What follows belongs to an exercise in optimizing a design on an open flow for small area, a short achievable clock period and few clock cycles per item; a production flow would make more cautious choices. In this exercise RTL edits were held to simulation tests only and were not proved equivalent to the original. Some runs may be left out. An edit can pass the tests and still lose a function that they never use.

`config.mk`:
```
export PLATFORM = sky130hd
export DESIGN_NAME = mnist_head
export DESIGN_NICKNAME = mnist_head
export VERILOG_FILES = /design/flow/design.v
export SDC_FILE = /design/flow/constraint.sdc
export NUM_CORES = 4
export LEC_CHECK = 0
export CAP_MARGIN = 20
export CORE_MARGIN = 2
export CORE_UTILIZATION = 40
export SLEW_MARGIN = 20
```
`constraint.sdc`:
```
create_clock -name core_clock -period 10.0 [get_ports {clk}]
set_input_delay 2.0000 -clock core_clock [delete_from_list [all_inputs] [get_ports {clk}]]
set_output_delay 2.0000 -clock core_clock [all_outputs]
set_load 0.01 [all_outputs]
```
`design.v`:
```
module relu
#(
    parameter       DATA_WIDTH       = 16 ,
                    WEIGHT_INT_WIDTH = 4  
)
(
    input                               clk       ,
    input       [2*DATA_WIDTH-1:0]      data_in   ,
    output  reg [DATA_WIDTH-1:0]        data_out  
);
always @(posedge clk)
begin        
    if($signed(data_in) >= 0)
    begin   
        if(|data_in[2*DATA_WIDTH-1-:WEIGHT_INT_WIDTH+1])    
            data_out <= {1'b0,{(DATA_WIDTH-1){1'b1}}};  
        else     
            data_out <= data_in[2*DATA_WIDTH-1-WEIGHT_INT_WIDTH-:DATA_WIDTH];
    end
    else 
        data_out <= 0;      
end
endmodule
module weight_memory 
#(
    parameter   WEIGHT_NUM  = 3  ,           
                NEURON_NO   = 5  ,           
                LAYER_NO    = 1  ,           
                ADDR_WIDTH  = 10 ,           
                DATA_WIDTH  = 16 ,           
                WEIGHT_FILE = "w_1_15.mif"   
)   
(
    input       clk         , 
    input                        wr_en   ,       
    input       [ADDR_WIDTH-1:0] wr_addr ,       
    input       [DATA_WIDTH-1:0] wr_data ,       
    input                        rd_en   ,       
    input       [ADDR_WIDTH-1:0] rd_addr ,       
    output reg  [DATA_WIDTH-1:0] rd_data        
);
reg [DATA_WIDTH-1 :0] mem [WEIGHT_NUM-1 :0];    
generate
    if (NEURON_NO == 0) begin : g_rom0
        initial $readmemb("w_4_0.mem", mem);
    end
    if (NEURON_NO == 1) begin : g_rom1
        initial $readmemb("w_4_1.mem", mem);
    end
    if (NEURON_NO == 2) begin : g_rom2
        initial $readmemb("w_4_2.mem", mem);
    end
    if (NEURON_NO == 3) begin : g_rom3
        initial $readmemb("w_4_3.mem", mem);
    end
    if (NEURON_NO == 4) begin : g_rom4
        initial $readmemb("w_4_4.mem", mem);
    end
    if (NEURON_NO == 5) begin : g_rom5
        initial $readmemb("w_4_5.mem", mem);
    end
    if (NEURON_NO == 6) begin : g_rom6
        initial $readmemb("w_4_6.mem", mem);
    end
    if (NEURON_NO == 7) begin : g_rom7
        initial $readmemb("w_4_7.mem", mem);
    end
    if (NEURON_NO == 8) begin : g_rom8
        initial $readmemb("w_4_8.mem", mem);
    end
    if (NEURON_NO == 9) begin : g_rom9
        initial $readmemb("w_4_9.mem", mem);
    end
endgenerate
always @(posedge clk)
    begin
        if (rd_en)
        begin
            rd_data <= mem[rd_addr];
        end
    end 
endmodule
module neuron
#(
    parameter   LAYER_NO     = 0       ,     
                NEURON_NO    = 0       ,     
                WEIGHT_NUM   = 784     ,     
                DATA_WIDTH   = 16      ,     
                SIGMOID_SIZE = 5       ,     
                WEIGHT_INT_WIDTH = 4   ,     
                ACT_TYPE     = "RELU"  ,     
                BIAS_FILE    = ""      ,     
                WEIGHT_FILE  = ""            
)
(   
    input           clk         ,
    input           rst_n       ,
    input   [DATA_WIDTH-1:0]  my_input          ,
    input                     input_valid       ,
    input   [31:0]            weight_value      ,
    input                     weight_valid      ,
    input   [31:0]            bias_value        , 
    input                     bias_valid        ,
    input   [31:0]            config_layer_num  ,
    input   [31:0]            config_neuron_num ,
    output  [DATA_WIDTH-1:0]  my_output      ,
    output reg                output_valid
);
localparam ADDR_WIDTH = $clog2(WEIGHT_NUM);     
reg     [ADDR_WIDTH-1:0]    wr_addr     ;   
reg     [DATA_WIDTH-1:0]    weight_in   ; 
reg                         wr_en       ;
reg     [ADDR_WIDTH-1:0]    rd_addr     ;  
wire    [DATA_WIDTH-1:0]   weight_out  ;  
wire                        rd_en       ;
reg     [31:0]              bias_reg    [0:0];
reg     [DATA_WIDTH-1:0]    my_input_delay0     ;
reg                         weight_data_valid   ;    
reg                         mul_data_valid      ;    
reg                         sum_data_valid      ;    
reg                         sigmoid_in_valid    ;    
wire                        sum_data_down       ;    
reg     [2*DATA_WIDTH-1:0]  mul         ;       
reg     [2*DATA_WIDTH-1:0]  sum         ;
reg     [2*DATA_WIDTH-1:0]  bias        ;
wire    [2*DATA_WIDTH-1:0]  sum_temp    ;    
wire    [2*DATA_WIDTH-1:0]  bias_sum_temp   ;   
always @(posedge clk or negedge rst_n) begin
    if(~rst_n) begin
        wr_addr <= {ADDR_WIDTH{1'b1}};   
        wr_en   <= 1'b0;
    end
    else if (weight_valid &&
            (config_layer_num == LAYER_NO) &&
            (config_neuron_num == NEURON_NO))     
    begin
        weight_in <= weight_value ;
        wr_addr   <= wr_addr + 1  ;
        wr_en     <= 1'b1         ;
    end 
end
generate
    if (NEURON_NO == 0) begin : g_bias0
        initial $readmemb("b_4_0.mem", bias_reg);
    end
    if (NEURON_NO == 1) begin : g_bias1
        initial $readmemb("b_4_1.mem", bias_reg);
    end
    if (NEURON_NO == 2) begin : g_bias2
        initial $readmemb("b_4_2.mem", bias_reg);
    end
    if (NEURON_NO == 3) begin : g_bias3
        initial $readmemb("b_4_3.mem", bias_reg);
    end
    if (NEURON_NO == 4) begin : g_bias4
        initial $readmemb("b_4_4.mem", bias_reg);
    end
    if (NEURON_NO == 5) begin : g_bias5
        initial $readmemb("b_4_5.mem", bias_reg);
    end
    if (NEURON_NO == 6) begin : g_bias6
        initial $readmemb("b_4_6.mem", bias_reg);
    end
    if (NEURON_NO == 7) begin : g_bias7
        initial $readmemb("b_4_7.mem", bias_reg);
    end
    if (NEURON_NO == 8) begin : g_bias8
        initial $readmemb("b_4_8.mem", bias_reg);
    end
    if (NEURON_NO == 9) begin : g_bias9
        initial $readmemb("b_4_9.mem", bias_reg);
    end
endgenerate
    always @(posedge clk)
    begin
        bias <= {bias_reg[0][DATA_WIDTH-1:0],{DATA_WIDTH{1'b0}}};
    end
always @(posedge clk or negedge rst_n) begin
    if(~rst_n)  begin
        my_input_delay0 <= 0   ;
        weight_data_valid <= 1'b0;
        mul_data_valid    <= 1'b0;
        sum_data_valid    <= 1'b0;
        sigmoid_in_valid  <= 1'b0;
        output_valid      <= 1'b0;
    end
    else begin
        my_input_delay0   <= my_input          ;
        weight_data_valid <= input_valid       ;
        mul_data_valid    <= weight_data_valid ;
        sum_data_valid    <= mul_data_valid    ;
        sigmoid_in_valid  <= sum_data_down     ;
        output_valid      <= sigmoid_in_valid  ;
    end
end
always @(posedge clk ) begin
    if (~rst_n || output_valid)
        rd_addr <= 0;
    else if (input_valid)
        rd_addr <= rd_addr + 1'b1;
end
assign rd_en = input_valid;
weight_memory 
#(
    .WEIGHT_NUM  (WEIGHT_NUM) ,           
    .NEURON_NO   (NEURON_NO ) ,           
    .LAYER_NO    (LAYER_NO  ) ,           
    .ADDR_WIDTH  (ADDR_WIDTH) ,           
    .DATA_WIDTH  (DATA_WIDTH) ,           
    .WEIGHT_FILE (WEIGHT_FILE)   
)   
u_weight_memory
(
    .clk         (clk), 
    .wr_en       (wr_en     ),       
    .wr_addr     (wr_addr   ),       
    .wr_data     (weight_in ),       
    .rd_en       (rd_en      ),       
    .rd_addr     (rd_addr    ),       
    .rd_data     (weight_out )       
);
always @(posedge clk or negedge rst_n) begin
    if(~rst_n)
        mul <= 0;
    else if(weight_data_valid)
        mul <= $signed(my_input_delay0) * $signed(weight_out);
end
assign sum_temp = sum + mul ;
assign bias_sum_temp = bias + sum;
assign sum_data_down = ~mul_data_valid && sum_data_valid; 
always @(posedge clk or negedge rst_n) begin
    if(~rst_n)
        sum <= 0;
    else if (output_valid)
        sum <= 0;
    else if ((rd_addr == WEIGHT_NUM) & sum_data_down)begin
        if(!bias[2*DATA_WIDTH-1] && !sum[2*DATA_WIDTH-1] && bias_sum_temp[2*DATA_WIDTH-1]) 
        begin
            sum[2*DATA_WIDTH-1] <= 1'b0;
            sum[2*DATA_WIDTH-2:0] <= {2*DATA_WIDTH-1{1'b1}};
        end
        else if(bias[2*DATA_WIDTH-1] && sum[2*DATA_WIDTH-1] && !bias_sum_temp[2*DATA_WIDTH-1]) 
        begin
            sum[2*DATA_WIDTH-1] <= 1'b1;
            sum[2*DATA_WIDTH-2:0] <= {2*DATA_WIDTH-1{1'b0}};
        end
        else
            sum <= bias_sum_temp; 
    end
    else if (mul_data_valid) begin
        if(!mul[2*DATA_WIDTH-1] && !sum[2*DATA_WIDTH-1] && sum_temp[2*DATA_WIDTH-1])       
        begin    
            sum[2*DATA_WIDTH-1] <= 1'b0;
            sum[2*DATA_WIDTH-2:0] <= {2*DATA_WIDTH-1{1'b1}};
        end
        else if(mul[2*DATA_WIDTH-1] && sum[2*DATA_WIDTH-1] && !sum_temp[2*DATA_WIDTH-1])
        begin    
            sum[2*DATA_WIDTH-1] <= 1'b1;
            sum[2*DATA_WIDTH-2:0] <= {2*DATA_WIDTH-1{1'b0}};
        end
        else
            sum <= sum_temp; 
    end
end
generate
    if(1)
    begin:ReLUinst
        relu 
        #(
            .DATA_WIDTH(DATA_WIDTH),
            .WEIGHT_INT_WIDTH(WEIGHT_INT_WIDTH)
        ) 
        u_relu 
        (
        .clk(clk),
        .data_in(sum),
        .data_out(my_output)
        );
    end
endgenerate
endmodule
module layer4
#(
    parameter       NEURON_NUM = 30      ,       
                    WEIGHT_NUM = 784     ,       
                    DATA_WIDTH = 16      ,       
                    LAYER_NO   = 3       ,       
                    SIGMOID_SIZE = 10    ,       
                    WEIGHT_INT_WIDTH = 4 ,       
                    ACT_TYPE   = "relu"          
)                   
(
    input           clk         ,
    input           rst_n       ,
    input   [DATA_WIDTH-1:0]  layer4_input             ,
    input                     layer4_input_valid       ,
    input   [31:0]            weight_value      ,
    input                     weight_valid      ,
    input   [31:0]            bias_value        , 
    input                     bias_valid        ,
    input   [31:0]            config_layer_num  ,
    input   [31:0]            config_neuron_num ,
    output  [NEURON_NUM*DATA_WIDTH-1:0]  layer4_output       ,   
    output  [NEURON_NUM -1:0 ]             layer4_output_valid
);
neuron #(
    .LAYER_NO          (LAYER_NO)           ,                
    .NEURON_NO         (0)                  ,                
    .WEIGHT_NUM        (WEIGHT_NUM)         ,                
    .DATA_WIDTH        (DATA_WIDTH)         ,    
    .SIGMOID_SIZE      (SIGMOID_SIZE)       ,    
    .WEIGHT_INT_WIDTH  (WEIGHT_INT_WIDTH)   ,   
    .ACT_TYPE          (ACT_TYPE)           ,     
    .BIAS_FILE         ("b_4_0.mem")  ,    
    .WEIGHT_FILE       ("w_4_0.mem")     
)
neuron0 (   
    .clk               (clk)                ,
    .rst_n             (rst_n)              ,
    .my_input          (layer4_input)       ,
    .input_valid       (layer4_input_valid) ,
    .weight_value      (weight_value)       ,
    .weight_valid      (weight_valid)       ,      
    .bias_value        (bias_value)         , 
    .bias_valid        (bias_valid)         ,
    .config_layer_num  (config_layer_num)   ,
    .config_neuron_num (config_neuron_num)  ,
    .my_output         (layer4_output[0*DATA_WIDTH+:DATA_WIDTH]),
    .output_valid      (layer4_output_valid[0]));
neuron #(
    .LAYER_NO          (LAYER_NO)           ,                
    .NEURON_NO         (1)                  ,                
    .WEIGHT_NUM        (WEIGHT_NUM)         ,                
    .DATA_WIDTH        (DATA_WIDTH)         ,    
    .SIGMOID_SIZE      (SIGMOID_SIZE)       ,    
    .WEIGHT_INT_WIDTH  (WEIGHT_INT_WIDTH)   ,   
    .ACT_TYPE          (ACT_TYPE)           ,     
    .BIAS_FILE         ("b_4_1.mem")  ,    
    .WEIGHT_FILE       ("w_4_1.mem")     
)
neuron1 (   
    .clk               (clk)                ,
    .rst_n             (rst_n)              ,
    .my_input          (layer4_input)       ,
    .input_valid       (layer4_input_valid) ,
    .weight_value      (weight_value)       ,
    .weight_valid      (weight_valid)       ,      
    .bias_value        (bias_value)         , 
    .bias_valid        (bias_valid)         ,
    .config_layer_num  (config_layer_num)   ,
    .config_neuron_num (config_neuron_num)  ,
    .my_output         (layer4_output[1*DATA_WIDTH+:DATA_WIDTH]),
    .output_valid      (layer4_output_valid[1]));
neuron #(
    .LAYER_NO          (LAYER_NO)           ,                
    .NEURON_NO         (2)                  ,                
    .WEIGHT_NUM        (WEIGHT_NUM)         ,                
    .DATA_WIDTH        (DATA_WIDTH)         ,    
    .SIGMOID_SIZE      (SIGMOID_SIZE)       ,    
    .WEIGHT_INT_WIDTH  (WEIGHT_INT_WIDTH)   ,   
    .ACT_TYPE          (ACT_TYPE)           ,     
    .BIAS_FILE         ("b_4_2.mem")  ,    
    .WEIGHT_FILE       ("w_4_2.mem")     
)
neuron2 (   
    .clk               (clk)                ,
    .rst_n             (rst_n)              ,
    .my_input          (layer4_input)       ,
    .input_valid       (layer4_input_valid) ,
    .weight_value      (weight_value)       ,
    .weight_valid      (weight_valid)       ,      
    .bias_value        (bias_value)         , 
    .bias_valid        (bias_valid)         ,
    .config_layer_num  (config_layer_num)   ,
    .config_neuron_num (config_neuron_num)  ,
    .my_output         (layer4_output[2*DATA_WIDTH+:DATA_WIDTH]),
    .output_valid      (layer4_output_valid[2]));
neuron #(
    .LAYER_NO          (LAYER_NO)           ,                
    .NEURON_NO         (3)                  ,                
    .WEIGHT_NUM        (WEIGHT_NUM)         ,                
    .DATA_WIDTH        (DATA_WIDTH)         ,    
    .SIGMOID_SIZE      (SIGMOID_SIZE)       ,    
    .WEIGHT_INT_WIDTH  (WEIGHT_INT_WIDTH)   ,   
    .ACT_TYPE          (ACT_TYPE)           ,     
    .BIAS_FILE         ("b_4_3.mem")  ,    
    .WEIGHT_FILE       ("w_4_3.mem")     
)
neuron3 (   
    .clk               (clk)                ,
    .rst_n             (rst_n)              ,
    .my_input          (layer4_input)       ,
    .input_valid       (layer4_input_valid) ,
    .weight_value      (weight_value)       ,
    .weight_valid      (weight_valid)       ,      
    .bias_value        (bias_value)         , 
    .bias_valid        (bias_valid)         ,
    .config_layer_num  (config_layer_num)   ,
    .config_neuron_num (config_neuron_num)  ,
    .my_output         (layer4_output[3*DATA_WIDTH+:DATA_WIDTH]),
    .output_valid      (layer4_output_valid[3]));
neuron #(
    .LAYER_NO          (LAYER_NO)           ,                
    .NEURON_NO         (4)                  ,                
    .WEIGHT_NUM        (WEIGHT_NUM)         ,                
    .DATA_WIDTH        (DATA_WIDTH)         ,    
    .SIGMOID_SIZE      (SIGMOID_SIZE)       ,    
    .WEIGHT_INT_WIDTH  (WEIGHT_INT_WIDTH)   ,   
    .ACT_TYPE          (ACT_TYPE)           ,     
    .BIAS_FILE         ("b_4_4.mem")  ,    
    .WEIGHT_FILE       ("w_4_4.mem")     
)
neuron4 (   
    .clk               (clk)                ,
    .rst_n             (rst_n)              ,
    .my_input          (layer4_input)       ,
    .input_valid       (layer4_input_valid) ,
    .weight_value      (weight_value)       ,
    .weight_valid      (weight_valid)       ,      
    .bias_value        (bias_value)         , 
    .bias_valid        (bias_valid)         ,
    .config_layer_num  (config_layer_num)   ,
    .config_neuron_num (config_neuron_num)  ,
    .my_output         (layer4_output[4*DATA_WIDTH+:DATA_WIDTH]),
    .output_valid      (layer4_output_valid[4]));
neuron #(
    .LAYER_NO          (LAYER_NO)           ,                
    .NEURON_NO         (5)                  ,                
    .WEIGHT_NUM        (WEIGHT_NUM)         ,                
    .DATA_WIDTH        (DATA_WIDTH)         ,    
    .SIGMOID_SIZE      (SIGMOID_SIZE)       ,    
    .WEIGHT_INT_WIDTH  (WEIGHT_INT_WIDTH)   ,   
    .ACT_TYPE          (ACT_TYPE)           ,     
    .BIAS_FILE         ("b_4_5.mem")  ,    
    .WEIGHT_FILE       ("w_4_5.mem")     
)
neuron5 (   
    .clk               (clk)                ,
    .rst_n             (rst_n)              ,
    .my_input          (layer4_input)       ,
    .input_valid       (layer4_input_valid) ,
    .weight_value      (weight_value)       ,
    .weight_valid      (weight_valid)       ,      
    .bias_value        (bias_value)         , 
    .bias_valid        (bias_valid)         ,
    .config_layer_num  (config_layer_num)   ,
    .config_neuron_num (config_neuron_num)  ,
    .my_output         (layer4_output[5*DATA_WIDTH+:DATA_WIDTH]),
    .output_valid      (layer4_output_valid[5]));
neuron #(
    .LAYER_NO          (LAYER_NO)           ,                
    .NEURON_NO         (6)                  ,                
    .WEIGHT_NUM        (WEIGHT_NUM)         ,                
    .DATA_WIDTH        (DATA_WIDTH)         ,    
    .SIGMOID_SIZE      (SIGMOID_SIZE)       ,    
    .WEIGHT_INT_WIDTH  (WEIGHT_INT_WIDTH)   ,   
    .ACT_TYPE          (ACT_TYPE)           ,     
    .BIAS_FILE         ("b_4_6.mem")  ,    
    .WEIGHT_FILE       ("w_4_6.mem")     
)
neuron6 (   
    .clk               (clk)                ,
    .rst_n             (rst_n)              ,
    .my_input          (layer4_input)       ,
    .input_valid       (layer4_input_valid) ,
    .weight_value      (weight_value)       ,
    .weight_valid      (weight_valid)       ,      
    .bias_value        (bias_value)         , 
    .bias_valid        (bias_valid)         ,
    .config_layer_num  (config_layer_num)   ,
    .config_neuron_num (config_neuron_num)  ,
    .my_output         (layer4_output[6*DATA_WIDTH+:DATA_WIDTH]),
    .output_valid      (layer4_output_valid[6]));
neuron #(
    .LAYER_NO          (LAYER_NO)           ,                
    .NEURON_NO         (7)                  ,                
    .WEIGHT_NUM        (WEIGHT_NUM)         ,                
    .DATA_WIDTH        (DATA_WIDTH)         ,    
    .SIGMOID_SIZE      (SIGMOID_SIZE)       ,    
    .WEIGHT_INT_WIDTH  (WEIGHT_INT_WIDTH)   ,   
    .ACT_TYPE          (ACT_TYPE)           ,     
    .BIAS_FILE         ("b_4_7.mem")  ,    
    .WEIGHT_FILE       ("w_4_7.mem")     
)
neuron7 (   
    .clk               (clk)                ,
    .rst_n             (rst_n)              ,
    .my_input          (layer4_input)       ,
    .input_valid       (layer4_input_valid) ,
    .weight_value      (weight_value)       ,
    .weight_valid      (weight_valid)       ,      
    .bias_value        (bias_value)         , 
    .bias_valid        (bias_valid)         ,
    .config_layer_num  (config_layer_num)   ,
    .config_neuron_num (config_neuron_num)  ,
    .my_output         (layer4_output[7*DATA_WIDTH+:DATA_WIDTH]),
    .output_valid      (layer4_output_valid[7]));
neuron #(
    .LAYER_NO          (LAYER_NO)           ,                
    .NEURON_NO         (8)                  ,                
    .WEIGHT_NUM        (WEIGHT_NUM)         ,                
    .DATA_WIDTH        (DATA_WIDTH)         ,    
    .SIGMOID_SIZE      (SIGMOID_SIZE)       ,    
    .WEIGHT_INT_WIDTH  (WEIGHT_INT_WIDTH)   ,   
    .ACT_TYPE          (ACT_TYPE)           ,     
    .BIAS_FILE         ("b_4_8.mem")  ,    
    .WEIGHT_FILE       ("w_4_8.mem")     
)
neuron8 (   
    .clk               (clk)                ,
    .rst_n             (rst_n)              ,
    .my_input          (layer4_input)       ,
    .input_valid       (layer4_input_valid) ,
    .weight_value      (weight_value)       ,
    .weight_valid      (weight_valid)       ,      
    .bias_value        (bias_value)         , 
    .bias_valid        (bias_valid)         ,
    .config_layer_num  (config_layer_num)   ,
    .config_neuron_num (config_neuron_num)  ,
    .my_output         (layer4_output[8*DATA_WIDTH+:DATA_WIDTH]),
    .output_valid      (layer4_output_valid[8]));
neuron #(
    .LAYER_NO          (LAYER_NO)           ,                
    .NEURON_NO         (9)                  ,                
    .WEIGHT_NUM        (WEIGHT_NUM)         ,                
    .DATA_WIDTH        (DATA_WIDTH)         ,    
    .SIGMOID_SIZE      (SIGMOID_SIZE)       ,    
    .WEIGHT_INT_WIDTH  (WEIGHT_INT_WIDTH)   ,   
    .ACT_TYPE          (ACT_TYPE)           ,     
    .BIAS_FILE         ("b_4_9.mem")  ,    
    .WEIGHT_FILE       ("w_4_9.mem")     
)
neuron9 (   
    .clk               (clk)                ,
    .rst_n             (rst_n)              ,
    .my_input          (layer4_input)       ,
    .input_valid       (layer4_input_valid) ,
    .weight_value      (weight_value)       ,
    .weight_valid      (weight_valid)       ,      
    .bias_value        (bias_value)         , 
    .bias_valid        (bias_valid)         ,
    .config_layer_num  (config_layer_num)   ,
    .config_neuron_num (config_neuron_num)  ,
    .my_output         (layer4_output[9*DATA_WIDTH+:DATA_WIDTH]),
    .output_valid      (layer4_output_valid[9]));
endmodule
module maxfinder
#(
    parameter       INPUT_NUM   =   10   ,
                    DATA_WIDTH  =   16   
)             
(
    input           clk         ,
    input           rst_n       ,
    input   [INPUT_NUM*DATA_WIDTH-1:0]  data_in     ,
    input                               data_valid  ,
    output  reg   [DATA_WIDTH-1:0]  output_data     ,
    output  reg                     output_valid    ,
    output  [INPUT_NUM*DATA_WIDTH-1:0]  output_scores   );
localparam  IDLE   =  1'b0,
            JUDGE  =  1'b1;
reg  state                       ;
reg  [DATA_WIDTH-1:0]   max      ;    
reg  [INPUT_NUM*DATA_WIDTH-1:0]  data_in_reg    ;    
reg  [15:0]     cnt;   
assign output_scores = data_in_reg;
always @(posedge clk or negedge rst_n) begin
    if(~rst_n) begin
        max <= 0;
        data_in_reg  <= 0;
        cnt <= 16'd0;
        state <= IDLE;
        output_data <= 0;
        output_valid <= 1'b0;
    end
    else begin
        case(state)
            IDLE: begin
                output_valid <= 1'b0;
                output_data <= 0;
                if(data_valid) begin
                    max <= data_in[DATA_WIDTH-1:0];
                    data_in_reg <= data_in;
                    cnt <= 16'd1;
                    state <= JUDGE;
                end 
            end
            JUDGE :begin
                cnt <= cnt + 1'b1   ;
                if (cnt == INPUT_NUM) begin
                    cnt <= 1'b0;
                    output_valid <= 1'b1;
                    state <= IDLE;
                end
                else if (data_in_reg[cnt*DATA_WIDTH+:DATA_WIDTH] > max)
                    begin
                        output_data <= cnt ;
                        max <= data_in_reg[cnt*DATA_WIDTH+:DATA_WIDTH];
                    end
            end
        endcase
    end
end
endmodule
module mnist_head(
    input               clk         ,
    input               rst_n       ,
    input  [16-1:0]      my_input      ,
    input                         input_valid   ,
    output [16:0]        output_data   ,
    output [10*16-1:0] output_scores ,
    output                        output_valid    );
wire    [10*16-1:0]  layer4_output          ;
wire    [10 -1:0]             layer4_output_valid    ;
wire    [16-1:0]                     max_index              ;
layer4 #(
    .NEURON_NUM         (10)      ,
    .WEIGHT_NUM         (10)      ,
    .DATA_WIDTH         (16)             ,
    .LAYER_NO           (4)                       ,
    .SIGMOID_SIZE       (10)           ,
    .WEIGHT_INT_WIDTH   (4)       ,
    .ACT_TYPE           ("relu")
)
layer_4
(    .clk        (clk) ,
    .rst_n       (rst_n) ,
    .layer4_input          (my_input)     ,
    .layer4_input_valid    (input_valid)  ,
    .weight_value      (32'd0),
    .weight_valid      (1'b0),
    .bias_value        (32'd0),
    .bias_valid        (1'b0),
    .config_layer_num  (32'd0),
    .config_neuron_num (32'd0),
    .layer4_output       (layer4_output),
    .layer4_output_valid (layer4_output_valid));
maxfinder
#(
    .INPUT_NUM   (10)   ,
    .DATA_WIDTH  (16)
)
u_maxfinder
(
    .clk    (clk)     ,
    .rst_n  (rst_n)     ,
    .data_in     (layer4_output),
    .data_valid  (layer4_output_valid[0]),
    .output_data    (max_index) ,
    .output_valid   (output_valid),
    .output_scores  (output_scores)     );
assign output_data = {1'b0, max_index};
endmodule
```
`b_4_0.mem`:
```
1111111111010111
```
`b_4_1.mem`:
```
111000
```
`b_4_2.mem`:
```
1111111111010010
```
`b_4_3.mem`:
```
11000
```
`b_4_4.mem`:
```
1111111111010111
```
`b_4_5.mem`:
```
1111111111011101
```
`b_4_6.mem`:
```
110001
```
`b_4_7.mem`:
```
10110
```
`b_4_8.mem`:
```
1111111111100101
```
`b_4_9.mem`:
```
11000
```
`w_4_0.mem`:
```
100111010110
10100011010
1111111100101000
11010111001
1001111001
1111000111101110
1111000100110000
1111010101011111
1111110001111011
1111010100011000
```
`w_4_1.mem`:
```
1111110010010010
1111001010110011
1111010100000110
1111111110110010
1110001110
1111011100111100
11011100111
10111010011
1111111010100100
110011011011
```
`w_4_2.mem`:
```
100000011100
1111111010010101
1111110000101010
1111111101000101
1001000001
1111001101001110
1111010011100110
10011100100
110001110101
1111110011001010
```
`w_4_3.mem`:
```
1111110010001001
1111101000010101
11000101010
1111101011010001
1111011110101001
11100010
100010001
110001001001
1111110110000011
1111001011100100
```
`w_4_4.mem`:
```
1111010111001101
1111011100100111
11110010100
1111100010000011
101111000000
100110111
1111110101101011
11101110
10000111100
1111101111110101
```
`w_4_5.mem`:
```
11000111
1000000001
100001000000
1111100101110001
1111100110101101
10100000101
100001000111
1111100011111100
1000000000
1111101011111000
```
`w_4_6.mem`:
```
1111100011000101
101111111110
100010111
1111111011110110
1111111011000000
1111001010000111
1111010010100101
1111011011110001
110110011
1111111110100111
```
`w_4_7.mem`:
```
101110010010
1111010010110010
1111011000100100
1111100101110001
100111010000
1111110110111100
1010010101
1000000101
1001010000
1111110000110011
```
`w_4_8.mem`:
```
1111110100010010
1111101011111110
111010001
110100000100
1111011111010110
1000011011
1111011101000010
1001100101
1111011111001011
110010100
```
`w_4_9.mem`:
```
1111110000000101
1111001010
1111011101010000
10100101001
10001000010
101111110100
1111010111110010
1111101100100100
10100111
1111011100100110
```
`run.sh`:
```
#!/bin/bash
# synth_recipe.tcl (not shown) runs the flow's synth.tcl, then flattens the netlist and writes it again
# the make line also repeats each setting of config.mk as NAME=value (left out here)
make -C /OpenROAD-flow-scripts/flow DESIGN_CONFIG=/design/flow/config.mk WORK_HOME=/design/flow/orfs CLKGATE_MAP_FILE= SYNTH_SCRIPT=/design/flow/synth_recipe.tcl finish
```
==> reports/summary.md, run 1 <==
The relative slew slack is 0.243. For this run, the post-layout net count is 21200. The logs give 0 for the count of final hold-check violations and 152 for the number of CTS-inserted buffers. The first detailed-routing pass ran for 7 iterations. Hold repair after CTS inserted 0 buffers.

The global-route usage over all layers is 0.225. The biggest cell delay along the critical path was 0.86 ns. Most numerous cell on the critical path: sky130_fd_sc_hd__fa_1. STA puts the critical path data required time at 10.71 ns. The critical path buffer and inverter count works out to 4.

The startpoint identified for the worst hold timing path is layer_4.neuron4.sigmoid_in_valid. During synthesis, Yosys emitted a total of 22 warnings. Setup repair after global routing left no endpoint under its margin. The clock tree synthesis step divided the H-tree into 4 levels. The final routed wirelength across all metal layers is 448000 um.

By startpoint and endpoint, the worst setup path is classified as reg2reg. STA classifies the critical path endpoint as a register. For flop-to-flop paths, the worst setup slack is 2.01 ns. The clock sink count is 1199. Share of cells above drive strength 1: 0.0464. Buffer type at the clock tree root: sky130_fd_sc_hd__clkbuf_16. Port buffering added 195 buffers. Summing every instance area after synthesis gives 0.161 mm^2. The area share of the largest cell type after synthesis is 0.319, and the number of placed I/O pins is 197. The fraction of the yosys area taken by sequential cells is 0.184, and the post-cts sizing count is 0. Summed over all instances, the cell type with the most area after synthesis is sky130_fd_sc_hd__fa_1.

The clock transition at the register clock pins on the worst setup and hold paths after CTS is 0.07 ns. Counting flops with a built-in enable in the synthesized netlist gives 128. The share of flip-flops with an asynchronous set or reset after synthesis is 0.726. The tools report the die area as 0.408 mm^2. The endpoint identified for the worst register-to-register timing path is layer_4.neuron8.mul[30]. By area the synthesized netlist is led by sky130_fd_sc_hd__fa_1 (32%), sky130_fd_sc_hd__dfrtp_1 (14%), sky130_fd_sc_hd__ha_1 (9.8%), sky130_fd_sc_hd__inv_1 (7.4%), sky130_fd_sc_hd__nand2_1 (5.3%). The clock arrives with 0.0600 ns of skew. In this run the critical register-to-register path is launched from layer_4.neuron0.my_input_delay0[8].

Walking the worst path, the cells encountered are buf_12, nand2_1, fa_1, fa_1, inv_1, fa_1, inv_1, fa_1, fa_1, fa_1, inv_1, ha_1, a21oi_1, o221ai_1, a211oi_1, o21ai_0, a211oi_1, o31ai_1, a2111oi_0, or3_1, o21ai_0, xor2_1, mux2_2. The netlist uses 104 different library cells.

In the detailed route, the total length drawn on met3 is 23600 um. After technology mapping, the gate count stands at 17500. The most frequently used cell type in the post-synthesis netlist was sky130_fd_sc_hd__inv_1. After clock tree synthesis, the setup repair step added 0 buffers. The via count of the first global-routing pass is 124000. The post-layout utilization of the core was 0.432; the maximum buffer depth of the clock tree was 4. The tools report the number of failing setup endpoints in the final timing report as 0.

The highest metal layer carrying signal wires in the routed design is met5. The tools report the initial antenna violation count as 25. The timing-limited maximum frequency came out at 125 MHz. The cell depth of the worst hold path is 0. In the synthesized netlist the dominant register cell turns out to be sky130_fd_sc_hd__dfrtp_1.

The floorplan has 233 rows. Highest fanout seen on the critical path: 67. Average instance area after synthesis: 9.19 um^2. After detailed routing, the met2 layer carries 211000 um of wire. Hold is met by 0.348 ns. The share of the clock period used by the worst path works out to 0.799. The worst hold path belongs to the class reg2reg. The chip width is 638 um. The slowest stage of the critical path is the sky130_fd_sc_hd__dfrtp_4 cell. The run finished with no timing, DRC or antenna violations. For the data arrival at the endpoint of the critical path, the log shows 8.70 ns. The time the final worst path needs with I/O delays and setup is 7.99 ns, and the number of maximum-capacitance constraint violations is 0.

The via count came out at 119000. The post-synthesis sequential element count came out at 1199.

The overflow left after global routing is 0. The endpoint of the worst hold-timing path is layer_4.neuron4.output_valid. The total count of max-transition violations in the final report was 0; the worst reg2reg path depth was 23.

The element type at the critical path start is a register. The wire length of the first global-routing pass is 719000 um. The tools report the initial core utilization as 0.401. Setup TNS after final layout: 0 ns. The tools report the HPWL after detailed placement as 344000 um. For the area inside the core boundary, the log shows 0.402 mm^2. The detail route stage leaves a number of antenna-violating nets equal to 0. In the routed layout, each cell is associated on average with a via count of 5.23.
Testbench counts for the RTL of run 1, summed over its fixed seeds: cycles 60,000, items 2,400.
run 1: per-layer routing:
metal	vias to the layer above	GRT usage
met4	10	0.0875
met1	60300	0.301
li1	54800	-
met3	684	0.0264
met5	-	0
met2	3022	0.372
run 1: worst max path at each step:
stage | from | endpoint | slack [ns] | depth (start not counted)
detailed placement | layer_4.neuron0.my_input_delay0[6] | layer_4.neuron7.mul[31] | 2.03 | 23
global placement | layer_4.neuron0.my_input_delay0[6] | layer_4.neuron7.mul[31] | 2.09 | 23
floorplan | layer_4.neuron0.my_input_delay0[11] | layer_4.neuron2.mul[31] | 3.09 | 25
CTS | layer_4.neuron0.my_input_delay0[6] | layer_4.neuron7.mul[31] | 2.01 | 23
finish | layer_4.neuron0.my_input_delay0[8] | layer_4.neuron8.mul[30] | 2.01 | 23
global route | layer_4.neuron0.my_input_delay0[6] | layer_4.neuron7.mul[31] | 1.54 | 23
run 1: logic make-up (layout without fill, tap and decap cells):
family                   after synthesis  in the layout  share of synthesized area
multiplexers                         364            364                     0.0271
other                                  1             30                  0.0000233
AO/OA/AOI/OAI                       2634           2634                      0.103
AND/OR/NAND/NOR                     4912           4912                      0.141
adder cells (fa/ha/maj)             3829           3829                      0.417
XOR/XNOR                             683            683                     0.0371
flip-flops                          1199           1199                      0.184
buffers and inverters               3907           3806                     0.0913
run 1: area by class of cell:
class,count,area (um^2)
tap,5287,6620
antenna,19,47.5
inverter,3192,12000
clock inverter,71,816
clock buffer,198,4350
sequential,1199,29700
multi-input combinational,12400,117000
timing repair buffer,345,3310
fill,39400,228000
run 1: worst reg2reg max path, stage by stage, from the launching register on:
cell and delay [ns]:
sky130_fd_sc_hd__dfrtp_4 0.86, sky130_fd_sc_hd__buf_12 0.51, sky130_fd_sc_hd__nand2_1 0.15, sky130_fd_sc_hd__fa_1 0.48
sky130_fd_sc_hd__fa_1 0.54, sky130_fd_sc_hd__inv_1 0.05, sky130_fd_sc_hd__fa_1 0.50, sky130_fd_sc_hd__inv_1 0.06
sky130_fd_sc_hd__fa_1 0.55, sky130_fd_sc_hd__fa_1 0.43, sky130_fd_sc_hd__fa_1 0.49, sky130_fd_sc_hd__inv_1 0.04
sky130_fd_sc_hd__ha_1 0.35, sky130_fd_sc_hd__a21oi_1 0.17, sky130_fd_sc_hd__o221ai_1 0.14, sky130_fd_sc_hd__a211oi_1 0.37
sky130_fd_sc_hd__o21ai_0 0.28, sky130_fd_sc_hd__a211oi_1 0.56, sky130_fd_sc_hd__o31ai_1 0.18, sky130_fd_sc_hd__a2111oi_0 0.40
sky130_fd_sc_hd__or3_1 0.20, sky130_fd_sc_hd__o21ai_0 0.11, sky130_fd_sc_hd__xor2_1 0.15, sky130_fd_sc_hd__mux2_2 0.26
run 1: per-stage QoR:
step / worst slack (ns) / instance area, um^2
after floorplan: 3.09 / 161000
after global placement: 2.09 / 168000
after detailed placement: 2.03 / 168000
after CTS: 2.01 / 174000
after global routing: 1.54 / 174000
final: 2.01 / 174000
run 1: layout by cell type, fill, tap and decap left out, types with 97 or more instances in the layout:
cell                              count
sky130_fd_sc_hd__o21bai_1           100
sky130_fd_sc_hd__nor3_1             120
sky130_fd_sc_hd__clkbuf_16          164
sky130_fd_sc_hd__nand2b_1           114
sky130_fd_sc_hd__o21a_1             108
sky130_fd_sc_hd__a31oi_1            122
sky130_fd_sc_hd__xor2_1             214
sky130_fd_sc_hd__xnor2_1            465
sky130_fd_sc_hd__nor2_1             880
sky130_fd_sc_hd__edfxtp_1           128
sky130_fd_sc_hd__a21oi_1            813
sky130_fd_sc_hd__ha_1              1264
sky130_fd_sc_hd__nand3_1            170
sky130_fd_sc_hd__o21ai_0            601
sky130_fd_sc_hd__clkdlybuf4s50_1    193
sky130_fd_sc_hd__nor2b_1             97
sky130_fd_sc_hd__and2_1             950
sky130_fd_sc_hd__dfrtp_1            852
sky130_fd_sc_hd__buf_4              132
sky130_fd_sc_hd__nand2_1           2268
sky130_fd_sc_hd__fa_1              2564
sky130_fd_sc_hd__dfxtp_1            200
sky130_fd_sc_hd__a21o_1             301
sky130_fd_sc_hd__inv_1             3176
sky130_fd_sc_hd__mux2_2             250
Figure 1. Power grid (run 1).
Pins as bars on the die edge. Tap cells in grey.
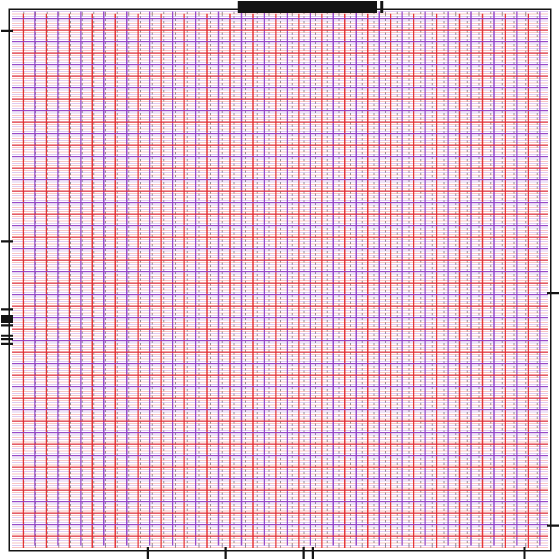
legend:
  VSS:
    colour: red
  VDD:
    colour: purple
rows: 233
met4 straps: 46
signal pins: 197

Figure 2. Placement by cell class (run 1).
(1 px per um) Fill, decap, tap and diode cells in grey.
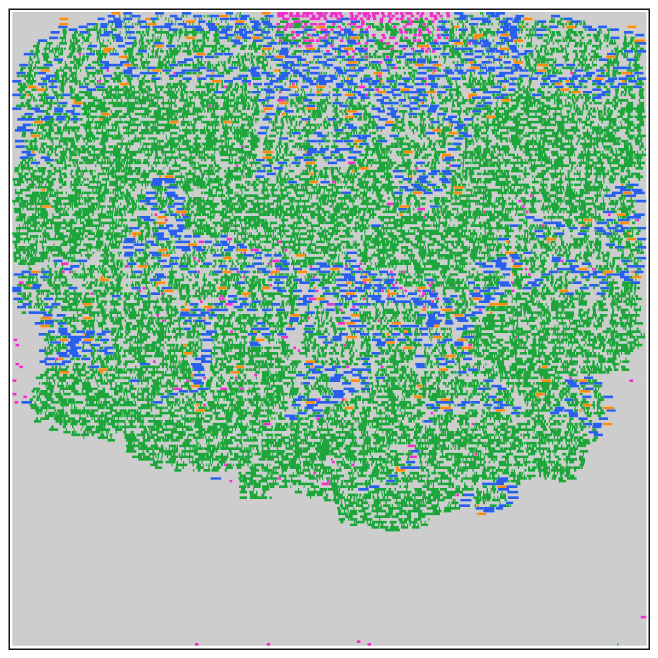
legend:
  other buffers and delay cells:
    colour: magenta
    cells: 345
    share_of_their_area: 2.0%
  flops:
    colour: blue
    cells: 1199
    share_of_their_area: 18%
  combinational and other logic:
    colour: green
    cells: 15625
    share_of_their_area: 77%
  clock drivers and dummy loads:
    colour: orange
    cells: 269
    share_of_their_area: 3.1%

Figure 3. Clock distribution (run 1).
(1 px per um)
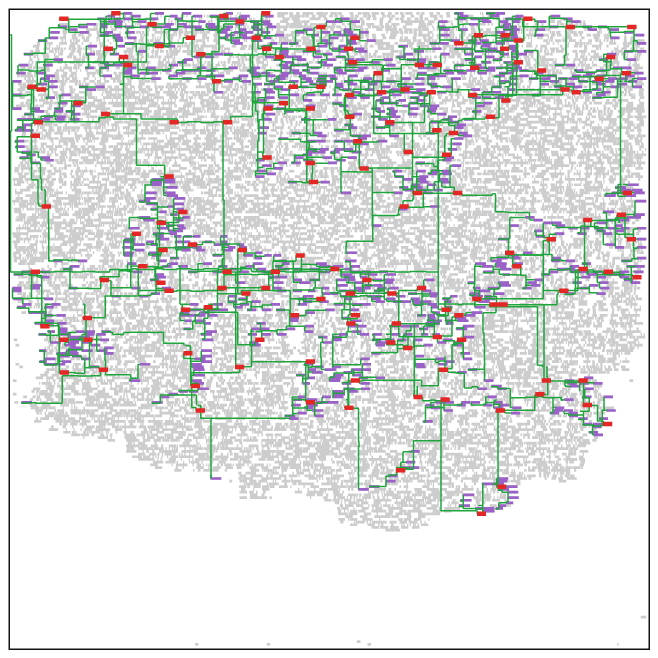
legend:
  clock wires:
    colour: green
    length: 21.0 mm
  flip-flops:
    colour: purple
    count: 1199
  clock drivers:
    colour: red
    count: 152
routed clock nets: 153

Figure 4. The whole layout, all layers (run 1).
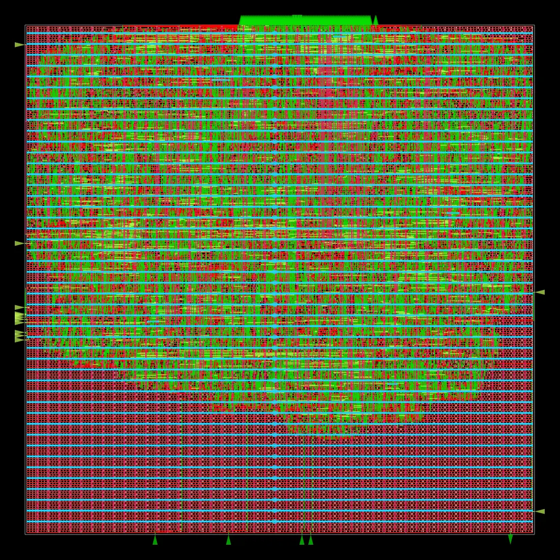

--- run 2: outline of the changes from run 1 ---
design.v: 653 -> 3618 lines; modules unchanged: 0
  mnist_head: edited, 49 -> 3618 lines
  removed: relu, weight_memory, neuron, layer4, maxfinder
==> flow/run.sh (new file) <==
#!/bin/bash
# Own layout flow: the standard layout (standard.sh) with two changes to how
# the layout is made, none to the constraints:
#  - synthesis uses the reference script with Yosys's fine-stage "abc -fast"
#    skipped (synth -noabc), so that the carry-save adder trees written in the RTL
#    map onto full-adder cells without inverters between them; the final ABC
#    mapping, the registers and their names are unchanged;
#  - repair_timing aims for a larger setup slack (SETUP_SLACK_MARGIN).
# Each tool's output goes to the ORFS logs under orfs/logs; make's own output to
# flow_standard.log here.
set -euo pipefail
W=$PWD
sed 's/yosys synth -nofsm -noshare/yosys synth -nofsm -noshare -noabc/' synth_recipe.tcl > flow_synth.tcl
grep -q -- '-noabc' flow_synth.tcl
sed "s|SYNTH_SCRIPT=[^ ]*|SYNTH_SCRIPT=$W/flow_synth.tcl|" standard.sh > flow_standard.sh
grep -q "SYNTH_SCRIPT=$W/flow_synth.tcl" flow_standard.sh
export SETUP_SLACK_MARGIN=${FLOW_SETUP_MARGIN:-6.6}
bash flow_standard.sh > flow_standard.log 2>&1
==> standard.sh (new file) <==
#!/bin/bash
# synth_recipe.tcl (not shown) runs the flow's synth.tcl, then flattens the netlist and writes it again
# the make line also repeats each setting of config.mk as NAME=value (left out here)
make -C /OpenROAD-flow-scripts/flow DESIGN_CONFIG=/design/flow/config.mk WORK_HOME=/design/flow/orfs CLKGATE_MAP_FILE= SYNTH_SCRIPT=/design/flow/synth_recipe.tcl "${@:-finish}"
--- a/config.mk
+++ b/config.mk
@@ -8,4 +8,4 @@
 export CAP_MARGIN = 20
 export CORE_MARGIN = 2
-export CORE_UTILIZATION = 40
+export CORE_UTILIZATION = 55
 export SLEW_MARGIN = 20
removed: b_4_0.mem
removed: b_4_1.mem
removed: b_4_2.mem
removed: b_4_3.mem
removed: b_4_4.mem
removed: b_4_5.mem
removed: b_4_6.mem
removed: b_4_7.mem
removed: b_4_8.mem
removed: b_4_9.mem
removed: w_4_0.mem
removed: w_4_1.mem
removed: w_4_2.mem
removed: w_4_3.mem
removed: w_4_4.mem
removed: w_4_5.mem
removed: w_4_6.mem
removed: w_4_7.mem
removed: w_4_8.mem
removed: w_4_9.mem
removed: run.sh
Figure 5. The whole layout, all layers (run 2).
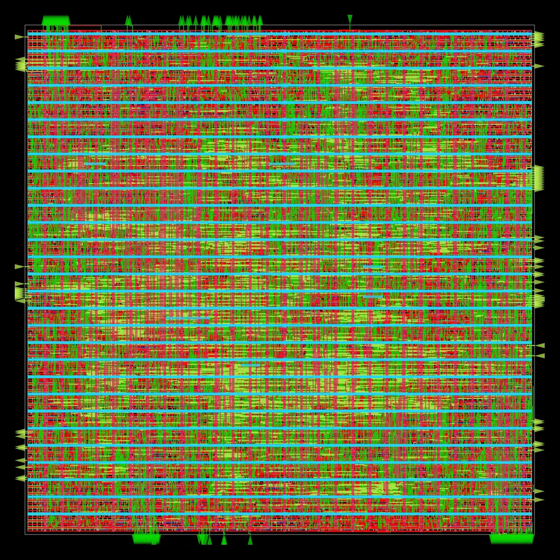
overall die area: 0.163 mm^2
number of primary I/O pins: 197
Die Span Y: 404 um
DRT Wirelength: 309000 um
die extent in x: 404 um

==> run 2 against run 1 <==
Still clean on timing, DRC and antenna. Sequential share of layout area up 2.8 points. Count of clock-buffer cells in the layout fell by 53. Global-route usage grew 14 points. Via count shrank 44%. Worst setup slack improved by 4.1 ns. Wire length fell by 31%. Register-to-register slack gained 4.1 ns.
==> reports/summary.md, run 2 <==
The total count of max-transition violations in the final report is 0 (unchanged). Total met3 wirelength after detailed routing: 32000 um (was 23600 um). The post-synthesis sequential element count came out at 990 (was 1199). The tools report the number of warnings reported in the yosys synthesis log as 1 (was 22). The fraction of the yosys area taken by sequential cells is 0.226 (was 0.184), and the share of cells above drive strength 1 is 0.189 (was 0.0464).

The run gives 66700 (was 119000) as the via count. The placement row count was 146 (was 233); the clock latency on the worst-skew pair was 0.79 ns (was 0.86 ns). The tools report the initial antenna violation count as 9 (was 25).

The count of input and output buffers came out at 173 (was 195). TritonCTS built the clock tree. The highest fanout seen on the critical path was 8 (was 67). Time the final worst path needs with I/O delays and setup: 3.85 ns (was 7.99 ns). Cell family with the largest share of critical-path delay: compound AO/OA/AOI/OAI gates (was adder cells). The share of the clock period used by the worst path is 0.385 (was 0.799). The HPWL after detailed placement is 187000 um (was 344000 um).

Largest cells by area after synthesis: sky130_fd_sc_hd__fa_1 (28%), sky130_fd_sc_hd__dfxtp_1 (22%), sky130_fd_sc_hd__xnor2_1 (12%), sky130_fd_sc_hd__ha_1 (7.9%), sky130_fd_sc_hd__a22oi_1 (6.8%) (was sky130_fd_sc_hd__fa_1 (32%), sky130_fd_sc_hd__dfrtp_1 (14%), sky130_fd_sc_hd__ha_1 (9.8%), sky130_fd_sc_hd__inv_1 (7.4%), sky130_fd_sc_hd__nand2_1 (5.3%)). The uppermost layer routed was met5 (unchanged). The final net count was 10300 (was 21200); the maximum buffer depth of the clock tree was 3 (was 4).

The detailed-route wire length on metal 1 is 120000 um (was 193000 um). The total number of H-tree levels is 3 (was 4). Crit path cell chain: inv_1, ha_1, nand4_1, or2_4, buf_4, o31a_4, buf_6, buf_4, mux2i_2, ha_1, nor2b_1, o21ai_1, nand2b_1, a221oi_4, a31oi_4, buf_12, buf_12, mux2i_1 (was buf_12, nand2_1, fa_1, fa_1, inv_1, fa_1, inv_1, fa_1, fa_1, fa_1, inv_1, ha_1, a21oi_1, o221ai_1, a211oi_1, o21ai_0, a211oi_1, o31ai_1, a2111oi_0, or3_1, o21ai_0, xor2_1, mux2_2). Post-detailed-route DRC marker count: 0 (unchanged).

Most frequent cells after synthesis: sky130_fd_sc_hd__fa_1 (1232), sky130_fd_sc_hd__xnor2_1 (1211), sky130_fd_sc_hd__dfxtp_1 (976) (was sky130_fd_sc_hd__inv_1 (3176), sky130_fd_sc_hd__fa_1 (2564), sky130_fd_sc_hd__nand2_1 (2269)). Buffer type at the clock tree root: sky130_fd_sc_hd__clkbuf_16 (unchanged). The number of maximum-capacitance constraint violations was 0 (unchanged). The cell at the slowest stage of the critical path was sky130_fd_sc_hd__o31a_4 (was sky130_fd_sc_hd__dfrtp_4).

The fill cell total of the finished layout is 12700 (was 39400), and the global-route usage over all layers is 0.361 (was 0.225). The largest registers in the layout are as0 (31), as1 (31). The data required time of the critical path is 10.63 ns (was 10.71 ns). The detailed-route vias per instance was 6.23 (was 5.23); the actual slew at the worst max-slew pin was 1.02 ns (was 1.13 ns). The tools report the kind of end point of the critical path as a register (unchanged).

Count of final hold-check violations: 0 (unchanged). The prevailing post-synth register cell was sky130_fd_sc_hd__dfxtp_1 (was sky130_fd_sc_hd__dfrtp_1). The wire length of the first global-routing pass was 445000 um (was 719000 um). The relative slew slack was 0.320 (was 0.243). The number of optimization iterations in the first detailed-route pass is 8 (was 7). The most common cell after layout, fill and taps aside is sky130_fd_sc_hd__xnor2_1 (was sky130_fd_sc_hd__inv_1). The number of failing setup endpoints in the final timing report is 0 (unchanged).

The share of flip-flops with an asynchronous set or reset after synthesis is 0.0141 (was 0.726), and the overflow left after global routing is 0 (unchanged). The biggest cell delay along the critical path is 0.37 ns (was 0.86 ns), and the area share of the largest cell type after synthesis is 0.280 (was 0.319). For the data arrival at the endpoint of the critical path, the log shows 4.48 ns (was 8.70 ns). The timing-limited maximum frequency came out at 260 MHz (was 125 MHz). Setup repair after global routing could not meet its margin everywhere. Critical path buffer and inverter count: 6 (was 4). Commonest cells after routing, fill and taps aside: sky130_fd_sc_hd__xnor2_1 (1190), sky130_fd_sc_hd__fa_1 (1170), sky130_fd_sc_hd__a22oi_1 (781) (was sky130_fd_sc_hd__inv_1 (3176), sky130_fd_sc_hd__fa_1 (2564), sky130_fd_sc_hd__nand2_1 (2268)). The run gives 0 ns (unchanged) as the setup TNS after final layout. The run finished with no timing, DRC or antenna violations. The tools report the maximum number of pins on one net before global-route repair as 137 (was 162). The number of CTS-inserted buffers is 117 (was 152). The critical path class was reg2reg (unchanged).

The weighted congestion reported at the end of routability-driven placement was 0.898 (was 0.897). Number of nets with antenna violations after detailed routing: 0 (unchanged). The run gives 6312 (was 8352) as the violation count after the first detailed-routing iteration. The post-synthesis instance total was 8511 (was 17500); the number of synthesized flops with an enable pin was 0 (was 128). Most frequently used cell type in the post-synthesis netlist: sky130_fd_sc_hd__fa_1 (was sky130_fd_sc_hd__inv_1).

The average instance area after synthesis was 10.4 um^2 (was 9.19 um^2); the cell area after synthesis was 0.0881 mm^2 (was 0.161 mm^2). The via count of the first global-routing pass is 70000 (was 124000), and the layout overhead on the synthesized area is 16.0% (was 7.87%). Element type at the critical path start: a register (unchanged).

For the initial core utilization, the log shows 0.555 (was 0.401). The routed wire length on met2 was 136000 um (was 211000 um). The post-route clock skew is 0.0464 ns (was 0.0600 ns), and the average detailed-routed wire length per instance is 28.9 um (was 19.7 um).

The number of library cell types mapped by synthesis was 96 (was 104); the post-route worst hold slack was 0.359 ns (was 0.348 ns). The area inside the core boundary was 0.159 mm^2 (was 0.402 mm^2); the clock sink count was 990 (was 1199). The library cell with the largest summed area after synthesis is sky130_fd_sc_hd__fa_1 (unchanged).

Type of the tightest min-delay check: reg2reg (unchanged). The clock transition at the register clock pins on the worst setup and hold paths after CTS is 0.06 ns (was 0.07 ns).
Testbench counts for the RTL of run 2, summed over its fixed seeds: cycles 33,600, items 2,400.
Figure 6. Metal layers overlaid (run 2).
(1.5 px per um)
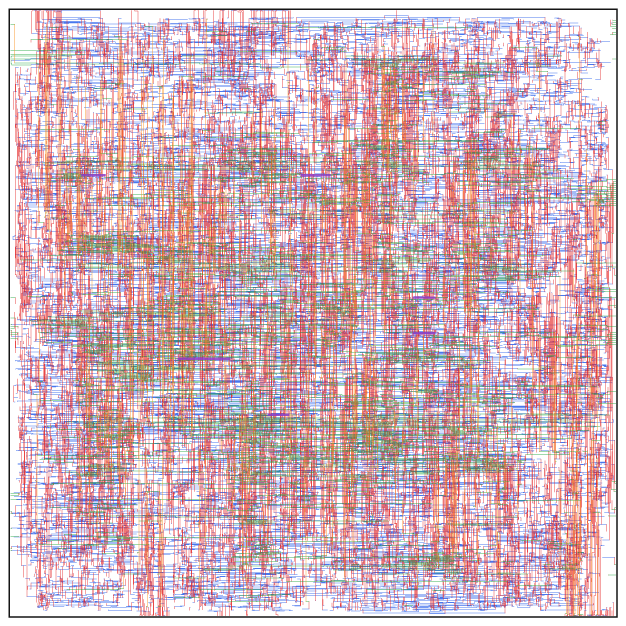
legend:
  metal 2:
    colour: red
    wire_length: 136 mm
  metal 1:
    colour: blue
    wire_length: 120 mm
  metal 5:
    colour: purple
    wire_length: 107 um
  metal 4:
    colour: orange
    wire_length: 21.5 mm
  metal 3:
    colour: green
    wire_length: 32.0 mm

run 2: cells by family (layout without fill, tap and decap cells):
logic type,after synthesis,after routing,synth area share
AOI/OAI and AO/OA,1728,1733,0.137
xor gates and xnor gates,1289,1289,0.129
adders and majority gates,1790,1790,0.359
buffers and inverters,989,1068,0.0438
DFF,990,990,0.226
muxes,84,84,0.00961
other,1,27,0.0000426
and+or+nand+nor,1640,1641,0.0961
run 2: path summary, 6_finish.rpt:
path                       cells past startpoint  slack [ns]  endpoint  startpoint
max                                           18        6.15   r2_1[8]   score4[8]
min in group asynchronous                      1        1.77     kh[9]       rst_n
max in group asynchronous                      1        7.50     kh[0]       rst_n
min                                            0        0.36        ov          d3
min reg2reg                                    0        0.36        ov          d3
max reg2reg                                   18        6.15   r2_1[8]   score4[8]
run 2: area by class of cell:
class / count / area (um^2) / area share
clock inverters: 76 / 995 / 0.00973
clock buffers: 145 / 3200 / 0.0314
well taps: 2072 / 2590 / 0.0254
repair buffers: 623 / 7370 / 0.0721
inverters: 224 / 862 / 0.00843
diodes: 4 / 10.0 / 0.0000979
multi-input cells: 6560 / 66800 / 0.654
flip-flops and latches: 990 / 20400 / 0.199
run 2: stage by stage:
stage                     utilization  instances  setup WS, ns  cell area [um^2]
final                           0.644      10700          6.15            102000
after global routing            0.644      10700          5.97            102000
after CTS                       0.624      10600          6.29             99100
after detailed placement        0.572      10100          4.94             90800
after global placement          0.572      10100          5.05             90800
after floorplan                     -       8533          6.31             88500
run 2: per-layer routing:
layer  track usage  vias up
li1              -    28600
met1         0.473    33700
met2         0.555     3536
met3        0.0848      861
met4         0.194       12
met5             0        -
run 2: what timing repair did:
action,in CTS,in global routing
gates cloned,29,31
hold buffers,0,0
gates resized for setup,1153,360
pin swaps,82,186
buffers inserted,156,109
endpoints found under the setup margin,928,460
Figure 7. Clock distribution (run 2).
(1.5 px per um)
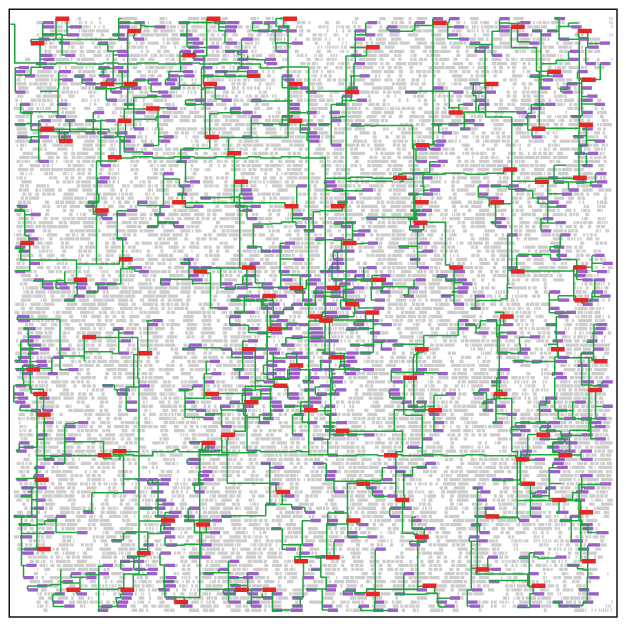

==> inputs of run 3 (changes only) <==
--- a/design.v
+++ b/design.v
@@ -11,7 +11,8 @@
 reg [15:0] xr1;
 always @(posedge clk) xr1 <= my_input;
 reg [9:0] kh;
-reg       d1, d2, d3, ov;
+reg       d1, d2, ov;
+reg       d3;
 wire [9:0] kn;    
 assign kn[0] = input_valid & ~(|kh[8:0]);
 assign kn[9:1] = {9{input_valid}} & kh[8:0];
@@ -19,6 +20,8 @@
     if (!rst_n) kh <= 10'd0;
     else kh <= kn;
 wire first = kh[0];
+wire kn_idle = ~(|kn);
+wire kh_idle = ~(|kh);
 wire [17:0] xs0 = {{2{xr0[15]}}, xr0};
 reg [30:0] as0, ac0;
 reg n0_one0;
@@ -3577,38 +3580,48 @@
 reg [14:0] score9;
 always @(posedge clk) score9 <= sc9;
 assign output_scores[159:144] = {1'b0, score9};
-function [18:0] pick;   
-    input [18:0] a, b;   
-    pick = (b[14:0] > a[14:0]) ? b : a;
-endfunction
-wire [18:0] e0 = {4'd0, score0};
-wire [18:0] e1 = {4'd1, score1};
-wire [18:0] e2 = {4'd2, score2};
-wire [18:0] e3 = {4'd3, score3};
-wire [18:0] e4 = {4'd4, score4};
-wire [18:0] e5 = {4'd5, score5};
-wire [18:0] e6 = {4'd6, score6};
-wire [18:0] e7 = {4'd7, score7};
-wire [18:0] e8 = {4'd8, score8};
-wire [18:0] e9 = {4'd9, score9};
-wire [18:0] l1_0 = pick(e0, e1);
-wire [18:0] l1_1 = pick(e2, e3);
-wire [18:0] l1_2 = pick(e4, e5);
-wire [18:0] l1_3 = pick(e6, e7);
-wire [18:0] l1_4 = pick(e8, e9);
-wire [18:0] l2_0 = pick(l1_0, l1_1);
-wire [18:0] l2_1 = pick(l1_2, l1_3);
-reg [18:0] r2_0, r2_1, r2_2;
-always @(posedge clk) begin r2_0 <= l2_0; r2_1 <= l2_1; r2_2 <= l1_4; end
-wire [18:0] l3_0 = pick(r2_0, r2_1);
-wire [18:0] l4 = pick(l3_0, r2_2);
+wire hi0 = score1 > score0;    
+reg [15:0] pr0;    
+always @(posedge clk) pr0 <= hi0 ? {1'b1, score1} : {1'b0, score0};
+wire hi1 = score3 > score2;    
+reg [15:0] pr1;    
+always @(posedge clk) pr1 <= hi1 ? {1'b1, score3} : {1'b0, score2};
+wire hi2 = score5 > score4;    
+reg [15:0] pr2;    
+always @(posedge clk) pr2 <= hi2 ? {1'b1, score5} : {1'b0, score4};
+wire hi3 = score7 > score6;    
+reg [15:0] pr3;    
+always @(posedge clk) pr3 <= hi3 ? {1'b1, score7} : {1'b0, score6};
+wire hi4 = score9 > score8;    
+reg [15:0] pr4;    
+always @(posedge clk) pr4 <= hi4 ? {1'b1, score9} : {1'b0, score8};
+wire gt1_0 = pr1[14:0] > pr0[14:0];    
+wire gt2_0 = pr2[14:0] > pr0[14:0];    
+wire gt3_0 = pr3[14:0] > pr0[14:0];    
+wire gt4_0 = pr4[14:0] > pr0[14:0];    
+wire gt2_1 = pr2[14:0] > pr1[14:0];    
+wire gt3_1 = pr3[14:0] > pr1[14:0];    
+wire gt4_1 = pr4[14:0] > pr1[14:0];    
+wire gt3_2 = pr3[14:0] > pr2[14:0];    
+wire gt4_2 = pr4[14:0] > pr2[14:0];    
+wire gt4_3 = pr4[14:0] > pr3[14:0];    
+wire win0 = ~gt1_0 & ~gt2_0 & ~gt3_0 & ~gt4_0;
+wire win1 = ~gt2_1 & ~gt3_1 & ~gt4_1 & gt1_0;
+wire win2 = ~gt3_2 & ~gt4_2 & gt2_0 & gt2_1;
+wire win3 = ~gt4_3 & gt3_0 & gt3_1 & gt3_2;
+wire win4 = gt4_0 & gt4_1 & gt4_2 & gt4_3;
+wire [3:0] widx =
+    ({4{win0}} & {3'd0, pr0[15]}) | ({4{win1}} & {3'd1, pr1[15]}) |
+    ({4{win2}} & {3'd2, pr2[15]}) | ({4{win3}} & {3'd3, pr3[15]}) |
+    ({4{win4}} & {3'd4, pr4[15]});
 reg [3:0] idx;
-always @(posedge clk) idx <= l4[18:15];
+always @(posedge clk) idx <= widx;
 assign output_data = {13'd0, idx};
 assign output_valid = ov;
 always @(posedge clk or negedge rst_n)
     if (!rst_n) begin
-        d1 <= 1'b0; d2 <= 1'b0; d3 <= 1'b0; ov <= 1'b0;
+        d1 <= 1'b0; d2 <= 1'b0; ov <= 1'b0;
+        d3 <= 1'b0;
     end else begin
         d1 <= kh[9];
         d2 <= d1;
Figure 8. Clock distribution (run 3).
(1.5 px per um)
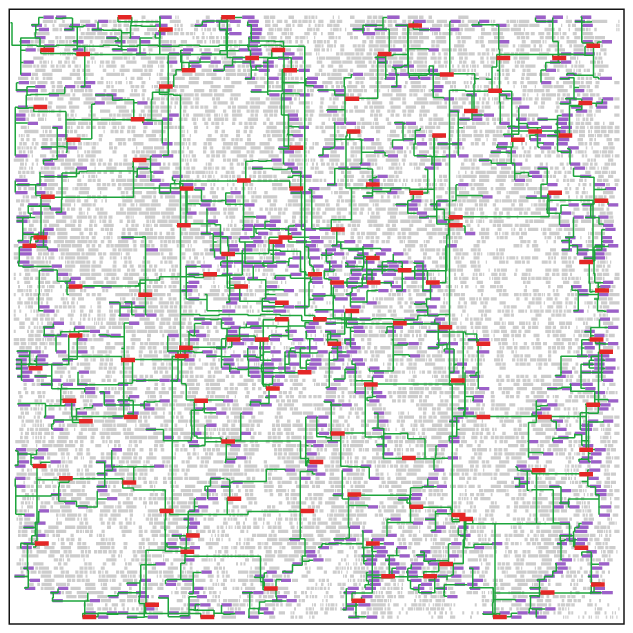
legend:
  clock drivers:
    colour: red
    count: 120
  flip-flops:
    colour: purple
    count: 1020
  clock wires:
    colour: green
    length: 15600 um
flops lie: widely spread
routed clock nets: 121

Figure 9. Wires after detailed routing (run 3).
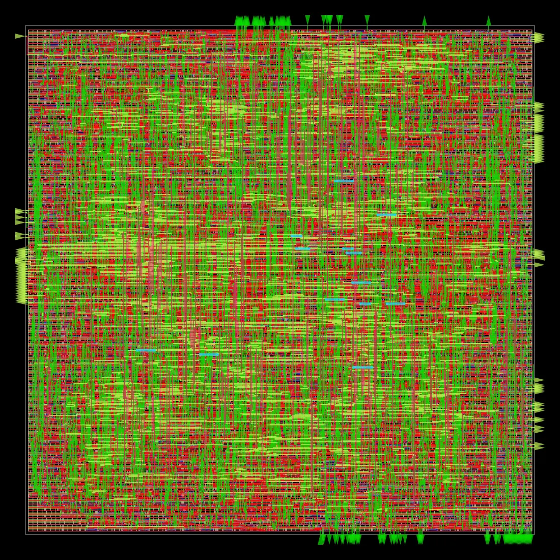
via count of the routed design: 67100
post-DR wirelength/cell: 28.0 um

==> run 3 against run 2 <==
Final cell count increased by 1.8%. Highest routed layer unchanged. Worst hold slack got worse by 0.0087 ns. Critical path type unchanged. Count of clock-buffer cells in the layout increased by 6. Cell area decreased by 0.86%. Global-route usage decreased by 1.3 points. Die area increased by 2.2%. Critical endpoint is now ac1[7]. Synthesized cell count increased by 1.9%.
==> reports/summary.md, run 3 <==
For the global-route usage over all layers, the log shows 0.348 (was 0.361). The buffer type at the clock tree root is sky130_fd_sc_hd__clkbuf_16 (unchanged). Number of synthesized flops with an enable pin: 0 (unchanged). The cell area reported after detailed placement was 0.0930 mm^2 (was 0.0908 mm^2). The tools report the capture point of the worst path as ac1[7] (was r2_1[8]). The violation count after the first detailed-routing iteration came out at 6487 (was 6312).

The area share of the largest cell type after synthesis is 0.274 (was 0.280), and the post-layout instance count excluding filler cells is 10900 (was 10700). The run gives 0 (unchanged) as the number of nets with antenna violations after detailed routing. The number of hold-repair buffers added at the cts stage is 0 (unchanged), and the relative slew slack is 0.288 (was 0.320). TritonCTS built the clock tree. Setup slack of the worst register-to-register path: 6.59 ns (was 6.15 ns).

The tools report the kind of end point of the critical path as a register (unchanged). Largest cells by area after synthesis: sky130_fd_sc_hd__fa_1 (27%), sky130_fd_sc_hd__dfxtp_1 (22%), sky130_fd_sc_hd__xnor2_1 (12%), sky130_fd_sc_hd__ha_1 (9.1%), sky130_fd_sc_hd__a22oi_1 (6.6%) (was sky130_fd_sc_hd__fa_1 (28%), sky130_fd_sc_hd__dfxtp_1 (22%), sky130_fd_sc_hd__xnor2_1 (12%), sky130_fd_sc_hd__ha_1 (7.9%), sky130_fd_sc_hd__a22oi_1 (6.8%)). The highest fanout seen on the critical path is 31 (was 8), and the maximum number of pins on one net before global-route repair is 168 (was 137). The share of flip-flops with an asynchronous set or reset after synthesis was 0.0137 (was 0.0141); the count of input and output buffers was 173 (unchanged). Number of placed I/O pins: 197 (unchanged). Reg-to-reg critical path startpoint: xr1[4] (was score4[8]). The flow ran to the end and the layout has no timing, DRC or antenna violations.

The run gives 10.67 ns (was 10.63 ns) as the data required time of the critical path. Most frequently used cell type in the post-synthesis netlist: sky130_fd_sc_hd__fa_1 (unchanged). The average instance area after synthesis is 10.4 um^2 (about the same).

The via count of the first global-routing pass was 69900 (was 70000). The count of final hold-check violations is 0 (unchanged). The post-route clock skew came out at 0.0514 ns (was 0.0464 ns). The detailed-route vias per instance was 6.16 (was 6.23); the die area was 0.167 mm^2 (was 0.163 mm^2). The clock transition at the register clock pins on the worst setup and hold paths after CTS is 0.06 ns (about the same), and the number of maximum-capacitance constraint violations is 0 (unchanged). The number of library cell types mapped by synthesis is 86 (was 96), and the clock latency on the worst-skew pair is 0.81 ns (was 0.79 ns). The tools report the capturing point of the worst reg2reg path as ac1[7] (was r2_1[8]). The number of warnings reported in the yosys synthesis log is 1 (unchanged). Largest regs: as0 (31), as1 (31) (unchanged). The final net count came out at 10500 (was 10300). For the post-detailed-route DRC marker count, the log shows 0 (unchanged). The share of cells above drive strength 1 was 0.147 (was 0.189); the share of the clock period used by the worst path was 0.341 (was 0.385). The time the final worst path needs with I/O delays and setup works out to 3.41 ns (was 3.85 ns). Most frequent cells after synthesis: sky130_fd_sc_hd__fa_1 (1232), sky130_fd_sc_hd__xnor2_1 (1214), sky130_fd_sc_hd__dfxtp_1 (1006) (was sky130_fd_sc_hd__fa_1 (1232), sky130_fd_sc_hd__xnor2_1 (1211), sky130_fd_sc_hd__dfxtp_1 (976)).

The clock sink count was 1020 (was 990); the chip width was 409 um (was 404 um). The number of CTS-inserted buffers came out at 120 (was 117). The critical path class was reg2reg (unchanged). For the total number of H-tree levels, the log shows 3 (unchanged). The type of the tightest min-delay check is reg2reg (unchanged).

The area inside the core boundary is 0.163 mm^2 (was 0.159 mm^2), and the wire length of the first global-routing pass is 442000 um (was 445000 um). Commonest cells after routing, fill and taps aside: sky130_fd_sc_hd__fa_1 (1229), sky130_fd_sc_hd__xnor2_1 (1204), sky130_fd_sc_hd__a22oi_1 (798) (was sky130_fd_sc_hd__xnor2_1 (1190), sky130_fd_sc_hd__fa_1 (1170), sky130_fd_sc_hd__a22oi_1 (781)). The tools report the data arrival at the endpoint of the critical path as 4.08 ns (was 4.48 ns).

The actual slew at the worst max-slew pin is 1.06 ns (was 1.02 ns), and the fraction of the yosys area taken by sequential cells is 0.227 (was 0.226). The timing-limited maximum frequency was 293 MHz (was 260 MHz); the weighted congestion reported at the end of routability-driven placement was 0.909 (was 0.898). The worst reg2reg path depth was 7 (was 18).
Testbench counts for the RTL of run 3, summed over its fixed seeds: cycles 33,600, items 2,400.
==> run 3: changes by cell type in the layout (fill, tap and decap cells not counted), sizes merged, moves of 39 or more <==
cell and change:
mux2i -75, buf -146, mux2 +68, o21a +55, o21ai -39, ha +97, clkdlybuf4s15 +42
==> run 3: layout make-up <==
class / count / area, um^2
Antenna cell: 12 / 30.0
Multi-Input combinational cell: 6692 / 66300
Clock buffer: 151 / 3430
Fill cell: 13400 / 61400
Tap cell: 2175 / 2720
Inverter: 249 / 938
Sequential cell: 1020 / 21000
Timing Repair Buffer: 506 / 5910
Clock inverter: 78 / 1050
==> run 3: cells by family after synthesis <==
logic type,after synthesis,share of synthesized area
adder cells (fa/ha/maj),1887,0.365
AO/OA/AOI/OAI,1737,0.134
AND/OR/NAND/NOR,1685,0.0978
XOR/XNOR,1283,0.125
flip-flops,1020,0.227
buffers and inverters,984,0.0421
multiplexers,77,0.00953
other,1,0.0000416
==> run 3: metrics by stage <==
stage | utilization | hold slack (ns)
2_1_floorplan | - | 0.331
3_3_place_gp | 0.571 | 0.334
3_5_place_dp | 0.571 | 0.337
4_1_cts | 0.613 | 0.352
5_1_grt | 0.622 | 0.363
6_report | 0.623 | 0.350
==> run 3: per-layer routing <==
| layer | global-route usage | wire (um) | vias up |
|---|---|---|---|
| met5 | 0 | 154 | - |
| met3 | 0.0797 | 30700 | 744 |
| met4 | 0.143 | 15300 | 26 |
| li1 | - | - | 29000 |
| met2 | 0.547 | 136000 | 3369 |
| met1 | 0.463 | 123000 | 33900 |
==> run 3: worst min path at each step <==
stage | from | to | slack (ns) | cells past startpoint
finish | d3 | ov | 0.35 | 0
global route | d3 | ov | 0.36 | 0
CTS | d3 | ov | 0.35 | 0
detailed placement | d3 | ov | 0.34 | 0
global placement | d2 | d3 | 0.33 | 0
floorplan | kh[9] | d1 | 0.33 | 0
==> run 3: timing repair <==
action	in CTS	in global routing
buffers inserted	119	47
pin swaps	7	39
setup endpoints to repair	788	412
gates cloned	6	27
gates resized for setup	904	127
==> run 3: worst max-delay path, cell delays in order, from the launching register on <==
cell	delay [ns]
sky130_fd_sc_hd__dfxtp_4	0.49
sky130_fd_sc_hd__clkbuf_16	0.38
sky130_fd_sc_hd__and2_1	0.30
sky130_fd_sc_hd__a21oi_1	0.08
sky130_fd_sc_hd__xnor2_1	0.52
sky130_fd_sc_hd__fa_1	0.54
sky130_fd_sc_hd__fa_1	0.53
sky130_fd_sc_hd__fa_1	0.42
Figure 10. The whole layout, all layers (run 3).
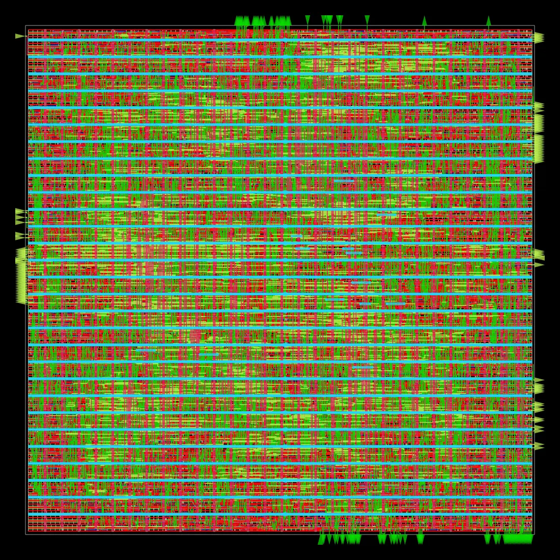

==> inputs of run 4 (changes only) <==
--- a/design.v
+++ b/design.v
@@ -3580,40 +3580,40 @@
 reg [14:0] score9;
 always @(posedge clk) score9 <= sc9;
 assign output_scores[159:144] = {1'b0, score9};
-wire hi0 = score1 > score0;    
-reg [15:0] pr0;    
-always @(posedge clk) pr0 <= hi0 ? {1'b1, score1} : {1'b0, score0};
-wire hi1 = score3 > score2;    
-reg [15:0] pr1;    
-always @(posedge clk) pr1 <= hi1 ? {1'b1, score3} : {1'b0, score2};
-wire hi2 = score5 > score4;    
-reg [15:0] pr2;    
-always @(posedge clk) pr2 <= hi2 ? {1'b1, score5} : {1'b0, score4};
-wire hi3 = score7 > score6;    
-reg [15:0] pr3;    
-always @(posedge clk) pr3 <= hi3 ? {1'b1, score7} : {1'b0, score6};
-wire hi4 = score9 > score8;    
-reg [15:0] pr4;    
-always @(posedge clk) pr4 <= hi4 ? {1'b1, score9} : {1'b0, score8};
-wire gt1_0 = pr1[14:0] > pr0[14:0];    
-wire gt2_0 = pr2[14:0] > pr0[14:0];    
-wire gt3_0 = pr3[14:0] > pr0[14:0];    
-wire gt4_0 = pr4[14:0] > pr0[14:0];    
-wire gt2_1 = pr2[14:0] > pr1[14:0];    
-wire gt3_1 = pr3[14:0] > pr1[14:0];    
-wire gt4_1 = pr4[14:0] > pr1[14:0];    
-wire gt3_2 = pr3[14:0] > pr2[14:0];    
-wire gt4_2 = pr4[14:0] > pr2[14:0];    
-wire gt4_3 = pr4[14:0] > pr3[14:0];    
+reg hr0;    
+always @(posedge clk) hr0 <= score1 > score0;
+wire [14:0] pw0 = hr0 ? score1 : score0;
+reg hr1;    
+always @(posedge clk) hr1 <= score3 > score2;
+wire [14:0] pw1 = hr1 ? score3 : score2;
+reg hr2;    
+always @(posedge clk) hr2 <= score5 > score4;
+wire [14:0] pw2 = hr2 ? score5 : score4;
+reg hr3;    
+always @(posedge clk) hr3 <= score7 > score6;
+wire [14:0] pw3 = hr3 ? score7 : score6;
+reg hr4;    
+always @(posedge clk) hr4 <= score9 > score8;
+wire [14:0] pw4 = hr4 ? score9 : score8;
+wire gt1_0 = pw1 > pw0;    
+wire gt2_0 = pw2 > pw0;    
+wire gt3_0 = pw3 > pw0;    
+wire gt4_0 = pw4 > pw0;    
+wire gt2_1 = pw2 > pw1;    
+wire gt3_1 = pw3 > pw1;    
+wire gt4_1 = pw4 > pw1;    
+wire gt3_2 = pw3 > pw2;    
+wire gt4_2 = pw4 > pw2;    
+wire gt4_3 = pw4 > pw3;    
 wire win0 = ~gt1_0 & ~gt2_0 & ~gt3_0 & ~gt4_0;
 wire win1 = ~gt2_1 & ~gt3_1 & ~gt4_1 & gt1_0;
 wire win2 = ~gt3_2 & ~gt4_2 & gt2_0 & gt2_1;
 wire win3 = ~gt4_3 & gt3_0 & gt3_1 & gt3_2;
 wire win4 = gt4_0 & gt4_1 & gt4_2 & gt4_3;
 wire [3:0] widx =
-    ({4{win0}} & {3'd0, pr0[15]}) | ({4{win1}} & {3'd1, pr1[15]}) |
-    ({4{win2}} & {3'd2, pr2[15]}) | ({4{win3}} & {3'd3, pr3[15]}) |
-    ({4{win4}} & {3'd4, pr4[15]});
+    ({4{win0}} & {3'd0, hr0}) | ({4{win1}} & {3'd1, hr1}) |
+    ({4{win2}} & {3'd2, hr2}) | ({4{win3}} & {3'd3, hr3}) |
+    ({4{win4}} & {3'd4, hr4});
 reg [3:0] idx;
 always @(posedge clk) idx <= widx;
 assign output_data = {13'd0, idx};
--- a/config.mk
+++ b/config.mk
@@ -8,4 +8,6 @@
 export CAP_MARGIN = 20
 export CORE_MARGIN = 2
 export CORE_UTILIZATION = 55
+export CTS_CLUSTER_DIAMETER = 100
+export CTS_CLUSTER_SIZE = 30
 export SLEW_MARGIN = 20
Figure 11. The whole layout, all layers (run 4).
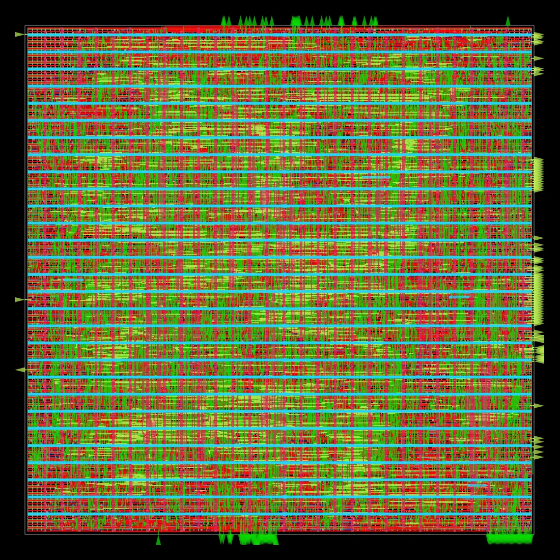
area of all placed cells without fillers: 0.0975 mm^2
die extent in x: 405 um
Die Span Y: 405 um

==> run 4 against run 3 <==
Still clean on timing, DRC and antenna. Area after synthesis is 2.0% lower. Global-route usage up 1.0 points. Final cell count shrank 2.6%. Synthesized cell count shrank 0.66%. Sequential cell count shrank 75. Critical path depth up 7. Sequential share of layout area fell by 0.67 points. First-iteration DRC count increased by 8.5%. Die area is 2.0% lower. Via count is 1.3% lower. Critical path type unchanged. Largest cell class unchanged. Highest routed layer unchanged.
==> reports/summary.md, run 4 <==
The run finished with no timing, DRC or antenna violations. The tools report the relative slew slack as 0.181 (was 0.288). The average detailed-routed wire length per instance works out to 28.6 um (was 28.0 um). Largest regs: as0 (31), as1 (31) (unchanged).

The post-synthesis instance total is 8617 (was 8674). The number of library cell types mapped by synthesis was 87 (was 86). The clock transition at the register clock pins on the worst setup and hold paths after CTS is 0.11 ns (was 0.06 ns), and the cell area after synthesis is 0.0883 mm^2 (was 0.0901 mm^2). The data required time of the critical path came out at 10.62 ns (was 10.67 ns). The area inside the core boundary is 0.160 mm^2 (was 0.163 mm^2), and the initial antenna violation count is 16 (was 27). The placement row count came out at 147 (was 148). The tools report the weighted congestion reported at the end of routability-driven placement as 0.910 (was 0.909). The logs give 0.0612 ns (was 0.0514 ns) for the post-route clock skew and 0.77 ns (was 0.81 ns) for the clock latency on the worst-skew pair. The count of final hold-check violations is 0 (unchanged), and the highest fanout seen on the critical path is 8 (was 31). The logs give 0.164 mm^2 (was 0.167 mm^2) for the die area and 5.04 ns (was 4.97 ns) for the worst setup slack after placement. The library cell with the largest summed area after synthesis is sky130_fd_sc_hd__fa_1 (unchanged). The detailed-route vias per instance is 6.24 (was 6.16), and the initial core utilization is 0.552 (was 0.554).

Most frequently used cell type in the post-synthesis netlist: sky130_fd_sc_hd__fa_1 (unchanged). The HPWL after detailed placement was 193000 um (about the same). The most common cell after layout, fill and taps aside was sky130_fd_sc_hd__fa_1 (unchanged). The fraction of synthesized cell area in xor and xnor cells works out to 0.127 (was 0.125). The kind of end point of the critical path was a register (unchanged). The number of warnings reported in the yosys synthesis log was 1 (unchanged). The area share of the largest cell type after synthesis came out at 0.279 (was 0.274). The time the final worst path needs with I/O delays and setup came out at 3.40 ns (was 3.41 ns). The run gives 2 (was 3) as the total number of H-tree levels.

For the final net count, the log shows 10400 (was 10500). Type of the tightest min-delay check: reg2reg (unchanged). The number of optimization iterations in the first detailed-route pass is 9 (was 8), and the number of synthesized flops with an enable pin is 0 (unchanged).

The via count came out at 66200 (was 67100). Critical path class: reg2reg (unchanged). The compound-gate portion of the synthesized area was 0.137 (was 0.134); the maximum buffer depth of the clock tree was 3 (unchanged).
Testbench counts for the RTL of run 4, summed over its fixed seeds: cycles 33,600, items 2,400.
Figure 12. Wires after detailed routing (run 4).
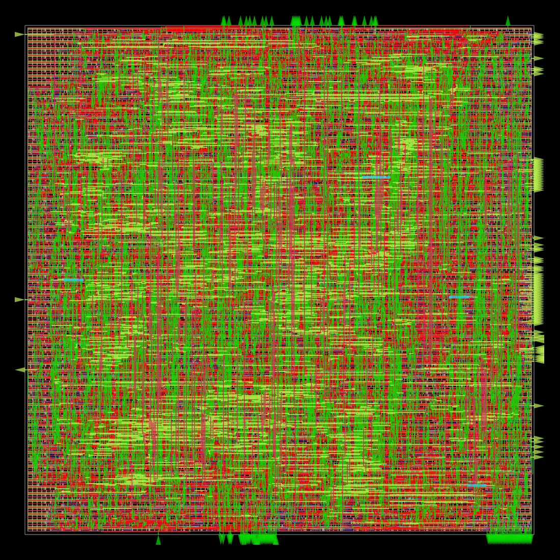
met2 routed wirelength: 135000 um
global-route usage over all layers: 0.358

## run 4: cell types whose count changed after synthesis, sizes merged, moves of 10 or more
cell,change
a31oi,-12
dfxtp,-75
a21o,-13
buf,+14
nor2,+10
mux2,-70
nand2,+49
a21boi,+16
nand2b,+21
o21ai,+28
a41oi,+10
o21bai,-14
mux2i,+13
## run 4: cell families after synthesis
family	Yosys count
buffers and inverters	992
DFF	945
xor gates and xnor gates	1276
AOI/OAI and AO/OA	1745
muxes	20
adders and majority gates	1887
and+or+nand+nor	1751
other	1
## run 4: routing by layer
metal | wire, um | vias up | GRT usage
li1 | - | 28600 | -
met1 | 123000 | 33500 | 0.489
met2 | 135000 | 3396 | 0.560
met3 | 29300 | 739 | 0.0668
met4 | 16300 | 8 | 0.151
met5 | 60 | - | 0
## run 4: worst paths after layout
kind | startpoint | end | slack [ns] | cells past startpoint
min | d1 | d2 | 0.37 | 0
max reg2reg | as6[21] | score6[6] | 6.60 | 14
min reg2reg | d1 | d2 | 0.37 | 0
min in group asynchronous | rst_n | kh[8] | 1.72 | 1
max | as6[21] | score6[6] | 6.60 | 14
max in group asynchronous | rst_n | kh[0] | 7.63 | 1
## run 4: timing repair
action / CTS / global route
pin swaps: 17 / 77
endpoints found under the setup margin: 899 / 406
hold buffers: 0 / 0
cloned: 14 / 20
setup buffers: 117 / 66
resized for setup: 842 / 191
## run 4: per-stage QoR
step,cell area [um^2],instances,util,hold WS (ns)
CTS,95700,10500,0.598,0.368
global placement,90900,10300,0.568,0.340
detailed placement,90900,10300,0.568,0.336
global route,97500,10600,0.609,0.369
floorplan,88300,8639,-,0.331
finish,97500,10600,0.609,0.365
## run 4: area by class of cell
cell class                 count  area [um^2]
inverter                     245          920
antenna                        9         22.5
clock buffer                  56         1320
sequential                   945        19500
multi-input combinational   6705        66500
timing repair buffer         520         6120
fill                       13500        62500
tap                         2086         2610
clock inverter                36          547
## run 4: worst max-delay path: stages, from the launching register on
cell                        delay [ns]
sky130_fd_sc_hd__dfxtp_1          0.33
sky130_fd_sc_hd__ha_1             0.36
sky130_fd_sc_hd__a21o_1           0.18
sky130_fd_sc_hd__a21o_1           0.17
sky130_fd_sc_hd__a21o_1           0.18
sky130_fd_sc_hd__a21o_1           0.18
sky130_fd_sc_hd__a221o_1          0.37
sky130_fd_sc_hd__a21oi_2          0.20
sky130_fd_sc_hd__o21ai_4          0.13
sky130_fd_sc_hd__a2111oi_4        0.30
sky130_fd_sc_hd__buf_4            0.20
sky130_fd_sc_hd__a311oi_4         0.04
sky130_fd_sc_hd__buf_4            0.22
sky130_fd_sc_hd__buf_12           0.13
sky130_fd_sc_hd__a41oi_4          0.29
Figure 13. Metal layers overlaid (run 4).
(1.5 px per um)
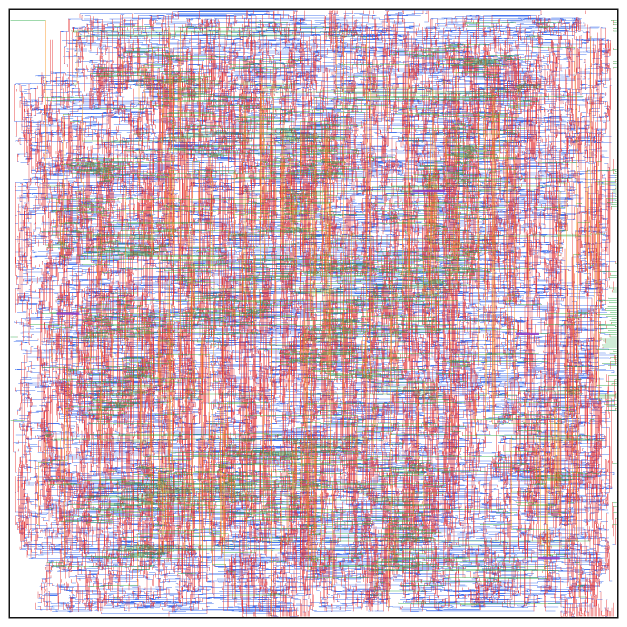

==> inputs of run 5 (changes only) <==
--- a/config.mk
+++ b/config.mk
@@ -9,5 +9,5 @@
 export CORE_MARGIN = 2
 export CORE_UTILIZATION = 55
 export CTS_CLUSTER_DIAMETER = 100
-export CTS_CLUSTER_SIZE = 30
+export CTS_CLUSTER_SIZE = 26
 export SLEW_MARGIN = 20
Figure 14. Metal layers overlaid (run 5).
(1.5 px per um)
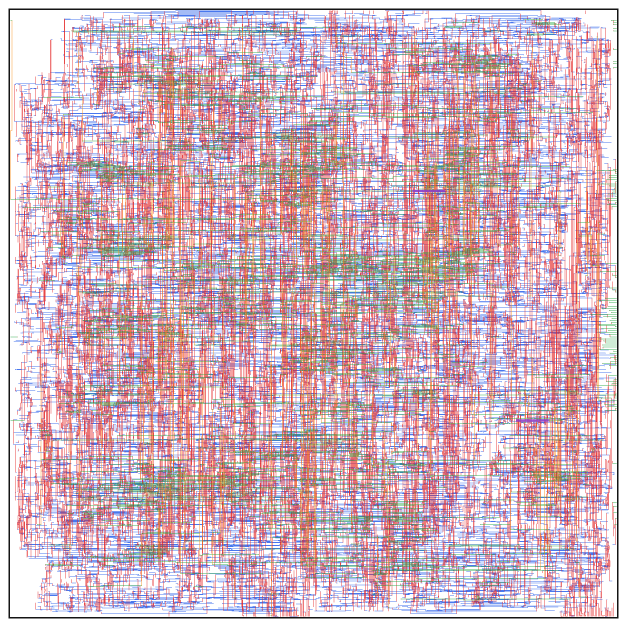
legend:
  metal 3:
    colour: green
    wire_length: 28.7 mm
  metal 1:
    colour: blue
    wire_length: 124 mm
  metal 4:
    colour: orange
    wire_length: 15400 um
  metal 2:
    colour: red
    wire_length: 136 mm
  metal 5:
    colour: purple
    wire_length: 40.5 um

Figure 15. Wires after detailed routing (run 5).
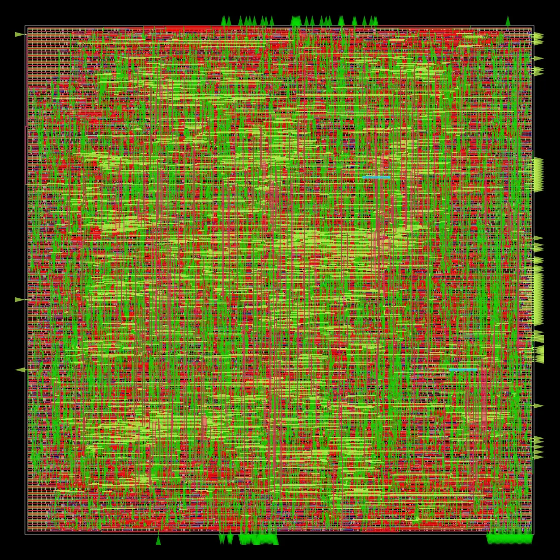
global-route usage over all layers: 0.358
detailed-route wire length on metal 1: 124000 um
met3 layer wire length in the routed design: 28700 um
met2 routed wirelength: 136000 um
DRT Wirelength: 303000 um

==> run 5 against run 4 <==
Worst hold slack got worse by 0.0011 ns. Global-route usage about the same. First-iteration DRC count decreased by 3.7%. Worst setup slack got worse by 0.044 ns. Area after synthesis unchanged. Count of clock-buffer cells in the layout increased by 6. Register-to-register slack got worse by 0.04 ns. Critical path type unchanged. Highest routed layer unchanged.
==> reports/summary.md, run 5 <==
The library cell with the largest summed area after synthesis was sky130_fd_sc_hd__fa_1 (unchanged). The run gives 10300 (unchanged) as the cell count after placement. The type of the tightest min-delay check is reg2reg (unchanged).

The data arrival at the endpoint of the critical path was 4.07 ns (was 4.02 ns); the number of failing setup endpoints in the final timing report was 0 (unchanged). The average detailed-routed wire length per instance is 28.7 um (was 28.6 um). The number of library cell types mapped by synthesis is 87 (unchanged). The number of warnings reported in the yosys synthesis log is 1 (unchanged).

Commonest cells after routing, fill and taps aside: sky130_fd_sc_hd__fa_1 (1218), sky130_fd_sc_hd__xnor2_1 (1204), sky130_fd_sc_hd__a22oi_1 (797) (was sky130_fd_sc_hd__fa_1 (1217), sky130_fd_sc_hd__xnor2_1 (1203), sky130_fd_sc_hd__a22oi_1 (797)). For the post-route clock skew, the log shows 0.0589 ns (was 0.0612 ns). The weighted congestion reported at the end of routability-driven placement is 0.910 (unchanged).

The setup TNS after final layout is 0 ns (unchanged). The share of the clock period used by the worst path came out at 0.345 (was 0.340). The placement row count is 147 (unchanged), and the violation count after the first detailed-routing iteration is 6777 (was 7037).

The highest fanout seen on the critical path works out to 13 (was 8). The tools report the wire length of the first global-routing pass as 440000 um (about the same). The most common cell after layout, fill and taps aside is sky130_fd_sc_hd__fa_1 (unchanged). The clock sink count was 945 (unchanged).

Cell area after synthesis: 0.0883 mm^2 (unchanged). The kind of end point of the critical path was a register (unchanged). For the post-route worst hold slack, the log shows 0.364 ns (was 0.365 ns). The most frequently used cell type in the post-synthesis netlist was sky130_fd_sc_hd__fa_1 (unchanged). The floorplan die height came out at 405 um (unchanged). Largest regs: as0 (31), as1 (31) (unchanged). Setup repair after global routing could not meet its margin everywhere. The number of synthesized flops with an enable pin is 0 (unchanged).

The die area is 0.164 mm^2 (unchanged), and the share of flip-flops with an asynchronous set or reset after synthesis is 0.0148 (unchanged). For the number of hold-repair buffers added at the cts stage, the log shows 0 (unchanged). The logs give 0.552 (unchanged) for the initial core utilization and 8617 (unchanged) for the post-synthesis instance total. The area share of the largest cell type after synthesis is 0.279 (unchanged), and the maximum buffer depth of the clock tree is 3 (unchanged). The timing-limited maximum frequency was 290 MHz (was 294 MHz).

The HPWL after detailed placement was 193000 um (unchanged); the total number of H-tree levels was 2 (unchanged). For the final setup slack of the worst path, the log shows 6.55 ns (was 6.60 ns). The number of maximum-capacitance constraint violations is 0 (unchanged), and the post-layout utilization of the core is 0.607 (was 0.609).

The post-synthesis sequential element count works out to 945 (unchanged). TritonCTS built the clock tree. The fill cell total of the finished layout is 13600 (was 13500), and the share of cells above drive strength 1 is 0.127 (was 0.129). The count of final hold-check violations is 0 (unchanged).

Via count: 66100 (was 66200). The flow ran to the end and the layout has no timing, DRC or antenna violations. The actual slew at the worst max-slew pin is 1.22 ns (about the same).

The cell depth of the worst hold path was 0 (unchanged); the clock latency on the worst-skew pair was 0.76 ns (was 0.77 ns). The run gives 197 (unchanged) as the number of placed I/O pins. The area of all placed cells without fillers is 0.0972 mm^2 (was 0.0975 mm^2). The worst setup slack after placement is 5.04 ns (unchanged). For the number of optimization iterations in the first detailed-route pass, the log shows 6 (was 9). Most frequent cells after synthesis: sky130_fd_sc_hd__fa_1 (1232), sky130_fd_sc_hd__xnor2_1 (1213), sky130_fd_sc_hd__dfxtp_1 (931) (unchanged). The buffer type at the clock tree root was sky130_fd_sc_hd__clkbuf_16 (unchanged). Fraction of the yosys area taken by sequential cells: 0.215 (unchanged).

Element type at the critical path start: a register (unchanged). Time the final worst path needs with I/O delays and setup: 3.45 ns (was 3.40 ns). The number of nets with antenna violations after detailed routing is 0 (unchanged). The data required time of the critical path was 10.63 ns (was 10.62 ns). The number of CTS-inserted buffers came out at 51 (was 50). The chip width works out to 405 um (unchanged). The logs give 10600 (about the same) for the post-layout instance count excluding filler cells and 67900 (was 68000) for the via count of the first global-routing pass.

The detailed-route vias per instance works out to 6.25 (was 6.24). The relative slew slack is 0.182 (was 0.181). The total count of max-transition violations in the final report came out at 0 (unchanged).

Count of input and output buffers: 173 (unchanged). The worst reg2reg path depth was 9 (was 14). The critical path class is reg2reg (unchanged).
==> run 5: kinds of logic after synthesis <==
family	share of synthesized area
AND/OR/NAND/NOR	0.103
other	0.0000425
AO/OA/AOI/OAI	0.137
buffers and inverters	0.0434
XOR/XNOR	0.127
multiplexers	0.00227
adder cells (fa/ha/maj)	0.372
flip-flops	0.215
==> run 5: final timing paths <==
| check | startpoint | endpoint | slack (ns) |
|---|---|---|---|
| max | xr1[15] | ac3[22] | 6.55 |
| max in group asynchronous | rst_n | kh[0] | 7.60 |
| max reg2reg | xr1[15] | ac3[22] | 6.55 |
| min | d1 | d2 | 0.36 |
| min in group asynchronous | rst_n | kh[8] | 1.74 |
| min reg2reg | d1 | d2 | 0.36 |
==> run 5: timing repair <==
item / CTS / global route
pin swaps: 20 / 51
cloned: 13 / 20
resized for setup: 839 / 178
setup endpoints to repair: 897 / 399
buffers inserted: 117 / 53
==> run 5: area by class of cell <==
class / count / area [um^2] / area share
diodes: 9 / 22.5 / 0.000232
clock buffers: 62 / 1360 / 0.0140
clock inverters: 29 / 444 / 0.00457
inverters: 245 / 920 / 0.00946
multi-input cells: 6704 / 66300 / 0.683
flip-flops and latches: 945 / 19500 / 0.201
well taps: 2086 / 2610 / 0.0269
repair buffers: 507 / 6000 / 0.0617
==> run 5: layer usage <==
metal	vias up	routed length, um	global-route usage
li1	28500	-	-
met1	33600	124000	0.489
met2	3243	136000	0.564
met3	721	28700	0.0686
met4	4	15400	0.142
met5	-	40	0
==> run 5: critical path, stage by stage, from the launching register on <==
cell and delay [ns]:
sky130_fd_sc_hd__dfxtp_4 0.54, sky130_fd_sc_hd__buf_4 0.22, sky130_fd_sc_hd__clkbuf_16 0.22, sky130_fd_sc_hd__o21ai_0 0.13
sky130_fd_sc_hd__xnor2_1 0.16, sky130_fd_sc_hd__buf_4 0.16, sky130_fd_sc_hd__fa_1 0.54, sky130_fd_sc_hd__fa_1 0.43
sky130_fd_sc_hd__fa_1 0.51, sky130_fd_sc_hd__fa_1 0.41

[what the ideal ports hide]
How much do the figures lean on ideal ports? The routed layouts below were timed once more, with nothing changed but the port constraints.
Step 1 assumes that a clkbuf_16 drives the clock port and a buf_2 every other input.
Step 2 also shifts input and output timing later by t, the mid clock arrival at the registers, as if the neighbouring blocks saw the same clock.
Three values: ideal ports, drivers, drivers and shift; two values: the first two.
| run | shift t [ns] | setup slack, ns | worst data-port slew with drivers (ns) |
|---|---|---|---|
| run 1 | 0.938 | 2.007 / 2.007 / 2.007 | 0.15 |
| run 2 | 0.863 | 6.148 / 6.148 / 5.711 | 0.18 |
| run 3 | 0.877 | 6.590 / 6.500 / 5.890 | 0.16 |
| run 4 | 0.825 | 6.598 / 6.534 / 5.969 | 0.16 |
| run 5 | 0.816 | 6.554 / 6.549 / 5.924 | 0.17 |
After both steps setup and hold are still met in every run listed. The setup slack of run 3, which loses most, moves by -0.090 ns with the drivers and by -0.700 ns with both steps.
